This design comes from an exercise in tuning for small area on the open sky130 flow, not from production work.
Where RTL was checked, it was by simulation tests only, not by an equivalence proof against the original.
Some runs may be left out. An edit can pass the tests and still lose a function that they never use.
For run 4, only the layout was checked, not whether the RTL still works.

[flow/flow/reopt.ys]
# Re-map the standard synthesis's logic for area. The flip-flop cells are kept as
# they are (blackboxes: same instances, names and cell types); only the
# combinational cells between them are rebuilt by ABC.
read_liberty -ignore_miss_func @LIB@
blackbox sky130_fd_sc_hd__df* sky130_fd_sc_hd__edf* sky130_fd_sc_hd__sdf* sky130_fd_sc_hd__sedf* sky130_fd_sc_hd__dl*
read_verilog @IN@
hierarchy -top @TOP@
flatten
opt -purge
abc -liberty @LIB@ @DONTUSE@ -script @ABC@
read_liberty -lib -overwrite -ignore_miss_func @LIB@
opt_clean -purge
setundef -zero
hilomap -singleton -hicell sky130_fd_sc_hd__conb_1 HI -locell sky130_fd_sc_hd__conb_1 LO
splitnets
opt_clean -purge
insbuf -buf sky130_fd_sc_hd__buf_1 A X
check -assert -mapped
tee -o @OUT@.stat stat -liberty @LIB@
write_verilog -noattr -nohex -nodec @OUT@
[flow/standard.sh]
#!/bin/bash
# synth_recipe.tcl (not shown) runs the flow's synth.tcl, then flattens the netlist and writes it again
# the make line also repeats each setting of config.mk as NAME=value (left out here)
make -C /OpenROAD-flow-scripts/flow DESIGN_CONFIG=/design/flow/config.mk WORK_HOME=/design/flow/orfs CLKGATE_MAP_FILE= SYNTH_SCRIPT=/design/flow/synth_recipe.tcl "${@:-finish}"
[flow/design.v]
module screen(input wire clk, input wire rst, output [3:0] vgaRed, output [3:0] vgaGreen,
    output [3:0] vgaBlue, output hsync, output vsync,
    input [2:0] color, input [3:0] blockcommand, input isenter, input choosing,
    input [4:0] keyboardcommand, input ischanged, input auto, output [15:0] led, output isdone);
    reg [9:0] pixel_cnt, line_cnt;
    always @(posedge clk) begin
        if (rst) pixel_cnt <= 10'd0;
        else if (pixel_cnt < 10'd799) pixel_cnt <= pixel_cnt + 10'd1;
        else pixel_cnt <= 10'd0;
    end
    always @(posedge clk) begin
        if (rst) line_cnt <= 10'd0;
        else if (pixel_cnt == 10'd799) begin
            if (line_cnt < 10'd524) line_cnt <= line_cnt + 10'd1;
            else line_cnt <= 10'd0;
        end
    end
    assign hsync = !((pixel_cnt >= 10'd656) && (pixel_cnt <= 10'd751));
    assign vsync = (pixel_cnt == 10'd0) ? !((line_cnt == 10'd490) || (line_cnt == 10'd491))
                                        : !((line_cnt == 10'd489) || (line_cnt == 10'd490));
    wire vis_line = (line_cnt < 10'd480);
    wire valid = (pixel_cnt < 10'd640) && vis_line;
    reg [9:0] ga;
    reg [7:0] gr, gr2;
    reg [5:0] gd;
    wire gc = (gr >= 8'd67), gc2 = (gr2 >= 8'd41);
    always @(posedge clk) begin
        if (rst || !vis_line) begin ga <= 10'd0; gr <= 8'd0; gd <= 6'd0; gr2 <= 8'd0; end
        else if (pixel_cnt == 10'd799) begin
            ga <= ga + {8'd0, gc, !gc};
            gr <= gc ? gr - 8'd67 : gr + 8'd183;
            gr2 <= gc2 ? gr2 - 8'd41 : gr2 + 8'd193;
            if (gc2 && !gc) gd <= gd + 6'd1;
            else if (gc && !gc2) gd <= gd - 6'd1;
        end
    end
    wire [12:1] blk, fr;
    wire blank;
    geom geom_inst(.h(pixel_cnt), .a(ga), .r(gr), .d(gd), .r2(gr2), .blk(blk), .fr(fr), .blank(blank));
    reg [2:0] ccode;
    always @(*) begin
        case (color)
            3'd0: ccode = 3'b100;  3'd1: ccode = 3'b010;  3'd2: ccode = 3'b001;
            3'd3: ccode = 3'b101;  3'd4: ccode = 3'b110;  3'd5: ccode = 3'b111;
            default: ccode = 3'b000;
        endcase
    end
    reg [35:0] cN;       
    reg [35:0] csN;      
    reg st, fl, prech;
    reg [1:0] ec;
    wire [71:0] cube;
    wire [35:0] store;        
    wire cstate;              
    wire [12:1] csnz;
    genvar gi;
    generate for (gi = 1; gi <= 12; gi = gi + 1) begin : g_entry
        always @(posedge clk) begin
            if (rst) cN[3*gi-1:3*gi-3] <= 3'd0;
            else if (choosing) begin
                if (st) cN[3*gi-1:3*gi-3] <= 3'd0;
                else if (blockcommand == gi) cN[3*gi-1:3*gi-3] <= ccode;
            end
        end
        always @(posedge clk) begin
            if (rst) csN[3*gi-1:3*gi-3] <= 3'd0;
            else if (choosing) begin
                if (st || !prech) csN[3*gi-1:3*gi-3] <= 3'd0;
                else if (cN[3*gi-1:3*gi-3] != 3'd0) csN[3*gi-1:3*gi-3] <= cN[3*gi-1:3*gi-3];
            end
            else csN[3*gi-1:3*gi-3] <= cube[3*gi-1:3*gi-3];
        end
        assign csnz[gi] = (csN[3*gi-1:3*gi-3] != 3'd0);
    end endgenerate
    wire colorfull = &csnz;
    always @(posedge clk or posedge rst) begin
        if (rst) begin st <= 1'b0; fl <= 1'b0; prech <= 1'b0; ec <= 2'd0; end
        else begin
            prech <= choosing;
            if (choosing) begin
                if (st) begin st <= 1'b0; fl <= 1'b1; end
                else if (ec == 2'd1 && !fl) st <= 1'b1;
            end
            if (isenter) begin
                case (ec)
                    2'd0: if (colorfull) ec <= 2'd1;
                    2'd1: ec <= 2'd2;
                    2'd2: if (colorfull) ec <= 2'd3;
                    default: ;
                endcase
            end
        end
    end
    wire tmpenter = (ec == 2'd1) && !fl && choosing;
    wire tmpenter2 = (ec == 2'd2) && choosing;
    wire load_done = !choosing && ec[1];
    wire bw;                  
    storecolor str1(.clk(clk), .rst(rst), .isenteronce(tmpenter), .isentertwice(tmpenter2),
                    .colors(csN), .store(store), .second(bw));
    wire [17:0] mv;
    cube_cntrl cub1(.clk(clk), .rst(rst), .mv(mv), .store(store), .second(bw),
                    .load_done(load_done), .state(cstate), .b(cube));
    wire ready0 = auto && !choosing && ec[1];
    wire dfd, tfd;
    wire [4:0] scode;
    wire schg;
    AIsolving sol(.clk(clk), .rst(rst), .ready(ready0), .cube(cube), .code(scode), .chg(schg),
                  .downfacedone(dfd), .topfacedone(tfd), .isdone(isdone));
    wire [4:0] cmd = auto ? scode : keyboardcommand;
    wire cmdchg = auto ? schg : ischanged;
    assign mv = (cmdchg && cmd < 5'd18) ? (18'd1 << cmd) : 18'd0;
    assign led = isdone ? 16'hffff : tfd ? 16'h03ff : dfd ? 16'h001f : 16'h0000;
    reg frame;
    always @(*) begin
        case (blockcommand)
            4'd2: frame = fr[2];   4'd3: frame = fr[3];   4'd4: frame = fr[4];
            4'd5: frame = fr[5];   4'd6: frame = fr[6];   4'd7: frame = fr[7];
            4'd8: frame = fr[8];   4'd9: frame = fr[9];   4'd10: frame = fr[10];
            4'd11: frame = fr[11]; 4'd12: frame = fr[12]; default: frame = fr[1];
        endcase
    end
    wire m_col = choosing && !ec[0];
    reg [2:0] bcode;
    integer k;
    always @(*) begin
        bcode = 3'd0;
        for (k = 1; k <= 12; k = k + 1)
            if (blk[k])
                bcode = bcode | (!choosing ? cube[3*k-1 -: 3] :
                                 !ec[0] ? csN[3*k-1 -: 3] :
                                 (!ec[1] || bw) ? store[3*k-1 -: 3] : 3'd0);
    end
    reg [11:0] rgb;
    always @(*) begin
        if (!valid) rgb = 12'h000;
        else if (frame) rgb = m_col ? 12'h60c : 12'h000;
        else if (|blk) rgb = {{4{bcode[2]}}, {bcode[1] | (bcode[2] & bcode[0]), {2{(bcode[1] & !bcode[2]) | (bcode[2] & bcode[0])}},
                              bcode[1] | (bcode[2] & bcode[0])}, {4{bcode[0] & !bcode[1]}}};
        else if (blank) rgb = 12'hffc;
        else rgb = 12'h000;
    end
    assign {vgaRed, vgaGreen, vgaBlue} = rgb;
endmodule
module geom(input [9:0] h, input [9:0] a, input [7:0] r, input [5:0] d, input [7:0] r2,
  output [12:1] blk, output [12:1] fr, output blank);
  wire [10:0] S = {1'b0,h} + {1'b0,a};
  wire [11:0] Du = {2'b0,h} + 12'd1024 - {2'b0,a};
  wire [11:0] D2u = Du - {6'b0,d};
  wire tA0 = (D2u>=12'd577) | ((D2u==12'd576) & (r2<=8'd209));
  wire h_1 = tA0;
  wire tA1 = (D2u>=12'd759) | ((D2u==12'd758) & (r2<=8'd97));
  wire h_2 = tA1;
  wire tA2 = (D2u>=12'd942) | ((D2u==12'd941) & (r2<=8'd219));
  wire h_3 = tA2;
  wire tB3 = (Du>=12'd1063) | ((Du==12'd1062) & (r<=8'd200));
  wire h_4 = tB3;
  wire tB4 = (Du>=12'd1163) | ((Du==12'd1162) & (r<=8'd197));
  wire h_5 = tB4;
  wire tC5 = (S>11'd508) | ((S==11'd508) & (r>=8'd123));
  wire h_6 = ~tC5;
  wire tC6 = (S>11'd606) | ((S==11'd606) & (r>=8'd5));
  wire h_7 = ~tC6;
  wire tC7 = (S>11'd702) | ((S==11'd702) & (r>=8'd196));
  wire h_8 = ~tC7;
  wire tC8 = (S>11'd879) | ((S==11'd879) & (r>=8'd112));
  wire h_9 = ~tC8;
  wire tC9 = (S>11'd1052) | ((S==11'd1052) & (r>=8'd162));
  wire h_10 = ~tC9;
  wire tA10 = (D2u>=12'd573) | ((D2u==12'd572) & (r2<=8'd127));
  wire tA11 = (D2u>=12'd763) | ((D2u==12'd762) & (r2<=8'd180));
  wire b_1 = tA10 & ~tA11;
  wire tA12 = (D2u>=12'd755) | ((D2u==12'd754) & (r2<=8'd15));
  wire tA13 = (D2u>=12'd945) | ((D2u==12'd944) & (r2<=8'd68));
  wire b_2 = tA12 & ~tA13;
  wire tA14 = (D2u>=12'd938) | ((D2u==12'd937) & (r2<=8'd137));
  wire tB15 = (Du>=12'd1066) | ((Du==12'd1065) & (r<=8'd84));
  wire b_3 = tA14 & ~tB15;
  wire tB16 = (Du>=12'd1059) | ((Du==12'd1058) & (r<=8'd66));
  wire tB17 = (Du>=12'd1166) | ((Du==12'd1165) & (r<=8'd81));
  wire b_4 = tB16 & ~tB17;
  wire tC18 = (S>11'd872) | ((S==11'd872) & (r>=8'd130));
  wire b_5 = ~tC9 & tC18;
  wire tC19 = (S>11'd699) | ((S==11'd699) & (r>=8'd80));
  wire b_6 = ~tC8 & tC19;
  wire tC20 = (S>11'd706) | ((S==11'd706) & (r>=8'd62));
  wire tC21 = (S>11'd602) | ((S==11'd602) & (r>=8'd139));
  wire b_7 = ~tC20 & tC21;
  wire tC22 = (S>11'd609) | ((S==11'd609) & (r>=8'd121));
  wire tC23 = (S>11'd505) | ((S==11'd505) & (r>=8'd7));
  wire b_8 = ~tC22 & tC23;
  wire tA24 = (D2u>=12'd580) | ((D2u==12'd579) & (r2<=8'd58));
  wire bp1 = tA10 & ~tA24;
  wire bp2 = tA12 & ~tA11;
  wire bp3 = tA14 & ~tA13;
  wire tC25 = (S>11'd1045) | ((S==11'd1045) & (r>=8'd180));
  wire bp4 = ~tC9 & tC25;
  wire bp5 = ~tC8 & tC18;
  wire bp6 = ~tC20 & tC19;
  wire bp7 = tB16 & ~tB15;
  wire tB26 = (Du>=12'd1159) | ((Du==12'd1158) & (r<=8'd63));
  wire bp8 = tB26 & ~tB17;
  wire bp9 = ~tC22 & tC21;
  wire tC27 = (S>11'd511) | ((S==11'd511) & (r>=8'd239));
  wire bp10 = ~tC27 & tC23;
  wire v_1 = (h>10'd222)&(h<10'd268);
  wire v_2 = (h>10'd272)&(h<10'd318);
  wire v_3 = (h>10'd322)&(h<10'd368);
  wire v_4 = (h>10'd372)&(h<10'd418);
  assign blk[1] = v_1&b_1&~bp1&~bp2;
  assign blk[2] = v_1&b_2&~bp2&~bp3;
  assign blk[3] = v_2&b_1&~bp1&~bp2;
  assign blk[4] = v_2&b_2&~bp2&~bp3;
  assign blk[5] = v_3&b_5&~bp4&~bp5;
  assign blk[6] = v_3&b_6&~bp5&~bp6;
  assign blk[7] = v_4&b_5&~bp4&~bp5;
  assign blk[8] = v_4&b_6&~bp5&~bp6;
  assign blk[9] = b_3&b_8&~bp3&~bp7&~bp9&~bp10;
  assign blk[10] = b_3&b_7&~bp6&~bp3&~bp7&~bp9;
  assign blk[11] = b_4&b_7&~bp6&~bp7&~bp8&~bp9;
  assign blk[12] = b_4&b_8&~bp7&~bp8&~bp9&~bp10;
  wire tC28 = (S>11'd505) | ((S==11'd505) & (r>=8'd7));
  wire tB29 = (Du>=12'd1166) | ((Du==12'd1165) & (r<=8'd81));
  wire tC30 = (S>11'd1052) | ((S==11'd1052) & (r>=8'd162));
  assign blank = (h<10'd218) | (h>10'd422) | ~tC28 | ~tA10 | tB29 | tC30;
  assign fr[1] = (bp2&(h>10'd218)&(h<10'd272))|((h>10'd268)&(h<10'd272)&h_1&~h_2)|(bp1&(h>10'd218)&(h<10'd272))|((h<10'd222)&~blank&~h_2);
  assign fr[2] = (bp3&(h>10'd218)&(h<10'd272))|((h>10'd268)&(h<10'd272)&h_2&~h_3)|(bp2&(h>10'd218)&(h<10'd272))|((h<10'd222)&~blank&~h_3&h_2);
  assign fr[3] = ((h>10'd268)&(h<10'd272)&h_1&~h_2)|((h>10'd268)&(h<10'd322)&bp1)|((h>10'd318)&(h<10'd322)&h_1&~h_2)|((h>10'd268)&(h<10'd322)&bp2);
  assign fr[4] = ((h>10'd268)&(h<10'd272)&h_2&~h_3)|((h>10'd268)&(h<10'd322)&bp2)|((h>10'd318)&(h<10'd322)&h_2&~h_3)|((h>10'd268)&(h<10'd322)&bp3);
  assign fr[5] = ((h>10'd318)&(h<10'd322)&h_1&~h_2)|((h>10'd318)&(h<10'd372)&bp4)|((h>10'd368)&(h<10'd372)&h_10&~h_9)|((h>10'd318)&(h<10'd372)&bp5);
  assign fr[6] = ((h>10'd318)&(h<10'd322)&h_2&~h_3)|((h>10'd318)&(h<10'd372)&bp5)|((h>10'd368)&(h<10'd372)&h_9&~h_8)|((h>10'd318)&(h<10'd372)&bp6);
  assign fr[7] = ((h>10'd368)&(h<10'd372)&h_10&~h_9)|((h>10'd368)&(h<10'd422)&bp4)|((h>10'd418)&(h<10'd422)&h_10&~h_9)|((h>10'd368)&(h<10'd422)&bp5);
  assign fr[8] = ((h>10'd368)&(h<10'd372)&h_9&~h_8)|((h>10'd368)&(h<10'd422)&bp5)|((h>10'd418)&(h<10'd422)&h_9&~h_8)|((h>10'd368)&(h<10'd422)&bp6);
  assign fr[9] = ((h>10'd218)&(h<10'd272)&bp3)|(h_3&~h_4&bp9)|(h_7&~h_6&bp7)|(h_3&~h_4&bp10);
  assign fr[10] = ((h>10'd268)&(h<10'd322)&bp3)|(h_3&~h_4&bp6)|(h_8&~h_7&bp7)|(h_3&~h_4&bp9);
  assign fr[11] = (h_8&~h_7&bp7)|(h_4&~h_5&bp6)|(h_8&~h_7&bp8)|(h_4&~h_5&bp9);
  assign fr[12] = (h_7&~h_6&bp7)|(h_4&~h_5&bp9)|(h_7&~h_6&bp8)|(h_4&~h_5&bp10);
endmodule
module storecolor(input wire clk, input wire rst, input wire isenteronce, input wire isentertwice,
    input wire [35:0] colors, output reg [35:0] store, output reg second);
    always @(posedge clk) begin
        if (rst) begin store <= 36'd0; second <= 1'b0; end
        else begin
            if (isenteronce || isentertwice) store <= colors;
            if (isentertwice) second <= 1'b1;
        end
    end
endmodule
module cube_cntrl(input wire clk, input wire rst, input wire [17:0] mv,
  input wire [35:0] store, input wire second, input wire load_done,
  output reg state, output reg [71:0] b);
  always @(posedge clk or posedge rst) begin
    if (rst) state <= 1'b0;
    else if (!state) state <= load_done;
  end
  wire ld = !state && !rst;
  wire [17:0] m = mv & {18{state}};
  wire ld1 = ld && !second;
  wire ld2 = ld && second;
  wire [71:0] nb;
  assign nb[2:0] = ({3{ld1}} & store[2:0])
      | ({3{ld2 | (state & ~(m[2] | m[3] | m[6] | m[7] | m[8] | m[9] | m[10] | m[11] | m[12] | m[13] | m[16] | m[17]))}} & b[2:0])
      | ({3{m[3] | m[13]}} & b[5:3])
      | ({3{m[2] | m[12]}} & b[8:6])
      | ({3{m[10] | m[17]}} & b[14:12])
      | ({3{m[6] | m[9]}} & b[26:24])
      | ({3{m[11] | m[16]}} & b[47:45])
      | ({3{m[7] | m[8]}} & b[65:63]);
  assign nb[5:3] = ({3{ld1}} & store[5:3])
      | ({3{ld2 | (state & ~(m[2] | m[3] | m[4] | m[5] | m[6] | m[7] | m[8] | m[9] | m[10] | m[11] | m[12] | m[13]))}} & b[5:3])
      | ({3{m[2] | m[12]}} & b[2:0])
      | ({3{m[3] | m[13]}} & b[11:9])
      | ({3{m[4] | m[10]}} & b[17:15])
      | ({3{m[6] | m[9]}} & b[35:33])
      | ({3{m[5] | m[11]}} & b[44:42])
      | ({3{m[7] | m[8]}} & b[62:60]);
  assign nb[8:6] = ({3{ld1}} & store[8:6])
      | ({3{ld2 | (state & ~(m[0] | m[1] | m[2] | m[3] | m[8] | m[9] | m[10] | m[11] | m[12] | m[13] | m[16] | m[17]))}} & b[8:6])
      | ({3{m[3] | m[13]}} & b[2:0])
      | ({3{m[2] | m[12]}} & b[11:9])
      | ({3{m[10] | m[17]}} & b[20:18])
      | ({3{m[1] | m[9]}} & b[29:27])
      | ({3{m[11] | m[16]}} & b[41:39])
      | ({3{m[0] | m[8]}} & b[68:66]);
  assign nb[11:9] = ({3{ld1}} & store[11:9])
      | ({3{ld2 | (state & ~(m[0] | m[1] | m[2] | m[3] | m[4] | m[5] | m[8] | m[9] | m[10] | m[11] | m[12] | m[13]))}} & b[11:9])
      | ({3{m[2] | m[12]}} & b[5:3])
      | ({3{m[3] | m[13]}} & b[8:6])
      | ({3{m[4] | m[10]}} & b[23:21])
      | ({3{m[1] | m[9]}} & b[32:30])
      | ({3{m[5] | m[11]}} & b[38:36])
      | ({3{m[0] | m[8]}} & b[71:69]);
  assign nb[14:12] = ({3{ld1}} & store[14:12])
      | ({3{ld2 | (state & ~(m[0] | m[1] | m[2] | m[3] | m[8] | m[9] | m[10] | m[11] | m[12] | m[13] | m[16] | m[17]))}} & b[14:12])
      | ({3{m[11] | m[16]}} & b[2:0])
      | ({3{m[1] | m[9]}} & b[17:15])
      | ({3{m[0] | m[8]}} & b[20:18])
      | ({3{m[2] | m[12]}} & b[29:27])
      | ({3{m[10] | m[17]}} & b[59:57])
      | ({3{m[3] | m[13]}} & b[62:60]);
  assign nb[17:15] = ({3{ld1}} & store[17:15])
      | ({3{ld2 | (state & ~(m[0] | m[1] | m[2] | m[3] | m[4] | m[5] | m[8] | m[9] | m[10] | m[11] | m[12] | m[13]))}} & b[17:15])
      | ({3{m[5] | m[11]}} & b[5:3])
      | ({3{m[0] | m[8]}} & b[14:12])
      | ({3{m[1] | m[9]}} & b[23:21])
      | ({3{m[2] | m[12]}} & b[26:24])
      | ({3{m[4] | m[10]}} & b[56:54])
      | ({3{m[3] | m[13]}} & b[71:69]);
  assign nb[20:18] = ({3{ld1}} & store[20:18])
      | ({3{ld2 | (state & ~(m[0] | m[1] | m[8] | m[9] | m[10] | m[11] | m[12] | m[13] | m[14] | m[15] | m[16] | m[17]))}} & b[20:18])
      | ({3{m[11] | m[16]}} & b[8:6])
      | ({3{m[1] | m[9]}} & b[14:12])
      | ({3{m[0] | m[8]}} & b[23:21])
      | ({3{m[12] | m[15]}} & b[32:30])
      | ({3{m[10] | m[17]}} & b[53:51])
      | ({3{m[13] | m[14]}} & b[65:63]);
  assign nb[23:21] = ({3{ld1}} & store[23:21])
      | ({3{ld2 | (state & ~(m[0] | m[1] | m[4] | m[5] | m[8] | m[9] | m[10] | m[11] | m[12] | m[13] | m[14] | m[15]))}} & b[23:21])
      | ({3{m[5] | m[11]}} & b[11:9])
      | ({3{m[0] | m[8]}} & b[17:15])
      | ({3{m[1] | m[9]}} & b[20:18])
      | ({3{m[12] | m[15]}} & b[35:33])
      | ({3{m[4] | m[10]}} & b[50:48])
      | ({3{m[13] | m[14]}} & b[68:66]);
  assign nb[26:24] = ({3{ld1}} & store[26:24])
      | ({3{ld2 | (state & ~(m[2] | m[3] | m[4] | m[5] | m[6] | m[7] | m[8] | m[9] | m[10] | m[11] | m[12] | m[13]))}} & b[26:24])
      | ({3{m[7] | m[8]}} & b[2:0])
      | ({3{m[3] | m[13]}} & b[17:15])
      | ({3{m[4] | m[10]}} & b[29:27])
      | ({3{m[5] | m[11]}} & b[35:33])
      | ({3{m[2] | m[12]}} & b[41:39])
      | ({3{m[6] | m[9]}} & b[50:48]);
  assign nb[29:27] = ({3{ld1}} & store[29:27])
      | ({3{ld2 | (state & ~(m[0] | m[1] | m[2] | m[3] | m[4] | m[5] | m[8] | m[9] | m[10] | m[11] | m[12] | m[13]))}} & b[29:27])
      | ({3{m[0] | m[8]}} & b[8:6])
      | ({3{m[3] | m[13]}} & b[14:12])
      | ({3{m[5] | m[11]}} & b[26:24])
      | ({3{m[4] | m[10]}} & b[32:30])
      | ({3{m[2] | m[12]}} & b[38:36])
      | ({3{m[1] | m[9]}} & b[56:54]);
  assign nb[32:30] = ({3{ld1}} & store[32:30])
      | ({3{ld2 | (state & ~(m[0] | m[1] | m[4] | m[5] | m[8] | m[9] | m[10] | m[11] | m[12] | m[13] | m[14] | m[15]))}} & b[32:30])
      | ({3{m[0] | m[8]}} & b[11:9])
      | ({3{m[13] | m[14]}} & b[20:18])
      | ({3{m[5] | m[11]}} & b[29:27])
      | ({3{m[4] | m[10]}} & b[35:33])
      | ({3{m[12] | m[15]}} & b[44:42])
      | ({3{m[1] | m[9]}} & b[59:57]);
  assign nb[35:33] = ({3{ld1}} & store[35:33])
      | ({3{ld2 | (state & ~(m[4] | m[5] | m[6] | m[7] | m[8] | m[9] | m[10] | m[11] | m[12] | m[13] | m[14] | m[15]))}} & b[35:33])
      | ({3{m[7] | m[8]}} & b[5:3])
      | ({3{m[13] | m[14]}} & b[23:21])
      | ({3{m[4] | m[10]}} & b[26:24])
      | ({3{m[5] | m[11]}} & b[32:30])
      | ({3{m[12] | m[15]}} & b[47:45])
      | ({3{m[6] | m[9]}} & b[53:51]);
  assign nb[38:36] = ({3{ld2}} & store[2:0])
      | ({3{state & ~(m[2] | m[3] | m[4] | m[5] | m[6] | m[7] | m[8] | m[9] | m[10] | m[11] | m[12] | m[13])}} & b[38:36])
      | ({3{m[4] | m[10]}} & b[11:9])
      | ({3{m[3] | m[13]}} & b[29:27])
      | ({3{m[7] | m[8]}} & b[41:39])
      | ({3{m[6] | m[9]}} & b[44:42])
      | ({3{m[5] | m[11]}} & b[50:48])
      | ({3{m[2] | m[12]}} & b[62:60]);
  assign nb[41:39] = ({3{ld2}} & store[5:3])
      | ({3{state & ~(m[2] | m[3] | m[6] | m[7] | m[8] | m[9] | m[10] | m[11] | m[12] | m[13] | m[16] | m[17])}} & b[41:39])
      | ({3{m[10] | m[17]}} & b[8:6])
      | ({3{m[3] | m[13]}} & b[26:24])
      | ({3{m[6] | m[9]}} & b[38:36])
      | ({3{m[7] | m[8]}} & b[47:45])
      | ({3{m[11] | m[16]}} & b[53:51])
      | ({3{m[2] | m[12]}} & b[71:69]);
  assign nb[44:42] = ({3{ld2}} & store[8:6])
      | ({3{state & ~(m[4] | m[5] | m[6] | m[7] | m[8] | m[9] | m[10] | m[11] | m[12] | m[13] | m[14] | m[15])}} & b[44:42])
      | ({3{m[4] | m[10]}} & b[5:3])
      | ({3{m[13] | m[14]}} & b[32:30])
      | ({3{m[7] | m[8]}} & b[38:36])
      | ({3{m[6] | m[9]}} & b[47:45])
      | ({3{m[5] | m[11]}} & b[56:54])
      | ({3{m[12] | m[15]}} & b[65:63]);
  assign nb[47:45] = ({3{ld2}} & store[11:9])
      | ({3{state & ~(m[6] | m[7] | m[8] | m[9] | m[10] | m[11] | m[12] | m[13] | m[14] | m[15] | m[16] | m[17])}} & b[47:45])
      | ({3{m[10] | m[17]}} & b[2:0])
      | ({3{m[13] | m[14]}} & b[35:33])
      | ({3{m[6] | m[9]}} & b[41:39])
      | ({3{m[7] | m[8]}} & b[44:42])
      | ({3{m[11] | m[16]}} & b[59:57])
      | ({3{m[12] | m[15]}} & b[68:66]);
  assign nb[50:48] = ({3{ld2}} & store[14:12])
      | ({3{state & ~(m[4] | m[5] | m[6] | m[7] | m[8] | m[9] | m[10] | m[11] | m[12] | m[13] | m[14] | m[15])}} & b[50:48])
      | ({3{m[5] | m[11]}} & b[23:21])
      | ({3{m[7] | m[8]}} & b[26:24])
      | ({3{m[4] | m[10]}} & b[38:36])
      | ({3{m[12] | m[15]}} & b[53:51])
      | ({3{m[13] | m[14]}} & b[56:54])
      | ({3{m[6] | m[9]}} & b[65:63]);
  assign nb[53:51] = ({3{ld2}} & store[17:15])
      | ({3{state & ~(m[6] | m[7] | m[8] | m[9] | m[10] | m[11] | m[12] | m[13] | m[14] | m[15] | m[16] | m[17])}} & b[53:51])
      | ({3{m[11] | m[16]}} & b[20:18])
      | ({3{m[7] | m[8]}} & b[35:33])
      | ({3{m[10] | m[17]}} & b[41:39])
      | ({3{m[13] | m[14]}} & b[50:48])
      | ({3{m[12] | m[15]}} & b[59:57])
      | ({3{m[6] | m[9]}} & b[62:60]);
  assign nb[56:54] = ({3{ld2}} & store[20:18])
      | ({3{state & ~(m[0] | m[1] | m[4] | m[5] | m[8] | m[9] | m[10] | m[11] | m[12] | m[13] | m[14] | m[15])}} & b[56:54])
      | ({3{m[5] | m[11]}} & b[17:15])
      | ({3{m[0] | m[8]}} & b[29:27])
      | ({3{m[4] | m[10]}} & b[44:42])
      | ({3{m[12] | m[15]}} & b[50:48])
      | ({3{m[13] | m[14]}} & b[59:57])
      | ({3{m[1] | m[9]}} & b[68:66]);
  assign nb[59:57] = ({3{ld2}} & store[23:21])
      | ({3{state & ~(m[0] | m[1] | m[8] | m[9] | m[10] | m[11] | m[12] | m[13] | m[14] | m[15] | m[16] | m[17])}} & b[59:57])
      | ({3{m[11] | m[16]}} & b[14:12])
      | ({3{m[0] | m[8]}} & b[32:30])
      | ({3{m[10] | m[17]}} & b[47:45])
      | ({3{m[13] | m[14]}} & b[53:51])
      | ({3{m[12] | m[15]}} & b[56:54])
      | ({3{m[1] | m[9]}} & b[71:69]);
  assign nb[62:60] = ({3{ld2}} & store[26:24])
      | ({3{state & ~(m[2] | m[3] | m[6] | m[7] | m[8] | m[9] | m[10] | m[11] | m[12] | m[13] | m[16] | m[17])}} & b[62:60])
      | ({3{m[6] | m[9]}} & b[5:3])
      | ({3{m[2] | m[12]}} & b[14:12])
      | ({3{m[3] | m[13]}} & b[38:36])
      | ({3{m[7] | m[8]}} & b[53:51])
      | ({3{m[11] | m[16]}} & b[65:63])
      | ({3{m[10] | m[17]}} & b[71:69]);
  assign nb[65:63] = ({3{ld2}} & store[29:27])
      | ({3{state & ~(m[6] | m[7] | m[8] | m[9] | m[10] | m[11] | m[12] | m[13] | m[14] | m[15] | m[16] | m[17])}} & b[65:63])
      | ({3{m[6] | m[9]}} & b[2:0])
      | ({3{m[12] | m[15]}} & b[20:18])
      | ({3{m[13] | m[14]}} & b[44:42])
      | ({3{m[7] | m[8]}} & b[50:48])
      | ({3{m[10] | m[17]}} & b[62:60])
      | ({3{m[11] | m[16]}} & b[68:66]);
  assign nb[68:66] = ({3{ld2}} & store[32:30])
      | ({3{state & ~(m[0] | m[1] | m[8] | m[9] | m[10] | m[11] | m[12] | m[13] | m[14] | m[15] | m[16] | m[17])}} & b[68:66])
      | ({3{m[1] | m[9]}} & b[8:6])
      | ({3{m[12] | m[15]}} & b[23:21])
      | ({3{m[13] | m[14]}} & b[47:45])
      | ({3{m[0] | m[8]}} & b[56:54])
      | ({3{m[10] | m[17]}} & b[65:63])
      | ({3{m[11] | m[16]}} & b[71:69]);
  assign nb[71:69] = ({3{ld2}} & store[35:33])
      | ({3{state & ~(m[0] | m[1] | m[2] | m[3] | m[8] | m[9] | m[10] | m[11] | m[12] | m[13] | m[16] | m[17])}} & b[71:69])
      | ({3{m[1] | m[9]}} & b[11:9])
      | ({3{m[2] | m[12]}} & b[17:15])
      | ({3{m[3] | m[13]}} & b[41:39])
      | ({3{m[0] | m[8]}} & b[59:57])
      | ({3{m[11] | m[16]}} & b[62:60])
      | ({3{m[10] | m[17]}} & b[68:66]);
  always @(posedge clk) b <= nb;
endmodule
module AIsolving(input wire clk, input wire rst, input wire ready, input wire [71:0] cube,
    output reg [4:0] code, output reg chg, output wire downfacedone, output wire topfacedone,
    output reg isdone);
    localparam WHITE = 3'b101, YELLOW = 3'b111;
    reg [7:0] pc, npc;
    reg [4:0] cnt, ncnt;
    reg [8:0] x, nx;
    wire [24:1] wh, ye;
    genvar gi;
    generate for (gi = 1; gi <= 24; gi = gi + 1) begin : g_col
        assign wh[gi] = (cube[3*gi-1:3*gi-3] == WHITE);
        assign ye[gi] = (cube[3*gi-1:3*gi-3] == YELLOW);
    end endgenerate
    wire [2:0] s1 = cube[2:0], s2 = cube[5:3], s3 = cube[8:6], s4 = cube[11:9];
    wire [2:0] s5 = cube[14:12], s6 = cube[17:15], s7 = cube[20:18], s8 = cube[23:21];
    wire [2:0] s13 = cube[38:36], s14 = cube[41:39], s15 = cube[44:42], s16 = cube[47:45];
    wire [2:0] s17 = cube[50:48], s18 = cube[53:51], s19 = cube[56:54], s20 = cube[59:57];
    wire e13 = (s1 == s3), e24 = (s2 == s4), e12 = (s1 == s2), e68 = (s6 == s8);
    wire [3:0] pairs = {3'd0, e13} + {3'd0, e24} + {3'd0, s5 == s7} + {3'd0, e68} +
                       {3'd0, s13 == s15} + {3'd0, s14 == s16} + {3'd0, s17 == s19} + {3'd0, s18 == s20};
    reg scanw, findw, spacew;
    always @(*) begin
        case (cnt)
            5'd1: scanw = wh[1]; 5'd2: scanw = wh[2]; 5'd3: scanw = wh[3]; 5'd4: scanw = wh[4]; 5'd5: scanw = wh[5]; 5'd6: scanw = wh[6]; 5'd7: scanw = wh[7]; 5'd8: scanw = wh[8]; 5'd9: scanw = wh[9]; 5'd10: scanw = wh[10]; 5'd11: scanw = wh[11]; 5'd12: scanw = wh[12]; 5'd13: scanw = wh[13]; 5'd14: scanw = wh[14]; 5'd15: scanw = wh[15]; 5'd16: scanw = wh[16]; 5'd17: scanw = wh[17]; 5'd18: scanw = wh[18]; 5'd19: scanw = wh[19]; 5'd20: scanw = wh[20]; 5'd21: scanw = wh[21]; 5'd22: scanw = wh[22]; 5'd23: scanw = wh[23]; 5'd24: scanw = wh[24];
            default: scanw = 1'b0;
        endcase
        case (cnt)
            5'd1: findw = wh[4]; 5'd2: findw = wh[6]; 5'd3: findw = wh[10]; 5'd4: findw = wh[8]; 5'd5: findw = wh[19]; 5'd6: findw = wh[11]; 5'd7: findw = wh[17]; 5'd8: findw = wh[15]; 5'd9: findw = wh[12]; 5'd10: findw = wh[13]; 5'd11: findw = wh[2]; 5'd12: findw = wh[9]; 5'd13: findw = wh[3]; 5'd14: findw = wh[5]; 5'd15: findw = wh[7]; 5'd16: findw = wh[20]; 5'd17: findw = wh[18]; 5'd18: findw = wh[16]; 5'd19: findw = wh[14]; 5'd20: findw = wh[1];
            default: findw = 1'b0;
        endcase
        case (cnt)
            5'd1: spacew = wh[24]; 5'd2: spacew = wh[23]; 5'd3: spacew = wh[22]; 5'd4: spacew = wh[21];
            default: spacew = 1'b1;
        endcase
    end
    wire act = (cnt[2:0] == 3'd7);
    wire [2:0] cur1 = x[2:0] + {2'b00, scanw};
    wire faceend = (cnt == 5'd4) | (cnt == 5'd8) | (cnt == 5'd12) | (cnt == 5'd16) | (cnt == 5'd20) | (cnt == 5'd24);
    reg [2:0] faceidx;
    always @(*) begin
        case (cnt)
            5'd4: faceidx = 3'd0; 5'd8: faceidx = 3'd1; 5'd12: faceidx = 3'd2;
            5'd16: faceidx = 3'd3; 5'd20: faceidx = 3'd4; default: faceidx = 3'd5;
        endcase
    end
    reg wkeep, wjmp;
    reg [4:0] wmv;
    reg [7:0] wtgt;
    wire isw = !((pc[7:3] == 5'd0) || (pc == 8'd64) || (pc[7:4] == 4'b1000));
    wire [7:0] wnext = wjmp ? wtgt : pc + 8'd1;
    always @(*) begin
        wkeep = 1'b0; wmv = 5'd31; wjmp = 1'b0; wtgt = 8'd0;
        case (pc)
            8'd8: begin wmv = 5'd12; wjmp = 1'b1; wtgt = 8'd3; end  
            8'd9: begin wmv = 5'd17; wjmp = 1'b1; wtgt = 8'd5; end  
            8'd10: begin wmv = 5'd31; wjmp = 1'b1; wtgt = 8'd3; end  
            8'd11: begin wmv = 5'd0; end  
            8'd12: begin wmv = 5'd5; end  
            8'd13: begin wmv = 5'd1; wjmp = 1'b1; wtgt = 8'd10; end  
            8'd14: begin wmv = 5'd3; end  
            8'd15: begin wmv = 5'd4; end  
            8'd16: begin wmv = 5'd2; wjmp = 1'b1; wtgt = 8'd10; end  
            8'd17: begin wmv = 5'd4; end  
            8'd18: begin wmv = 5'd4; end  
            8'd19: begin wmv = 5'd2; end  
            8'd20: begin wmv = 5'd4; end  
            8'd21: begin wmv = 5'd31; wjmp = 1'b1; wtgt = 8'd33; end  
            8'd22: begin wmv = 5'd31; wjmp = 1'b1; wtgt = 8'd33; end  
            8'd23: begin wmv = 5'd31; wjmp = 1'b1; wtgt = 8'd34; end  
            8'd24: begin wmv = 5'd31; wjmp = 1'b1; wtgt = 8'd35; end  
            8'd25: begin wmv = 5'd4; end  
            8'd26: begin wmv = 5'd31; wjmp = 1'b1; wtgt = 8'd33; end  
            8'd27: begin wmv = 5'd4; end  
            8'd28: begin wmv = 5'd31; wjmp = 1'b1; wtgt = 8'd34; end  
            8'd29: begin wmv = 5'd4; end  
            8'd30: begin wmv = 5'd31; wjmp = 1'b1; wtgt = 8'd35; end  
            8'd31: begin wmv = 5'd31; wjmp = 1'b1; wtgt = 8'd33; end  
            8'd32: begin wmv = 5'd31; wjmp = 1'b1; wtgt = 8'd45; end  
            8'd33: begin wmv = 5'd4; wjmp = 1'b1; wtgt = 8'd11; end  
            8'd34: begin wmv = 5'd5; wjmp = 1'b1; wtgt = 8'd14; end  
            8'd35: begin wmv = 5'd3; wjmp = 1'b1; wtgt = 8'd17; end  
            8'd36: begin wmv = 5'd4; wjmp = 1'b1; wtgt = 8'd22; end  
            8'd37: begin wmv = 5'd4; wjmp = 1'b1; wtgt = 8'd23; end  
            8'd38: begin wmv = 5'd4; wjmp = 1'b1; wtgt = 8'd24; end  
            8'd39: begin wmv = 5'd4; wjmp = 1'b1; wtgt = 8'd25; end  
            8'd40: begin wmv = 5'd4; wjmp = 1'b1; wtgt = 8'd27; end  
            8'd41: begin wmv = 5'd4; wjmp = 1'b1; wtgt = 8'd29; end  
            8'd42: begin wmv = 5'd5; wjmp = 1'b1; wtgt = 8'd31; end  
            8'd43: begin wmv = 5'd5; wjmp = 1'b1; wtgt = 8'd53; end  
            8'd44: begin wmv = 5'd5; wjmp = 1'b1; wtgt = 8'd54; end  
            8'd45: begin wmv = 5'd0; wjmp = 1'b1; wtgt = 8'd55; end  
            8'd46: begin wmv = 5'd3; wjmp = 1'b1; wtgt = 8'd58; end  
            8'd47: begin wmv = 5'd17; wjmp = 1'b1; wtgt = 8'd61; end  
            8'd48: begin wmv = 5'd17; wjmp = 1'b1; wtgt = 8'd62; end  
            8'd49: begin wmv = 5'd17; wjmp = 1'b1; wtgt = 8'd63; end  
            8'd50: begin wmv = 5'd17; wjmp = 1'b1; wtgt = 8'd56; end  
            8'd51: begin wmv = 5'd16; wjmp = 1'b1; wtgt = 8'd58; end  
            8'd52: begin wmv = 5'd16; wjmp = 1'b1; wtgt = 8'd59; end  
            8'd53: begin wmv = 5'd31; wjmp = 1'b1; wtgt = 8'd34; end  
            8'd54: begin wmv = 5'd31; wjmp = 1'b1; wtgt = 8'd35; end  
            8'd55: begin wmv = 5'd5; end  
            8'd56: begin wmv = 5'd1; end  
            8'd57: begin wmv = 5'd31; wjmp = 1'b1; wtgt = 8'd33; end  
            8'd58: begin wmv = 5'd4; end  
            8'd59: begin wmv = 5'd2; end  
            8'd60: begin wmv = 5'd31; wjmp = 1'b1; wtgt = 8'd34; end  
            8'd61: begin wmv = 5'd31; wjmp = 1'b1; wtgt = 8'd45; end  
            8'd62: begin wmv = 5'd31; wjmp = 1'b1; wtgt = 8'd46; end  
            8'd63: begin wmv = 5'd17; wjmp = 1'b1; wtgt = 8'd32; end  
            8'd65: begin wmv = 5'd1; end  
            8'd66: begin wmv = 5'd5; end  
            8'd67: begin wmv = 5'd0; end  
            8'd68: begin wmv = 5'd5; end  
            8'd69: begin wmv = 5'd1; end  
            8'd70: begin wmv = 5'd4; end  
            8'd71: begin wmv = 5'd4; end  
            8'd72: begin wmv = 5'd0; wjmp = 1'b1; wtgt = 8'd144; end  
            8'd73: begin wmv = 5'd0; end  
            8'd74: begin wmv = 5'd4; end  
            8'd75: begin wmv = 5'd1; end  
            8'd76: begin wmv = 5'd4; end  
            8'd77: begin wmv = 5'd0; end  
            8'd78: begin wmv = 5'd5; end  
            8'd79: begin wmv = 5'd5; end  
            8'd80: begin wmv = 5'd1; wjmp = 1'b1; wtgt = 8'd144; end  
            8'd81: begin wmv = 5'd2; end  
            8'd82: begin wmv = 5'd1; end  
            8'd83: begin wmv = 5'd3; end  
            8'd84: begin wmv = 5'd0; end  
            8'd85: begin wmv = 5'd4; end  
            8'd86: begin wmv = 5'd0; end  
            8'd87: begin wmv = 5'd5; end  
            8'd88: begin wmv = 5'd1; wjmp = 1'b1; wtgt = 8'd144; end  
            8'd89: begin wmv = 5'd0; end  
            8'd90: begin wmv = 5'd4; end  
            8'd91: begin wmv = 5'd1; end  
            8'd92: begin wmv = 5'd5; end  
            8'd93: begin wmv = 5'd1; end  
            8'd94: begin wmv = 5'd2; end  
            8'd95: begin wmv = 5'd0; end  
            8'd96: begin wmv = 5'd3; wjmp = 1'b1; wtgt = 8'd144; end  
            8'd97: begin wmv = 5'd2; end  
            8'd98: begin wmv = 5'd0; end  
            8'd99: begin wmv = 5'd4; end  
            8'd100: begin wmv = 5'd1; end  
            8'd101: begin wmv = 5'd5; end  
            8'd102: begin wmv = 5'd3; wjmp = 1'b1; wtgt = 8'd144; end  
            8'd103: begin wmv = 5'd0; end  
            8'd104: begin wmv = 5'd0; end  
            8'd105: begin wmv = 5'd4; end  
            8'd106: begin wmv = 5'd4; end  
            8'd107: begin wmv = 5'd1; end  
            8'd108: begin wmv = 5'd4; end  
            8'd109: begin wmv = 5'd4; end  
            8'd110: begin wmv = 5'd1; end  
            8'd111: begin wmv = 5'd1; wjmp = 1'b1; wtgt = 8'd144; end  
            8'd112: begin wmv = 5'd2; end  
            8'd113: begin wmv = 5'd0; end  
            8'd114: begin wmv = 5'd4; end  
            8'd115: begin wmv = 5'd1; end  
            8'd116: begin wmv = 5'd5; end  
            8'd117: begin wmv = 5'd0; end  
            8'd118: begin wmv = 5'd4; end  
            8'd119: begin wmv = 5'd1; end  
            8'd120: begin wmv = 5'd5; end  
            8'd121: begin wmv = 5'd3; wjmp = 1'b1; wtgt = 8'd144; end  
            8'd144: begin wmv = 5'd31; wjmp = 1'b1; wtgt = 8'd128; end  
            8'd145: begin wmv = 5'd4; wjmp = 1'b1; wtgt = 8'd129; end  
            8'd146: begin wmv = 5'd1; end  
            8'd147: begin wmv = 5'd1; end  
            8'd148: begin wmv = 5'd2; end  
            8'd149: begin wmv = 5'd2; end  
            8'd150: begin wmv = 5'd0; end  
            8'd151: begin wmv = 5'd0; wjmp = 1'b1; wtgt = 8'd129; wkeep = 1'b1; end  
            8'd152: begin wmv = 5'd12; end  
            8'd153: begin wmv = 5'd12; wjmp = 1'b1; wtgt = 8'd130; end  
            8'd154: begin wmv = 5'd12; end  
            8'd155: begin wmv = 5'd12; wjmp = 1'b1; wtgt = 8'd132; end  
            8'd156: begin wmv = 5'd12; end  
            8'd157: begin wmv = 5'd12; wjmp = 1'b1; wtgt = 8'd133; end  
            8'd158: begin wmv = 5'd1; end  
            8'd159: begin wmv = 5'd2; end  
            8'd160: begin wmv = 5'd1; end  
            8'd161: begin wmv = 5'd2; end  
            8'd162: begin wmv = 5'd2; end  
            8'd163: begin wmv = 5'd6; end  
            8'd164: begin wmv = 5'd3; end  
            8'd165: begin wmv = 5'd6; wjmp = 1'b1; wtgt = 8'd129; wkeep = 1'b1; end  
            8'd166: begin wmv = 5'd1; end  
            8'd167: begin wmv = 5'd1; end  
            8'd168: begin wmv = 5'd4; end  
            8'd169: begin wmv = 5'd1; end  
            8'd170: begin wmv = 5'd1; end  
            8'd171: begin wmv = 5'd4; end  
            8'd172: begin wmv = 5'd16; end  
            8'd173: begin wmv = 5'd1; end  
            8'd174: begin wmv = 5'd1; end  
            8'd175: begin wmv = 5'd4; end  
            8'd176: begin wmv = 5'd1; end  
            8'd177: begin wmv = 5'd1; wjmp = 1'b1; wtgt = 8'd129; wkeep = 1'b1; end  
            8'd178: begin wmv = 5'd2; end  
            8'd179: begin wmv = 5'd0; end  
            8'd180: begin wmv = 5'd5; end  
            8'd181: begin wmv = 5'd1; end  
            8'd182: begin wmv = 5'd5; end  
            8'd183: begin wmv = 5'd0; end  
            8'd184: begin wmv = 5'd4; end  
            8'd185: begin wmv = 5'd1; end  
            8'd186: begin wmv = 5'd3; end  
            8'd187: begin wmv = 5'd0; end  
            8'd188: begin wmv = 5'd4; end  
            8'd189: begin wmv = 5'd1; end  
            8'd190: begin wmv = 5'd5; end  
            8'd191: begin wmv = 5'd1; end  
            8'd192: begin wmv = 5'd2; end  
            8'd193: begin wmv = 5'd0; end  
            8'd194: begin wmv = 5'd3; wjmp = 1'b1; wtgt = 8'd136; end  
            8'd195: begin wmv = 5'd0; end  
            8'd196: begin wmv = 5'd4; end  
            8'd197: begin wmv = 5'd1; end  
            8'd198: begin wmv = 5'd5; end  
            8'd199: begin wmv = 5'd1; end  
            8'd200: begin wmv = 5'd2; end  
            8'd201: begin wmv = 5'd0; end  
            8'd202: begin wmv = 5'd0; end  
            8'd203: begin wmv = 5'd5; end  
            8'd204: begin wmv = 5'd1; end  
            8'd205: begin wmv = 5'd5; end  
            8'd206: begin wmv = 5'd0; end  
            8'd207: begin wmv = 5'd4; end  
            8'd208: begin wmv = 5'd1; end  
            8'd209: begin wmv = 5'd3; wjmp = 1'b1; wtgt = 8'd129; wkeep = 1'b1; end  
            default: ;
        endcase
    end
    task waitmove(input [4:0] m);
        begin
            if (!act) ncnt = cnt + 5'd1;
            else begin ncnt = 5'd0; code = m; chg = 1'b1; end
        end
    endtask
    always @(*) begin
        npc = pc; ncnt = cnt; nx = x; code = 5'd31; chg = 1'b0; isdone = 1'b0;
        if (ready) begin
            if (isw) begin
                if (!act) ncnt = cnt + 5'd1;
                else begin
                    code = wmv; chg = 1'b1; npc = wnext;
                    if (!wkeep) ncnt = 5'd0;
                end
            end else case (pc)
                8'd0: begin
                    ncnt = cnt + 5'd1;
                    nx[2:0] = cur1;
                    if (faceend) begin
                        nx[2:0] = 3'd0;
                        if (cur1 > x[5:3]) begin nx[5:3] = cur1; nx[8:6] = faceidx; end
                    end
                    if (cnt == 5'd24) begin npc = 8'd1; ncnt = 5'd0; end
                end
                8'd1: begin
                    ncnt = cnt + 5'd1;
                    if (cnt == 5'd6) begin npc = 8'd2; ncnt = 5'd0; end
                end
                8'd2: begin
                    if (!act) ncnt = cnt + 5'd1;
                    else begin
                        ncnt = 5'd0; chg = 1'b1; npc = 8'd3;
                        case (x[8:6])
                            3'd0: code = 5'd9;
                            3'd1: code = 5'd12;
                            3'd2: begin code = 5'd12; npc = 8'd8; end
                            3'd3: code = 5'd13;
                            3'd4: code = 5'd8;
                            default: code = 5'd31;
                        endcase
                    end
                end
                8'd3: begin
                    ncnt = cnt + 5'd1;
                    if (cnt == 5'd0) nx[2:0] = 3'd4;
                    else if (!spacew) nx[2:0] = cnt[2:0] - 3'd1;
                    if (cnt == 5'd4) begin ncnt = 5'd0; npc = 8'd4; end
                end
                8'd4: begin
                    if (!act) ncnt = cnt + 5'd1;
                    else begin
                        ncnt = 5'd0; chg = 1'b1; npc = 8'd5;
                        case (x[2:0])
                            3'd0: code = 5'd31;
                            3'd1: code = 5'd17;
                            3'd2: begin code = 5'd17; npc = 8'd9; end
                            3'd3: code = 5'd16;
                            3'd4: begin code = 5'd31; npc = 8'd64; end
                            default: code = 5'd31;
                        endcase
                    end
                end
                8'd5: begin
                    ncnt = cnt + 5'd1;
                    if (cnt == 5'd0) nx[8:4] = 5'd21;
                    else if (findw) nx[8:4] = cnt;
                    if (cnt == 5'd20) begin ncnt = 5'd0; npc = 8'd6; end
                end
                8'd6: begin
                    if (x[8:4] == 5'd21) npc = 8'd64;
                    else if (x[8:4] >= 5'd1 && x[8:4] <= 5'd20) npc = {3'b001, x[8:4]};
                end
                8'd64: begin
                    if (ye[12] & ye[2] & ye[6] & ye[19]) npc = 8'd65;
                    else if (ye[9] & ye[4] & ye[8] & ye[17]) npc = 8'd73;
                    else if (ye[12] & ye[10] & ye[2] & ye[8]) npc = 8'd81;
                    else if (ye[2] & ye[10] & ye[11] & ye[17]) npc = 8'd89;
                    else if (ye[10] & ye[11] & ye[13] & ye[15]) npc = 8'd97;
                    else if (ye[2] & ye[4] & ye[17] & ye[19]) npc = 8'd103;
                    else if (ye[4] & ye[13] & ye[15] & ye[19]) npc = 8'd112;
                    else if (ye[9] & ye[10] & ye[11] & ye[12]) begin npc = 8'd144; ncnt = 5'd0; end
                    else waitmove(5'd10);
                end
                8'd128: case (pairs)
                    4'd0: npc = 8'd146;
                    4'd1: npc = 8'd130;
                    4'd2: npc = 8'd131;
                    4'd4: npc = 8'd132;
                    4'd5: npc = 8'd133;
                    default: npc = 8'd134;
                endcase
                8'd130: if (e24) npc = 8'd135; else if (e13) npc = 8'd152; else waitmove(5'd10);
                8'd131: if (e13 & e24) npc = 8'd166; else if (!e13 & !e24) waitmove(5'd10); else waitmove(5'd16);
                8'd132: npc = e24 ? 8'd154 : 8'd178;
                8'd133: npc = (e24 & e68) ? 8'd156 : 8'd137;
                8'd134: npc = 8'd129;
                8'd135: if (e12) npc = 8'd158; else waitmove(5'd16);
                8'd136: if (e12) npc = 8'd129; else waitmove(5'd4);
                8'd137: if (s13 == s15) npc = 8'd195; else waitmove(5'd4);
                8'd129: if (s1 != s2 && s13 != s14) npc = 8'd145; else isdone = 1'b1;
                default: ;
            endcase
        end
    end
    assign downfacedone = ready & (pc[7] | pc[6]);
    assign topfacedone = ready & pc[7];
    always @(posedge clk or posedge rst) begin
        if (rst) begin pc <= 8'd0; cnt <= 5'd31; x <= 9'd0; end
        else begin pc <= npc; cnt <= ncnt; x <= nx; end
    end
endmodule
[flow/flow/run.sh]
#!/bin/bash
# Own layout flow: the standard synthesis, then an area re-mapping of the
# combinational logic (flip-flops untouched), then the standard flow from
# floorplan to finish with a lighter clock tree and port buffers.
set -euo pipefail
W=$(pwd)
F=$W/flow
YOSYS=${FLOW_HOME}/../tools/install/yosys/bin/yosys
[[ -x $YOSYS ]] || YOSYS=yosys
PLAT=${FLOW_PLATFORM:-sky130hd}
LIB=${FLOW_HOME}/platforms/$PLAT/lib/sky130_fd_sc_hd__tt_025C_1v80.lib
R=$W/orfs/results/$PLAT/screen/base

# 1. standard synthesis
bash standard.sh synth > $W/log_1_synth.txt 2>&1

# 2. area re-mapping of the logic between the flip-flops
cp $R/1_2_yosys.v $W/std_1_2_yosys.v
DU=$(sed -n '/DONT_USE_CELLS/,/^$/p' ${FLOW_HOME}/platforms/$PLAT/config.mk | grep -o 'sky130_fd_sc_hd__[A-Za-z0-9_]*' | sed 's/^/-dont_use /' | tr '\n' ' ')
sed -e "s|@LIB@|$LIB|g" -e "s|@IN@|$W/std_1_2_yosys.v|" -e "s|@TOP@|${FLOW_TOP:-screen}|" \
    -e "s|@ABC@|$F/area.abc|" -e "s|@OUT@|$W/reopt_1_2_yosys.v|g" -e "s|@DONTUSE@|$DU|" $F/reopt.ys > $W/reopt.ys
$YOSYS -s $W/reopt.ys > $W/log_2_reopt.txt 2>&1
cp $W/reopt_1_2_yosys.v $R/1_2_yosys.v
touch $R/1_2_yosys.v

# 3. the standard flow from the re-mapped netlist
bash standard.sh \
  "CTS_ARGS=-sink_clustering_enable -repair_clock_nets -buf_list sky130_fd_sc_hd__clkbuf_4 -dont_use_dummy_load -sink_clustering_size 6 -sink_clustering_max_diameter 60" \
  "BUFFER_PORTS_ARGS=-buffer_cell sky130_fd_sc_hd__buf_1" \
  finish > $W/log_3_finish.txt 2>&1
[flow/constraint.sdc]
create_clock -name core_clock -period 16.0 [get_ports {clk}]
set_input_delay 3.2000 -clock core_clock [delete_from_list [all_inputs] [get_ports {clk}]]
set_output_delay 3.2000 -clock core_clock [all_outputs]
set_load 0.01 [all_outputs]
[flow/config.mk]
export PLATFORM = sky130hd
export DESIGN_NAME = screen
export DESIGN_NICKNAME = screen
export VERILOG_FILES = /design/flow/design.v
export SDC_FILE = /design/flow/constraint.sdc
export NUM_CORES = 8
export LEC_CHECK = 0
export CAP_MARGIN = 0
export CORE_MARGIN = 2
export CORE_UTILIZATION = 45
export CTS_BUF_LIST = sky130_fd_sc_hd__clkbuf_4
export PLACE_DENSITY = 0.6
export SLEW_MARGIN = 0
[flow/flow/area.abc]
&get -n
&deepsyn -T 120
&put
&get -n
&st
&dch
&nf -R 1000 -a -p
&put
mfs2
&get -n
&deepsyn -T 120
&put
&get -n
&st
&dch
&nf -R 1000 -a -p
&put
mfs2
&get -n
&deepsyn -T 120
&put
&get -n
&st
&dch
&nf -R 1000 -a -p
&put
mfs2
&get -n
&deepsyn -T 120
&put
&get -n
&st
&dch
&nf -R 1000 -a -p
&put
mfs2
&get -n
&st
&dch
&nf -R 1000 -a -p
&put
mfs2
&get -n
&st
&dch
&nf -R 1000 -a -p
&put
mfs2
&get -n
&st
&dch
&nf -R 1000 -a -p
&put
topo
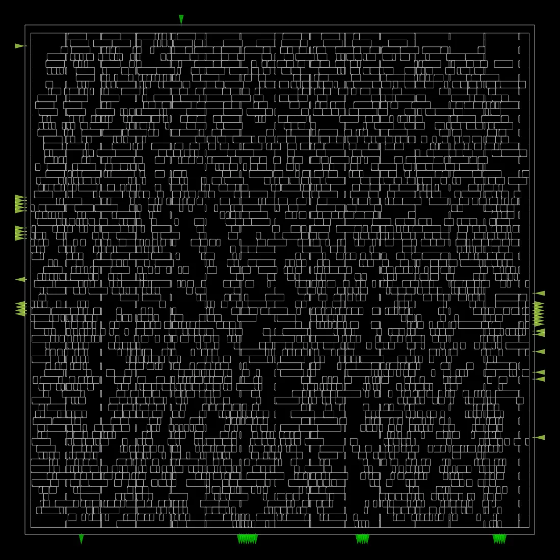
run_1/final_placement.png
non-filler cells, final: 3023
Site Rows: 72
Fill cells: 3950

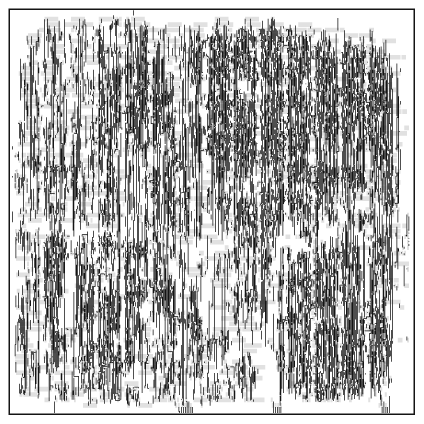
run_1/met2.png
Drawn at 2 px/µm.
The layer carries 33.6 mm of wire. The longest straight run is 69.4 µm.
Routed Wire Length: 80800 µm
met2 Track Usage GR: 56.1%
vias after detailed routing: 21700

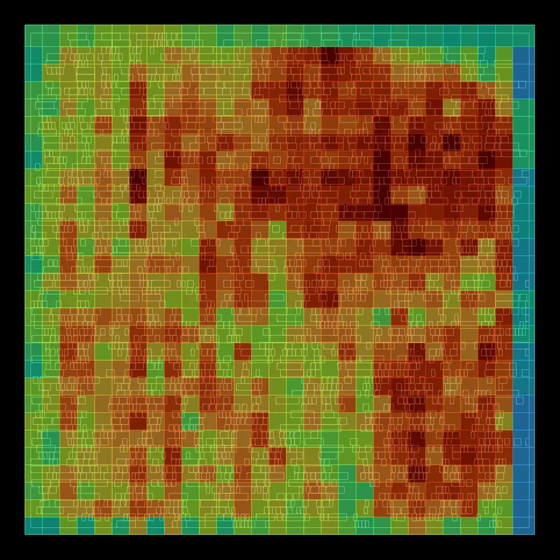
run_1/final_congestion.png
post-layout util: 49.9%
met3 usage: 12.2%

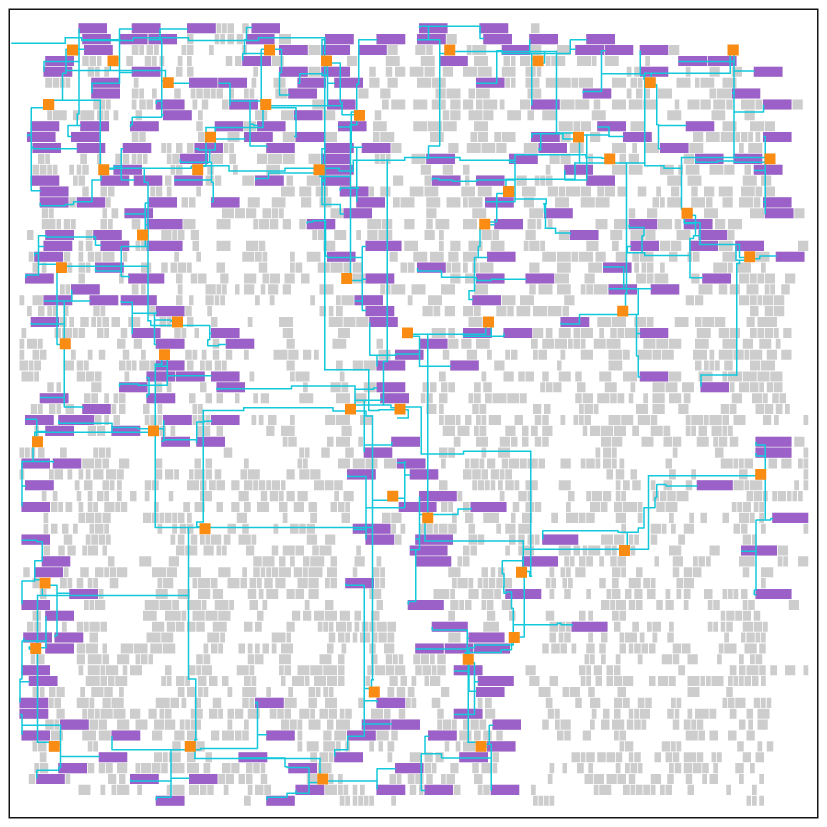
run_1/clock_map.png
Drawn at 4 px/µm.
Key: purple = flip-flops [count 261]; cyan = clock wires [length 4160 µm]; orange = cells driving clock nets [count 51]
There are 52 routed clock nets.
Worst-Skew Late Latency: 0.84 ns
clock skew: 0.138 ns

==> impl_metrics.env, run 1 <==
export IMPL_status="complete, no violations"
export IMPL_ioPinCount=49
export IMPL_slew_headroom_pct=18.5
export IMPL_cts_sinks=261
export IMPL_cp_num_cells=30
export IMPL_drc=0
export IMPL_path_max_fanout=11
export IMPL_r2r_cells=26
export IMPL_startpoint_type="flip-flop"
export IMPL_grt_total_usage_pct=38.6
export IMPL_dp_hpwl_um=55900
export IMPL_clkbuf_count=51
export IMPL_finalSetupViolCount=0
export IMPL_overflow=0
export IMPL_path_class="reg -> out"
export IMPL_synth_area_per_cell_um2=7.45
export IMPL_seq_cell_count=261
export IMPL_area_delta_synth_final_pct=9.64
export IMPL_syn_area_um2=17600
export IMPL_final_clk_cell_share_pct=1.98
export IMPL_coreArea_um2=38600
export IMPL_multi_input_gates=2038
export IMPL_hold_violations=0
export IMPL_die_h_um=202
export IMPL_regArea_um2=5370
export IMPL_antenna_found_initial=2
export IMPL_die_w_um=202
export IMPL_initial_core_util_pct=45.5
export IMPL_cts_buffer_depth=3
export IMPL_antennaDiodeCount=4
export IMPL_cts_tree="yes"
export IMPL_cts_root_buf="clkbuf_4"
export IMPL_drt_met1_wl_um=32100
export IMPL_worstPathRequired_ns=12.80
export IMPL_drt_iter0_drc=4225
export IMPL_reg2reg_from="sol.pc[3]"
export IMPL_layout_common_cells="nand2_1, nor2_1, dfxtp_1, a21oi_1, o21ai_0"
export IMPL_maxSlewViolCount=0
export IMPL_cp_slowest_cell="or4_1"
export IMPL_worst_pin_slew_ns=1.22
export IMPL_arrival_ns=8.98
export IMPL_synthCells=2361
export IMPL_grt_pass1_wl_um=123000
export IMPL_grt_start_max_net_pins=43
export IMPL_worstHoldStart="fl"
export IMPL_cp_top_family="compound AO/OA/AOI/OAI gates"
export IMPL_grt_pass1_vias=20200
export IMPL_multiInputGateArea_um2=12100
export IMPL_ys_warnings_count=4
export IMPL_worstSetupStartpoint="pixel_cnt[1]"
export IMPL_timing_rr_end="cub1.b[13]"
export IMPL_htreeDepth=2
export IMPL_drt_first_pass_iters=15
export IMPL_wl_met2_um=33600
export IMPL_min_delay_path_class="reg -> reg"
export IMPL_cap_violations=0
export IMPL_period_needed_ns=12.18
export IMPL_hold_path_end="fl"
export IMPL_rsz0062_at_grt="false"
export IMPL_nNetsFinal=2521
export IMPL_gp_routability_congestion=1.04
export IMPL_buf_share_pct=3.62
export IMPL_r2r_slack_ns=8.25
export IMPL_tns_ns=0
## run 1: flip-flops by register name (all words and copies together), names as in the netlist
signal	cells
st	1
line_cnt	10
gd	6
fl	1
sol.x	9
sol.cnt	5
cN	36
ec	2
csN	36
cub1.state	1
pixel_cnt	10
ga	10
str1.store	36
gr2	8
gr	8
cub1.b	72
sol.pc	8
str1.second	1
prech	1
## run 1: per-stage QoR
stage,utilization (%),area (µm²),std cells,setup WS (ns)
2_1_floorplan,-,17600,2361,6.36
6_report,49.9,19300,3023,3.82
5_1_grt,49.9,19300,3020,3.16
3_5_place_dp,48.9,18900,2968,4.80
3_3_place_gp,48.9,18900,2968,5.11
4_1_cts,49.9,19300,3019,3.90
## run 1: metal layers
layer	vias to the layer above	global-route usage [%]
li1	9535	-
met4	2	19.0
met2	1648	56.1
met3	408	12.2
met1	10100	51.4
met5	-	0.119
run_1/port_nets.png
Drawn at 2 px/µm.
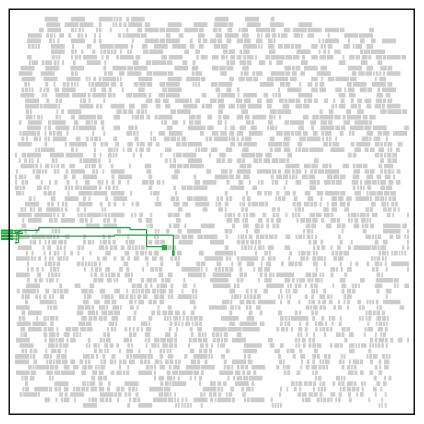

==> run 1 -> run 2 <==
--- a/flow/config.mk
+++ b/flow/config.mk
@@ -11,2 +11,3 @@
 export CTS_BUF_LIST = sky130_fd_sc_hd__clkbuf_4
+export GPL_TIMING_DRIVEN = 0
 export PLACE_DENSITY = 0.6
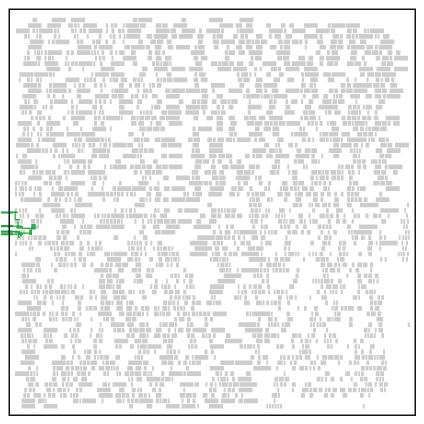
run_2/port_nets.png
Drawn at 2 px/µm.
Key: green = vgaBlue [direction output, end cells 2, buffers 8, wire 52.9 µm]

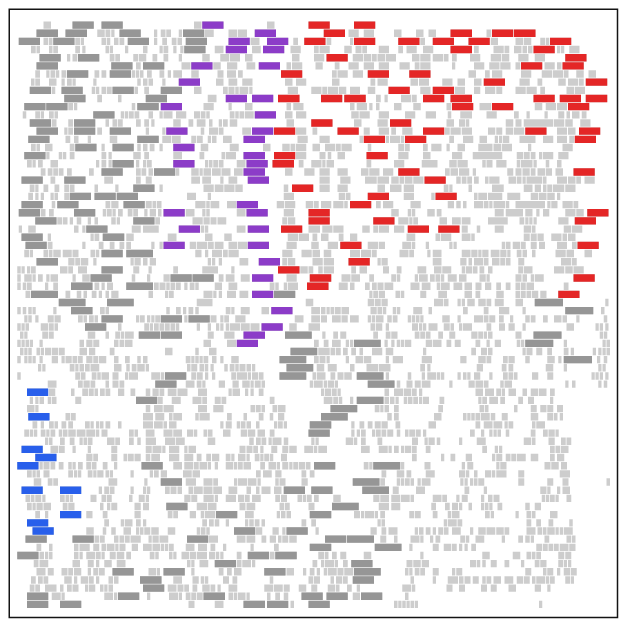
run_2/registers.png
Drawn at 3 px/µm. Other sequential cells in the stronger grey, the rest of the logic in the fainter grey.
Key: blue = pixel_cnt [placed flops 10, where bottom left]; red = cub1.b [placed flops 72]; purple = str1.store [placed flops 36]
Another 143 sequential cells are not coloured.

==> run 2 against run 1 <==
Design area about the same. Worst hold slack improved by 0.019 ns. Wire length decreased by 2.6%. Final cell count decreased by 0.43%. Fmax increased by 6.5%. Critical path depth decreased by 3. Flip-flop and latch count unchanged. Critical endpoint is now vgaGreen[1]. Highest routed layer unchanged.
==> impl_metrics.env, run 2 <==
export IMPL_ys_warnings_count=4
export IMPL_dp_hpwl_um=55900
export IMPL_dp_cells=2956
export IMPL_post_cts_setup_buffers=0
export IMPL_hold_violations=0
export IMPL_cp_slowest_cell="dfxtp_1"
export IMPL_path_class="reg -> out"
export IMPL_drt_iter0_drc=3846
export IMPL_drt_first_pass_iters=17
export IMPL_overflow=0
export IMPL_post_route_worst_setup_slack_ns=4.56
export IMPL_area_delta_synth_final_pct=9.09
export IMPL_coreArea_um2=38700
export IMPL_placed_area_um2=18900
export IMPL_grt_total_usage_pct=37.4
export IMPL_arrival_ns=8.24
export IMPL_grt_start_max_net_pins=40
export IMPL_syn_area_um2=17700
export IMPL_startpoint_type="flip-flop"
export IMPL_path_max_fanout=10
export IMPL_wirelength_um=78700
export IMPL_final_instance_count_excl_fill=3010
export IMPL_die_w_um=202
export IMPL_synth_area_per_cell_um2=7.47
export IMPL_regMostFlops="cub1.b"
export IMPL_drc=0
export IMPL_cts_buffer_depth=3
export IMPL_grt_pass1_vias=19800
export IMPL_dp_slack_ns=4.82
export IMPL_rows=72
export IMPL_grt_pass1_wl_um=120000
export IMPL_gp_routability_congestion=0.995
export IMPL_min_delay_path_class="reg -> reg"
export IMPL_layout_commonest_cell="nand2_1"
export IMPL_die_h_um=202
export IMPL_finalSetupViolCount=0
export IMPL_tns_ns=0
export IMPL_utilization_pct=49.8
export IMPL_status="complete, no violations"
export IMPL_vias=21500
export IMPL_ioPinCount=49
export IMPL_cp_top_family="compound AO/OA/AOI/OAI gates"
export IMPL_slew_headroom_pct=6.61
export IMPL_period_needed_ns=11.44
export IMPL_antenna_found_initial=2
export IMPL_layout_common_cells="nand2_1, nor2_1, dfxtp_1, a21oi_1, o21ai_0"
export IMPL_cts_sinks=261
export IMPL_cts_root_buf="clkbuf_4"
export IMPL_finalClockSkew_ns=0.153
export IMPL_nNetsFinal=2510
export IMPL_htreeDepth=2
export IMPL_largest_reg_flops=72
export IMPL_worst_pin_slew_ns=1.40
export IMPL_maxSlewViolCount=0
export IMPL_cts_tree="yes"
export IMPL_cap_violations=0
export IMPL_rsz0062_at_grt="false"
export IMPL_worstPathRequired_ns=12.80
export IMPL_die_area_um2=40900
export IMPL_final_area_um2=19300
export IMPL_initial_core_util_pct=45.6
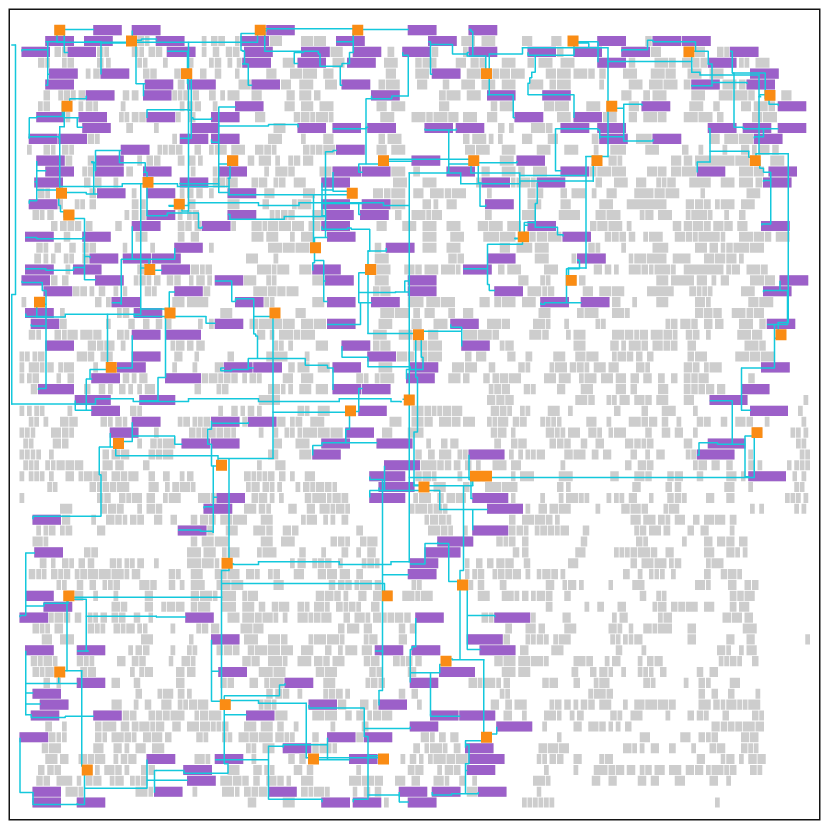
run_2/clock_map.png
Drawn at 4 px/µm.
Key: purple = flip-flops [count 261]; cyan = clock wires [length 4190 µm]; orange = cells driving clock nets [count 51]
Position of the flops: widely spread. There are 52 routed clock nets.
Worst-Skew Late Latency: 0.82 ns

==> run 2: worst paths after layout <==
path                                    from  depth (start not counted)  slack (ns)     endpoint
worst max-delay path            pixel_cnt[1]                         27        4.56  vgaGreen[1]
max in group asynchronous                rst                          2       12.48     sol.x[6]
worst min-delay path                      fl                          1        0.48           fl
worst min register to register            fl                          1        0.48           fl
worst max register to register     sol.pc[2]                         23        6.97   cub1.b[60]
min in group asynchronous                rst                          2        2.82           fl
==> run 2: final cells by class <==
cell class	instances	area [µm²]
Fill cell	3963	19400
Multi-Input combinational cell	2039	12100
Sequential cell	261	5370
Tap cell	518	648
Timing Repair Buffer	71	488
Clock buffer	51	383
Inverter	40	150
Buffer	28	105
Antenna cell	2	5.00
==> run 2: metal layers <==
layer / GRT usage (%) / vias up / share of wire [%]
li1: - / 9553 / -
met1: 51.5 / 10000 / 41
met2: 54.6 / 1643 / 41
met3: 11.2 / 305 / 14
met4: 14.6 / 2 / 4.5
met5: 0 / - / 0.038
run_2/met2.png
Drawn at 2 px/µm.
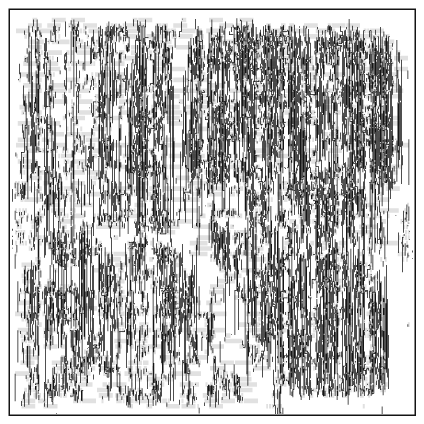

==> run 2 -> run 3 <==
--- a/flow/config.mk
+++ b/flow/config.mk
@@ -9,6 +9,6 @@
 export CORE_MARGIN = 2
-export CORE_UTILIZATION = 45
+export CORE_UTILIZATION = 60
 export CTS_BUF_LIST = sky130_fd_sc_hd__clkbuf_4
 export GPL_TIMING_DRIVEN = 0
-export PLACE_DENSITY = 0.6
+export PLACE_DENSITY = 0.75
 export SLEW_MARGIN = 0
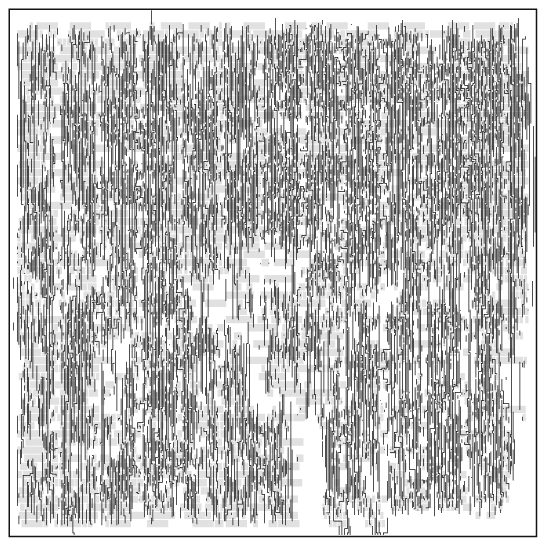
run_3/met2.png
Drawn at 3 px/µm.
The layer carries 30.0 mm of wire. The layer holds 41% of the routed length. The wires run mostly vertical. 2091 nets have wire on it. The longest straight run is 63.9 µm.
Routed Wire Length: 74000 µm
vias after detailed routing: 22000
met2 Track Usage GR: 68.2%

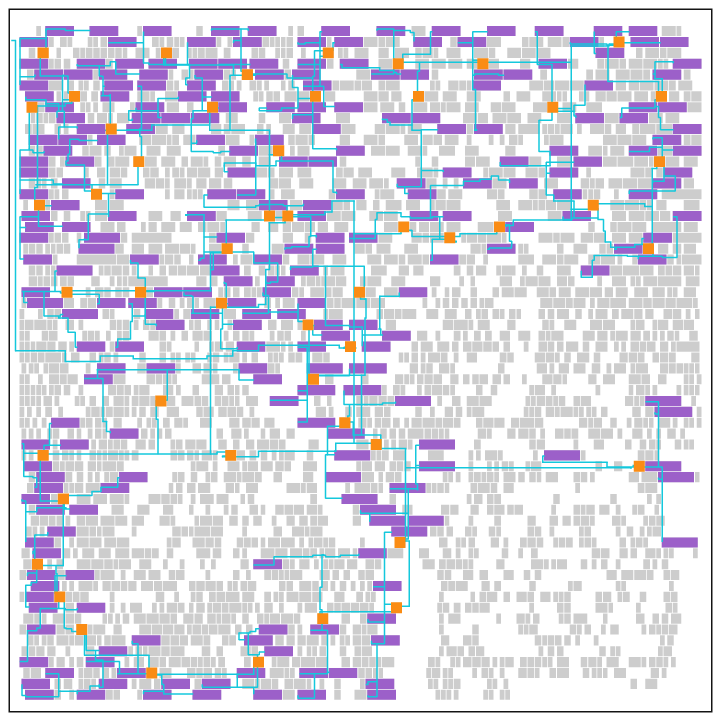
run_3/clock_map.png
Drawn at 4 px/µm.
Key: cyan = clock wires [length 3580 µm]; purple = flip-flops [count 261]; orange = cells driving clock nets [count 50]
Position of the flops: widely spread. There are 51 routed clock nets.

==> run 3 against run 2 <==
The layout now fails its checks (capacitance limit, slew limit). Fmax fell by 5.2%. Sequential share of layout area rose by 0.31 points. Synthesized area fell by 0.46%. Final cell count fell by 4.7%. Clock-buffer cell count fell by 1. Synthesized cell count fell by 0.30%. Global-route usage rose by 9.7 points. Critical path type unchanged.
==> impl_metrics.env, run 3 <==
export IMPL_violatedChecks="capacitance limit, slew limit"
export IMPL_min_path_cells=1
export IMPL_drive_above_1_share_pct=3.95
export IMPL_clk_pin_slew_ns=0.08
export IMPL_wire_per_inst_um=25.8
export IMPL_reg2reg_from="sol.pc[2]"
export IMPL_die_area_um2=30700
export IMPL_coreArea_um2=28800
export IMPL_grt_start_max_net_pins=43
export IMPL_regMostFlops="cub1.b"
export IMPL_placed_area_um2=18700
export IMPL_synth_area_per_cell_um2=7.45
export IMPL_path_buf_inv=4
export IMPL_post_cts_setup_buffers=0
export IMPL_path_max_fanout=10
export IMPL_slew_headroom_pct=-2.57
export IMPL_cts_buffers=50
export IMPL_ioPinCount=49
export IMPL_status="complete, but fails checks"
export IMPL_worstHoldStart="csN[4]"
export IMPL_path_class="reg -> out"
export IMPL_worstPathRequired_ns=12.80
export IMPL_final_instance_count_excl_fill=2869
export IMPL_period_needed_ns=12.06
export IMPL_io_buffers=48
export IMPL_maxSlewViolCount=11
export IMPL_use_met3_pct=21.1
export IMPL_holdBufCountCts=0
export IMPL_final_area_um2=19100
export IMPL_ys_warnings_count=4
export IMPL_drt_first_pass_iters=23
export IMPL_hold_violations=0
export IMPL_dp_cells=2815
export IMPL_cts_root_buf="clkbuf_4"
export IMPL_insertion_delay_ns=0.76
export IMPL_grt_total_usage_pct=47.1
export IMPL_postRouteAntennaNets=0
export IMPL_largest_reg_flops=72
export IMPL_hold_path_end="str1.store[4]"
export IMPL_syn_area_um2=17600
export IMPL_end_kind="output pin"
export IMPL_cp_slowest_cell="dfxtp_1"
export IMPL_drt_iter0_drc=5585
export IMPL_drc=0
export IMPL_overflow=0
export IMPL_r2r_cells=24
export IMPL_area_delta_synth_final_pct=8.41
export IMPL_dp_slack_ns=4.87
export IMPL_cts_resized_gates=0
export IMPL_worst_pin_slew_ns=1.54
export IMPL_grt_pass1_wl_um=115000
export IMPL_post_route_worst_setup_slack_ns=3.94
export IMPL_tns_ns=0
export IMPL_htreeDepth=2
export IMPL_finalSetupViolCount=0
export IMPL_layout_commonest_cell="nand2_1"
export IMPL_antenna_found_initial=3
export IMPL_cts_buffer_depth=3
export IMPL_cp_num_cells=35
export IMPL_rsz0062_at_grt="false"
export IMPL_synthCells=2361
export IMPL_nNetsFinal=2502
export IMPL_viasPerCell=7.65
export IMPL_cap_violations=1
export IMPL_die_h_um=175
export IMPL_period_share_pct=75.4
export IMPL_die_w_um=175
export IMPL_cts_sinks=261
export IMPL_cp_top_family="compound AO/OA/AOI/OAI gates"
export IMPL_initial_core_util_pct=61.2
export IMPL_gp_routability_congestion=1.02
export IMPL_grt_use_met1_pct=59.0
export IMPL_dp_hpwl_um=51400
export IMPL_cpMostUsedCell="o21ai_0"
export IMPL_grt_pass1_vias=20600
export IMPL_fin_hold_ws_ns=0.465
export IMPL_min_delay_path_class="reg -> reg"
export IMPL_r2r_slack_ns=7.46
export IMPL_busiest_layer="met2"
export IMPL_arrival_ns=8.86
export IMPL_layout_common_cells="nand2_1, nor2_1, dfxtp_1, a21oi_1, o21ai_0"
export IMPL_cts_tree="yes"
export IMPL_max_stage_delay_ns=0.57
export IMPL_timing_rr_end="cub1.b[13]"
export IMPL_startpoint_type="flip-flop"
export IMPL_finalClockSkew_ns=0.126
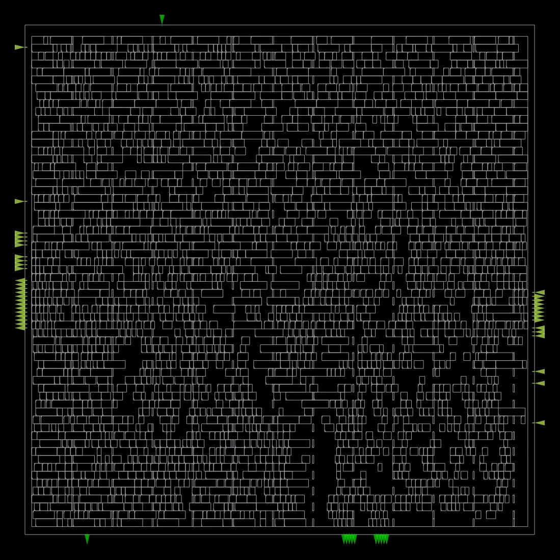
run_3/final_placement.png
fraction of area in registers: 28.2%
Fill cells: 2548
Site Rows: 62
Well Taps: 384
post-layout util: 66.3%

run 3: final cells by class:
cell class              instances  area (µm²)  area share, %
multi-input cells            2038       12100           63.4
flip-flops and latches        261        5370           28.2
repair buffers                 71         522           2.73
well taps                     384         480           2.52
plain buffers                  28         105          0.551
inverters                      34         128          0.669
clock buffers                  50         375           1.97
diodes                          3        7.51         0.0393
run 3: worst max path at each step:
stage	start	to	slack, ns
2_1_floorplan	pixel_cnt[0]	vgaGreen[1]	6.36
3_3_place_gp	choosing	cub1.b[19]	2.35
3_5_place_dp	pixel_cnt[0]	vgaGreen[1]	4.87
4_1_cts	pixel_cnt[1]	vgaGreen[2]	4.11
5_1_grt	pixel_cnt[0]	vgaGreen[1]	3.13
6_report	pixel_cnt[0]	vgaGreen[2]	3.94
run 3: layer usage:
metal / vias to the layer above / part of all wire, %
met3: 515 / 16
met5: - / 0.058
met4: 4 / 6.6
li1: 9501 / -
met2: 1863 / 41
met1: 10100 / 36
run_3/port_nets.png
Drawn at 2 px/µm.
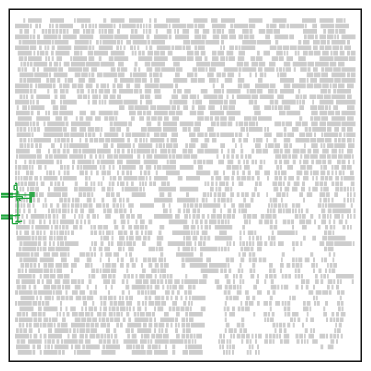

## Run 4: large edit since run 3, in outline
flow/design.v: 800 -> 4258 lines; modules unchanged: 0
  screen: edited, 143 -> 34 lines
  pixel_gen: new, 520 lines
  vga_controller: new, 59 lines
  storecolor: edited, 10 -> 150 lines
  cube_cntrl: edited, 206 -> 476 lines
  AIsolving: edited, 347 -> 1358 lines
  solvetop: new, 755 lines
  solveside: new, 906 lines
  removed: geom
==> module screen as of run 4 <==
module screen(input wire clk,input wire rst,output[3:0]vgaRed,output[3:0]vgaGreen,output [3:0]vgaBlue,output hsync,output vsync,
input [2:0]color,input [3:0]blockcommand,input isenter,input choosing,input[4:0]keyboardcommand,input ischanged,input auto,output[15:0] led,output isdone);
    wire valid;
    wire [9:0] h_cnt;  
    wire [9:0] v_cnt;   
   pixel_gen pixel_gen_inst(
       .h_cnt(h_cnt),
       .v_cnt(v_cnt),
       .clk(clk),
       .rst(rst),
       .valid(valid),
       .vgaRed(vgaRed),
       .vgaGreen(vgaGreen),
       .vgaBlue(vgaBlue),
       .color(color),
       .blockcommand(blockcommand),
       .isenter(isenter),
       .choosing(choosing),
       .keyboardcommand(keyboardcommand),
       .keyboardischanged(ischanged),
       .auto(auto),
       .led(led),
       .isdone(isdone)
    );
    vga_controller   vga_inst(
      .pclk(clk),
      .reset(rst),
      .hsync(hsync),
      .vsync(vsync),
      .valid(valid),
      .h_cnt(h_cnt),
      .v_cnt(v_cnt)
    );
endmodule
==> module storecolor as of run 4 <==
module storecolor(colors1,colors2,colors3,colors4,colors5,colors6,colors7,colors8,colors9,colors10,colors11,colors12,
                f_colors1,f_colors2,f_colors3,f_colors4,f_colors5,f_colors6,f_colors7,f_colors8,f_colors9,f_colors10,f_colors11,f_colors12,
                b_colors1,b_colors2,b_colors3,b_colors4,b_colors5,b_colors6,b_colors7,b_colors8,b_colors9,b_colors10,b_colors11,b_colors12,
                isenteronce,isentertwice,rst,clk);
        input wire [11:0]colors1;
        input wire [11:0]colors2;
        input wire [11:0]colors3;
        input wire [11:0]colors4;
        input wire [11:0]colors5;
        input wire [11:0]colors6;
        input wire [11:0]colors7;
        input wire [11:0]colors8;
        input wire [11:0]colors9;
        input wire [11:0]colors10;
        input wire [11:0]colors11;
        input wire [11:0]colors12;
        input wire isenteronce;
        input wire isentertwice;
        input wire rst;
        input wire clk;
        output reg [11:0]f_colors1;
        output reg [11:0]f_colors2;
        output reg [11:0]f_colors3;
        output reg [11:0]f_colors4;
        output reg [11:0]f_colors5;
        output reg [11:0]f_colors6;
        output reg [11:0]f_colors7;
        output reg [11:0]f_colors8;
        output reg [11:0]f_colors9;
        output reg [11:0]f_colors10;
        output reg [11:0]f_colors11;
        output reg [11:0]f_colors12;
        output reg [11:0]b_colors1;
        output reg [11:0]b_colors2;
        output reg [11:0]b_colors3;
        output reg [11:0]b_colors4;
        output reg [11:0]b_colors5;
        output reg [11:0]b_colors6;
        output reg [11:0]b_colors7;
        output reg [11:0]b_colors8;
        output reg [11:0]b_colors9;
        output reg [11:0]b_colors10;
        output reg [11:0]b_colors11;
        output reg [11:0]b_colors12;
        reg [11:0]nextf_colors1;
        reg [11:0]nextf_colors2;
        reg [11:0]nextf_colors3;
        reg [11:0]nextf_colors4;
        reg [11:0]nextf_colors5;
        reg [11:0]nextf_colors6;
        reg [11:0]nextf_colors7;
        reg [11:0]nextf_colors8;
        reg [11:0]nextf_colors9;
        reg [11:0]nextf_colors10;
        reg [11:0]nextf_colors11;
        reg [11:0]nextf_colors12;
        reg [11:0]nextb_colors1;
        reg [11:0]nextb_colors2;
        reg [11:0]nextb_colors3;
        reg [11:0]nextb_colors4;
        reg [11:0]nextb_colors5;
        reg [11:0]nextb_colors6;
        reg [11:0]nextb_colors7;
        reg [11:0]nextb_colors8;
        reg [11:0]nextb_colors9;
        reg [11:0]nextb_colors10;
        reg [11:0]nextb_colors11;
        reg [11:0]nextb_colors12;
       always@(posedge clk or posedge rst)begin
                if(rst)begin
                        f_colors1<=0;
                        f_colors2<=0;
                        f_colors3<=0;
                        f_colors4<=0;
                        f_colors5<=0;
                        f_colors6<=0;
                        f_colors7<=0;
                        f_colors8<=0;
                        f_colors9<=0;
                        f_colors10<=0;
                        f_colors11<=0;
                        f_colors12<=0;
                        b_colors1<=0;
                        b_colors2<=0;
                        b_colors3<=0;
                        b_colors4<=0;
                        b_colors5<=0;
                        b_colors6<=0;
                        b_colors7<=0;
                        b_colors8<=0;
                        b_colors9<=0;
                        b_colors10<=0;
                        b_colors11<=0;
                        b_colors12<=0;
                end
                else begin
                        f_colors1<=nextf_colors1;
                        f_colors2<=nextf_colors2;
                        f_colors3<=nextf_colors3;
                        f_colors4<=nextf_colors4;
                        f_colors5<=nextf_colors5;
                        f_colors6<=nextf_colors6;
                        f_colors7<=nextf_colors7;
                        f_colors8<=nextf_colors8;
                        f_colors9<=nextf_colors9;
                        f_colors10<=nextf_colors10;
                        f_colors11<=nextf_colors11;
                        f_colors12<=nextf_colors12;
                        b_colors1<=nextb_colors1;
                        b_colors2<=nextb_colors2;
                        b_colors3<=nextb_colors3;
                        b_colors4<=nextb_colors4;
                        b_colors5<=nextb_colors5;
                        b_colors6<=nextb_colors6;
                        b_colors7<=nextb_colors7;
                        b_colors8<=nextb_colors8;
                        b_colors9<=nextb_colors9;
                        b_colors10<=nextb_colors10;
                        b_colors11<=nextb_colors11;
                        b_colors12<=nextb_colors12;
                end
       end
       always@(*)
        begin
                nextf_colors1=(isenteronce)?colors1:f_colors1;
                nextf_colors2=(isenteronce)?colors2:f_colors2;
                nextf_colors3=(isenteronce)?colors3:f_colors3;
                nextf_colors4=(isenteronce)?colors4:f_colors4;
                nextf_colors5=(isenteronce)?colors5:f_colors5;
                nextf_colors6=(isenteronce)?colors6:f_colors6;
                nextf_colors7=(isenteronce)?colors7:f_colors7;
                nextf_colors8=(isenteronce)?colors8:f_colors8;
                nextf_colors9=(isenteronce)?colors9:f_colors9;
                nextf_colors10=(isenteronce)?colors10:f_colors10;
                nextf_colors11=(isenteronce)?colors11:f_colors11;
                nextf_colors12=(isenteronce)?colors12:f_colors12;
                nextb_colors1=(isentertwice)?colors1:b_colors1;
                nextb_colors2=(isentertwice)?colors2:b_colors2;
                nextb_colors3=(isentertwice)?colors3:b_colors3;
                nextb_colors4=(isentertwice)?colors4:b_colors4;
                nextb_colors5=(isentertwice)?colors5:b_colors5;
                nextb_colors6=(isentertwice)?colors6:b_colors6;
                nextb_colors7=(isentertwice)?colors7:b_colors7;
                nextb_colors8=(isentertwice)?colors8:b_colors8;
                nextb_colors9=(isentertwice)?colors9:b_colors9;
                nextb_colors10=(isentertwice)?colors10:b_colors10;
                nextb_colors11=(isentertwice)?colors11:b_colors11;
                nextb_colors12=(isentertwice)?colors12:b_colors12;
        end
endmodule
==> module vga_controller as of run 4 <==
module vga_controller (
    input wire pclk, reset,
    output wire hsync, vsync, valid,
    output wire [9:0]h_cnt,
    output wire [9:0]v_cnt
    );
    reg [9:0]pixel_cnt;
    reg [9:0]line_cnt;
    reg hsync_i,vsync_i;
    parameter HD = 640;
    parameter HF = 16;
    parameter HS = 96;
    parameter HB = 48;
    parameter HT = 800; 
    parameter VD = 480;
    parameter VF = 10;
    parameter VS = 2;
    parameter VB = 33;
    parameter VT = 525;
    parameter hsync_default = 1'b1;
    parameter vsync_default = 1'b1;
    always @(posedge pclk)
        if (reset)
            pixel_cnt <= 0;
        else
            if (pixel_cnt < (HT - 1))
                pixel_cnt <= pixel_cnt + 1;
            else
                pixel_cnt <= 0;
    always @(posedge pclk)
        if (reset)
            hsync_i <= hsync_default;
        else
            if ((pixel_cnt >= (HD + HF - 1)) && (pixel_cnt < (HD + HF + HS - 1)))
                hsync_i <= ~hsync_default;
            else
                hsync_i <= hsync_default; 
    always @(posedge pclk)
        if (reset)
            line_cnt <= 0;
        else
            if (pixel_cnt == (HT -1))
                if (line_cnt < (VT - 1))
                    line_cnt <= line_cnt + 1;
                else
                    line_cnt <= 0;
    always @(posedge pclk)
        if (reset)
            vsync_i <= vsync_default; 
        else if ((line_cnt >= (VD + VF - 1)) && (line_cnt < (VD + VF + VS - 1)))
            vsync_i <= ~vsync_default; 
        else
            vsync_i <= vsync_default; 
    assign hsync = hsync_i;
    assign vsync = vsync_i;
    assign valid = ((pixel_cnt < HD) && (line_cnt < VD));
    assign h_cnt = (pixel_cnt < HD) ? pixel_cnt : 10'd0;
    assign v_cnt = (line_cnt < VD) ? line_cnt : 10'd0;
endmodule
==> flow/run.sh (new file) <==
#!/bin/bash
# synth_recipe.tcl (not shown) runs the flow's synth.tcl, then flattens the netlist and writes it again
# the make line also repeats each setting of config.mk as NAME=value (left out here)
make -C /OpenROAD-flow-scripts/flow DESIGN_CONFIG=/design/flow/config.mk WORK_HOME=/design/flow/orfs CLKGATE_MAP_FILE= SYNTH_SCRIPT=/design/flow/synth_recipe.tcl finish
==> flow/config.mk (replaced) <==
export PLATFORM = sky130hd
export DESIGN_NAME = screen
export DESIGN_NICKNAME = screen
export VERILOG_FILES = /design/flow/design.v
export SDC_FILE = /design/flow/constraint.sdc
export NUM_CORES = 8
export LEC_CHECK = 0
export CAP_MARGIN = 20
export CORE_MARGIN = 2
export CORE_UTILIZATION = 20
export PLACE_DENSITY = 0.3
export SLEW_MARGIN = 20
removed: flow/flow/run.sh
removed: flow/flow/area.abc
removed: flow/flow/reopt.ys
removed: flow/standard.sh
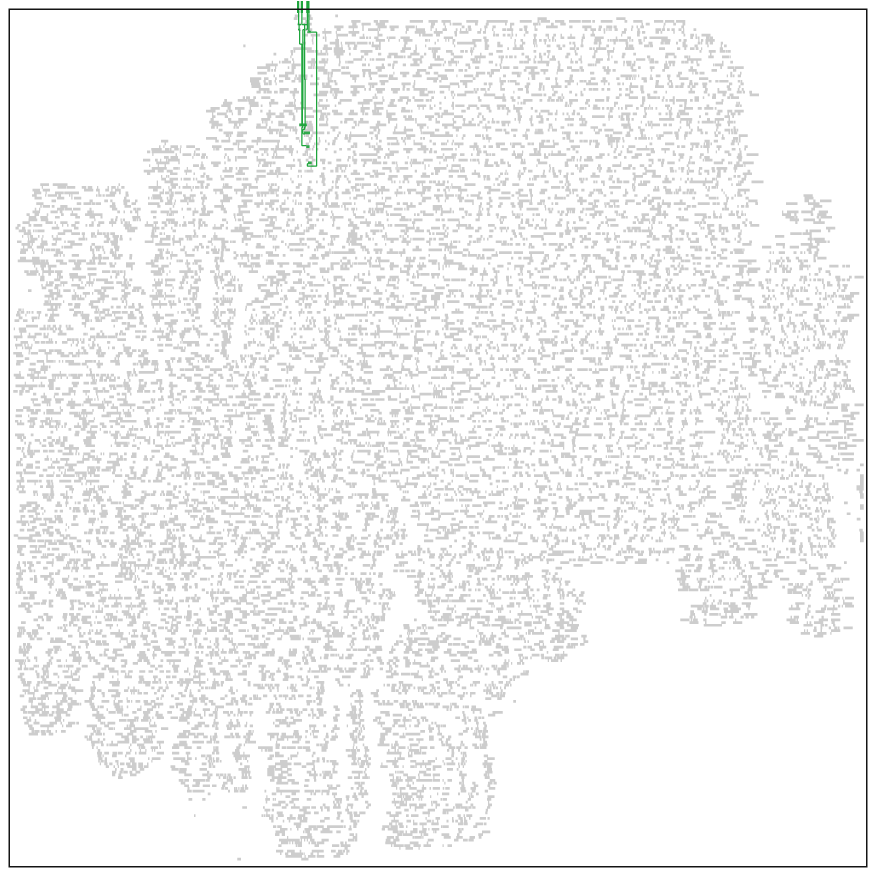
run_4/port_nets.png
Drawn at 1 px/µm.
Key: green = vgaBlue [direction output, end cells 4, buffers 5, wire 585 µm]
# IOs: 49
port bufs: 48

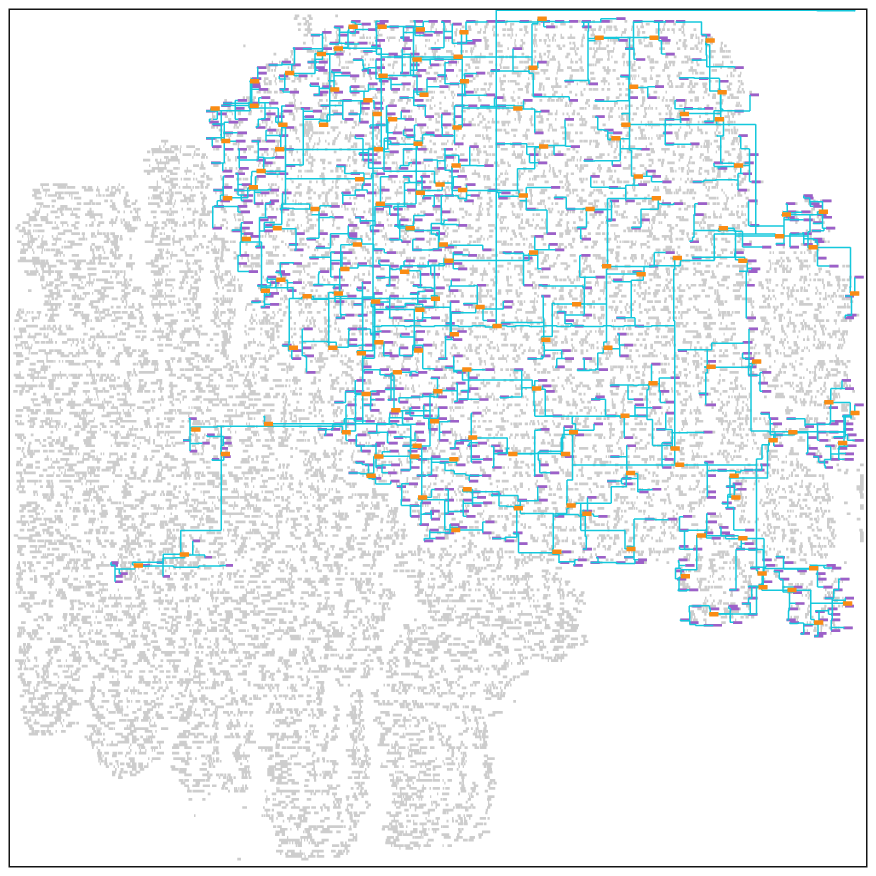
run_4/clock_map.png
Drawn at 1 px/µm.
Key: purple = flip-flops [count 940]; orange = cells driving clock nets [count 145]; cyan = clock wires [length 23.4 mm]
There are 146 routed clock nets.
clock skew: 0.109 ns
Worst-Skew Late Latency: 0.95 ns

==> run 4 against run 3 <==
The run now finishes clean. Clock skew decreased by 0.017 ns. Global-route usage decreased by 22 points. Final cell count increased to 9.8 times the previous value. Fmax decreased by 23%. Critical endpoint unchanged. Register-to-register slack got worse by 1.3 ns.
==> impl_metrics.env, run 4 <==
export IMPL_status="complete, no violations"
export IMPL_drive_above_1_share_pct=10.0
export IMPL_clk_pin_slew_ns=0.06
export IMPL_coreArea_um2=723000
export IMPL_grt_pass1_vias=148000
export IMPL_finalSetupViolCount=0
export IMPL_worstPathRequired_ns=12.80
export IMPL_dp_cells=27700
export IMPL_endpoint="vgaGreen[2]"
export IMPL_hold_path_end="pixel_gen_inst.cub1.b15[4]"
export IMPL_slew_headroom_pct=4.86
export IMPL_path_class="reg -> out"
export IMPL_cp_top_family="compound AO/OA/AOI/OAI gates"
export IMPL_multiInputGateArea_um2=112000
export IMPL_drt_iter0_drc=17900
export IMPL_r2r_slack_ns=6.14
export IMPL_final_area_um2=167000
export IMPL_min_path_cells=2
export IMPL_path_max_fanout=7
export IMPL_worst_pin_slew_ns=1.43
export IMPL_top_regs="pixel_gen_inst.sol0.turncnt: 28 flops, pixel_gen_inst.sol1.count: 25 flops, pixel_gen_inst.sol2.count: 25 flops"
export IMPL_cts_buffers=145
export IMPL_initial_core_util_pct=20.1
export IMPL_max_stage_delay_ns=0.76
export IMPL_worstSetupStartpoint="vga_inst.line_cnt[5]"
export IMPL_cts_buffer_depth=4
export IMPL_grt_total_usage_pct=25.2
export IMPL_cts_root_buf="clkbuf_16"
export IMPL_path_buf_inv=10
export IMPL_cap_violations=0
export IMPL_maxSlewViolCount=0
export IMPL_grt_start_max_net_pins=117
export IMPL_drc=0
export IMPL_end_kind="output pin"
export IMPL_cts_tree="yes"
export IMPL_startpoint_type="flip-flop"
export IMPL_die_area_um2=733000
export IMPL_period_share_pct=98.0
export IMPL_synth_area_per_cell_um2=7.82
export IMPL_cp_slowest_cell="or4b_1"
export IMPL_ys_warnings_count=7
export IMPL_utilization_pct=23.1
export IMPL_syn_area_um2=145000
export IMPL_synthCells=18600
export IMPL_r2r_cells=19
export IMPL_placed_area_um2=160000
export IMPL_reg2reg_from="pixel_gen_inst.cub1.b11[8]"
export IMPL_drt_first_pass_iters=10
export IMPL_antenna_found_initial=118
export IMPL_cp_num_cells=39
export IMPL_postRouteAntennaNets=0
export IMPL_layout_commonest_cell="nand2_1"
export IMPL_final_instance_count_excl_fill=28100
export IMPL_nNetsFinal=20900
export IMPL_hold_violations=0
export IMPL_viasPerCell=5.44
export IMPL_timing_rr_end="pixel_gen_inst.cub1.b23[10]"
export IMPL_largest_reg_flops=28
export IMPL_layout_common_cells="nand2_1, inv_1, ha_1, nor2_1, a21oi_1"
export IMPL_cts_sinks=940
export IMPL_regMostFlops="pixel_gen_inst.sol0.turncnt"
export IMPL_regArea_um2=23500
export IMPL_arrival_ns=12.48
export IMPL_gp_routability_congestion=0.974
export IMPL_rows=312
export IMPL_die_w_um=856
export IMPL_min_delay_path_class="reg -> reg"
export IMPL_fin_hold_ws_ns=0.481
export IMPL_dp_slack_ns=-0.586
export IMPL_rsz0062_at_grt="true"
export IMPL_wire_per_inst_um=34.3
export IMPL_overflow=0
export IMPL_n_fill_cell=79900
export IMPL_cpMostUsedCell="ha_1"
export IMPL_tns_ns=0
export IMPL_area_delta_synth_final_pct=14.9
export IMPL_holdBufCountCts=0
export IMPL_period_needed_ns=15.68
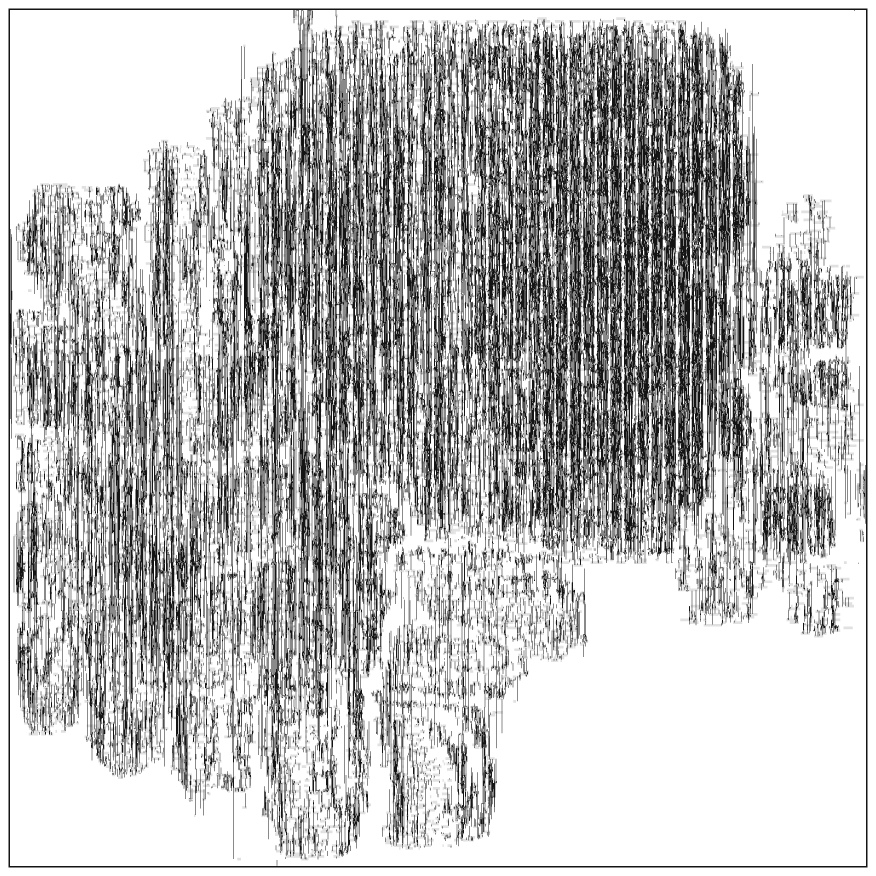
run_4/met2.png
Drawn at 1 px/µm.
The longest straight run is 246 µm. The layer carries 413 mm of wire.
Routed Wire Length: 963000 µm
met2 Track Usage GR: 38.6%
vias after detailed routing: 153000

run 4: cell types whose count changed in the layout (fill, tap and decap cells not counted), moves of 247 or more:
cell      previous run  this run
ha_1                 0      1649
a221oi_1             4       258
dfrtp_1             22       872
a21oi_1            189      1310
nor2_1             297      1374
fa_1                 0       824
nand2_1            298      1969
o21ai_0            171      1039
nand3_1            118       397
inv_1                0      1662
buf_4                1       836
mux2i_1              4       251
xnor2_1             55       410
run 4: per-layer routing:
metal  vias up  track usage (%)  wire length, µm
met5         -           0.0452              398
met4        54             11.6            54800
met3      1879             6.66            84100
met2      7380             38.6           413000
met1     77100             33.0           410000
li1      66200                -                -
run 4: area by class of cell:
| cell class | count | area share, % |
|---|---|---|
| sequential | 940 | 14.1 |
| timing repair buffer | 934 | 4.57 |
| multi-input combinational | 14600 | 67.4 |
| clock inverter | 55 | 0.355 |
| inverter | 1693 | 3.83 |
| tap | 9577 | 7.18 |
| antenna | 52 | 0.0780 |
| clock buffer | 201 | 2.52 |
run 4: repair_timing:
item | in CTS | in global routing
hold endpoints to repair | 0 | 0
buffers inserted | 13 | 36
endpoints found under the setup margin | 12 | 12
pin swaps | 15 | 32
resized for setup | 132 | 189

==> layout pictures side by side <==
Congestion heat map.
Plate I
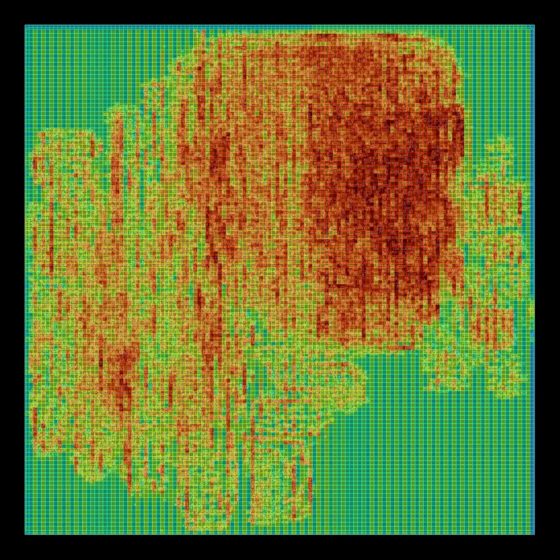
Plate II
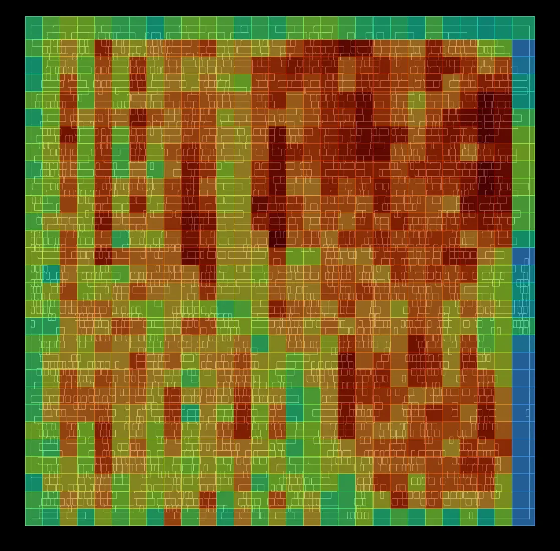
- most wire per cell: Plate I
| from | picture |
|---|---|
| run 2 | Plate II |
| run 4 | Plate I |

-- static timing again, ports no longer ideal --
No port has a modelled driver above. Below, the same layouts with a new extraction and two added sets of constraints.
Step 1 (the two cells are an assumption about what drives the block):
set clk [get_ports {clk}]
set_driving_cell -lib_cell sky130_fd_sc_hd__clkbuf_16 $clk
set_driving_cell -lib_cell sky130_fd_sc_hd__buf_2 [delete_from_list [all_inputs] $clk]
Step 2, shift: input delay + t, output delay - t, t = (earliest + latest rising clock arrival at the registers) / 2. This alone moves slack from input paths to output paths.
a / b / c = no drivers / after step 1 / after step 2; a / b = the first two.
run | t (ns) | slack for setup (ns) | worst setup path after step 2 | slew at the worst register clock pin (ns) | worst slew at a driven data input, ns
run 1 | 0.831 | 3.817 / 3.763 / 4.594 | register to output | 0.09 / 0.09 | 0.04
run 2 | 0.790 | 4.564 / 4.517 / 4.612 | input to output | 0.09 / 0.09 | 0.04
run 3 | 0.739 | 3.939 / 3.892 / 4.631 | register to output | 0.10 / 0.10 | 0.03
run 4 | 1.012 | 0.321 / 0.206 / 1.219 | register to output | 0.07 / 0.07 | 0.25
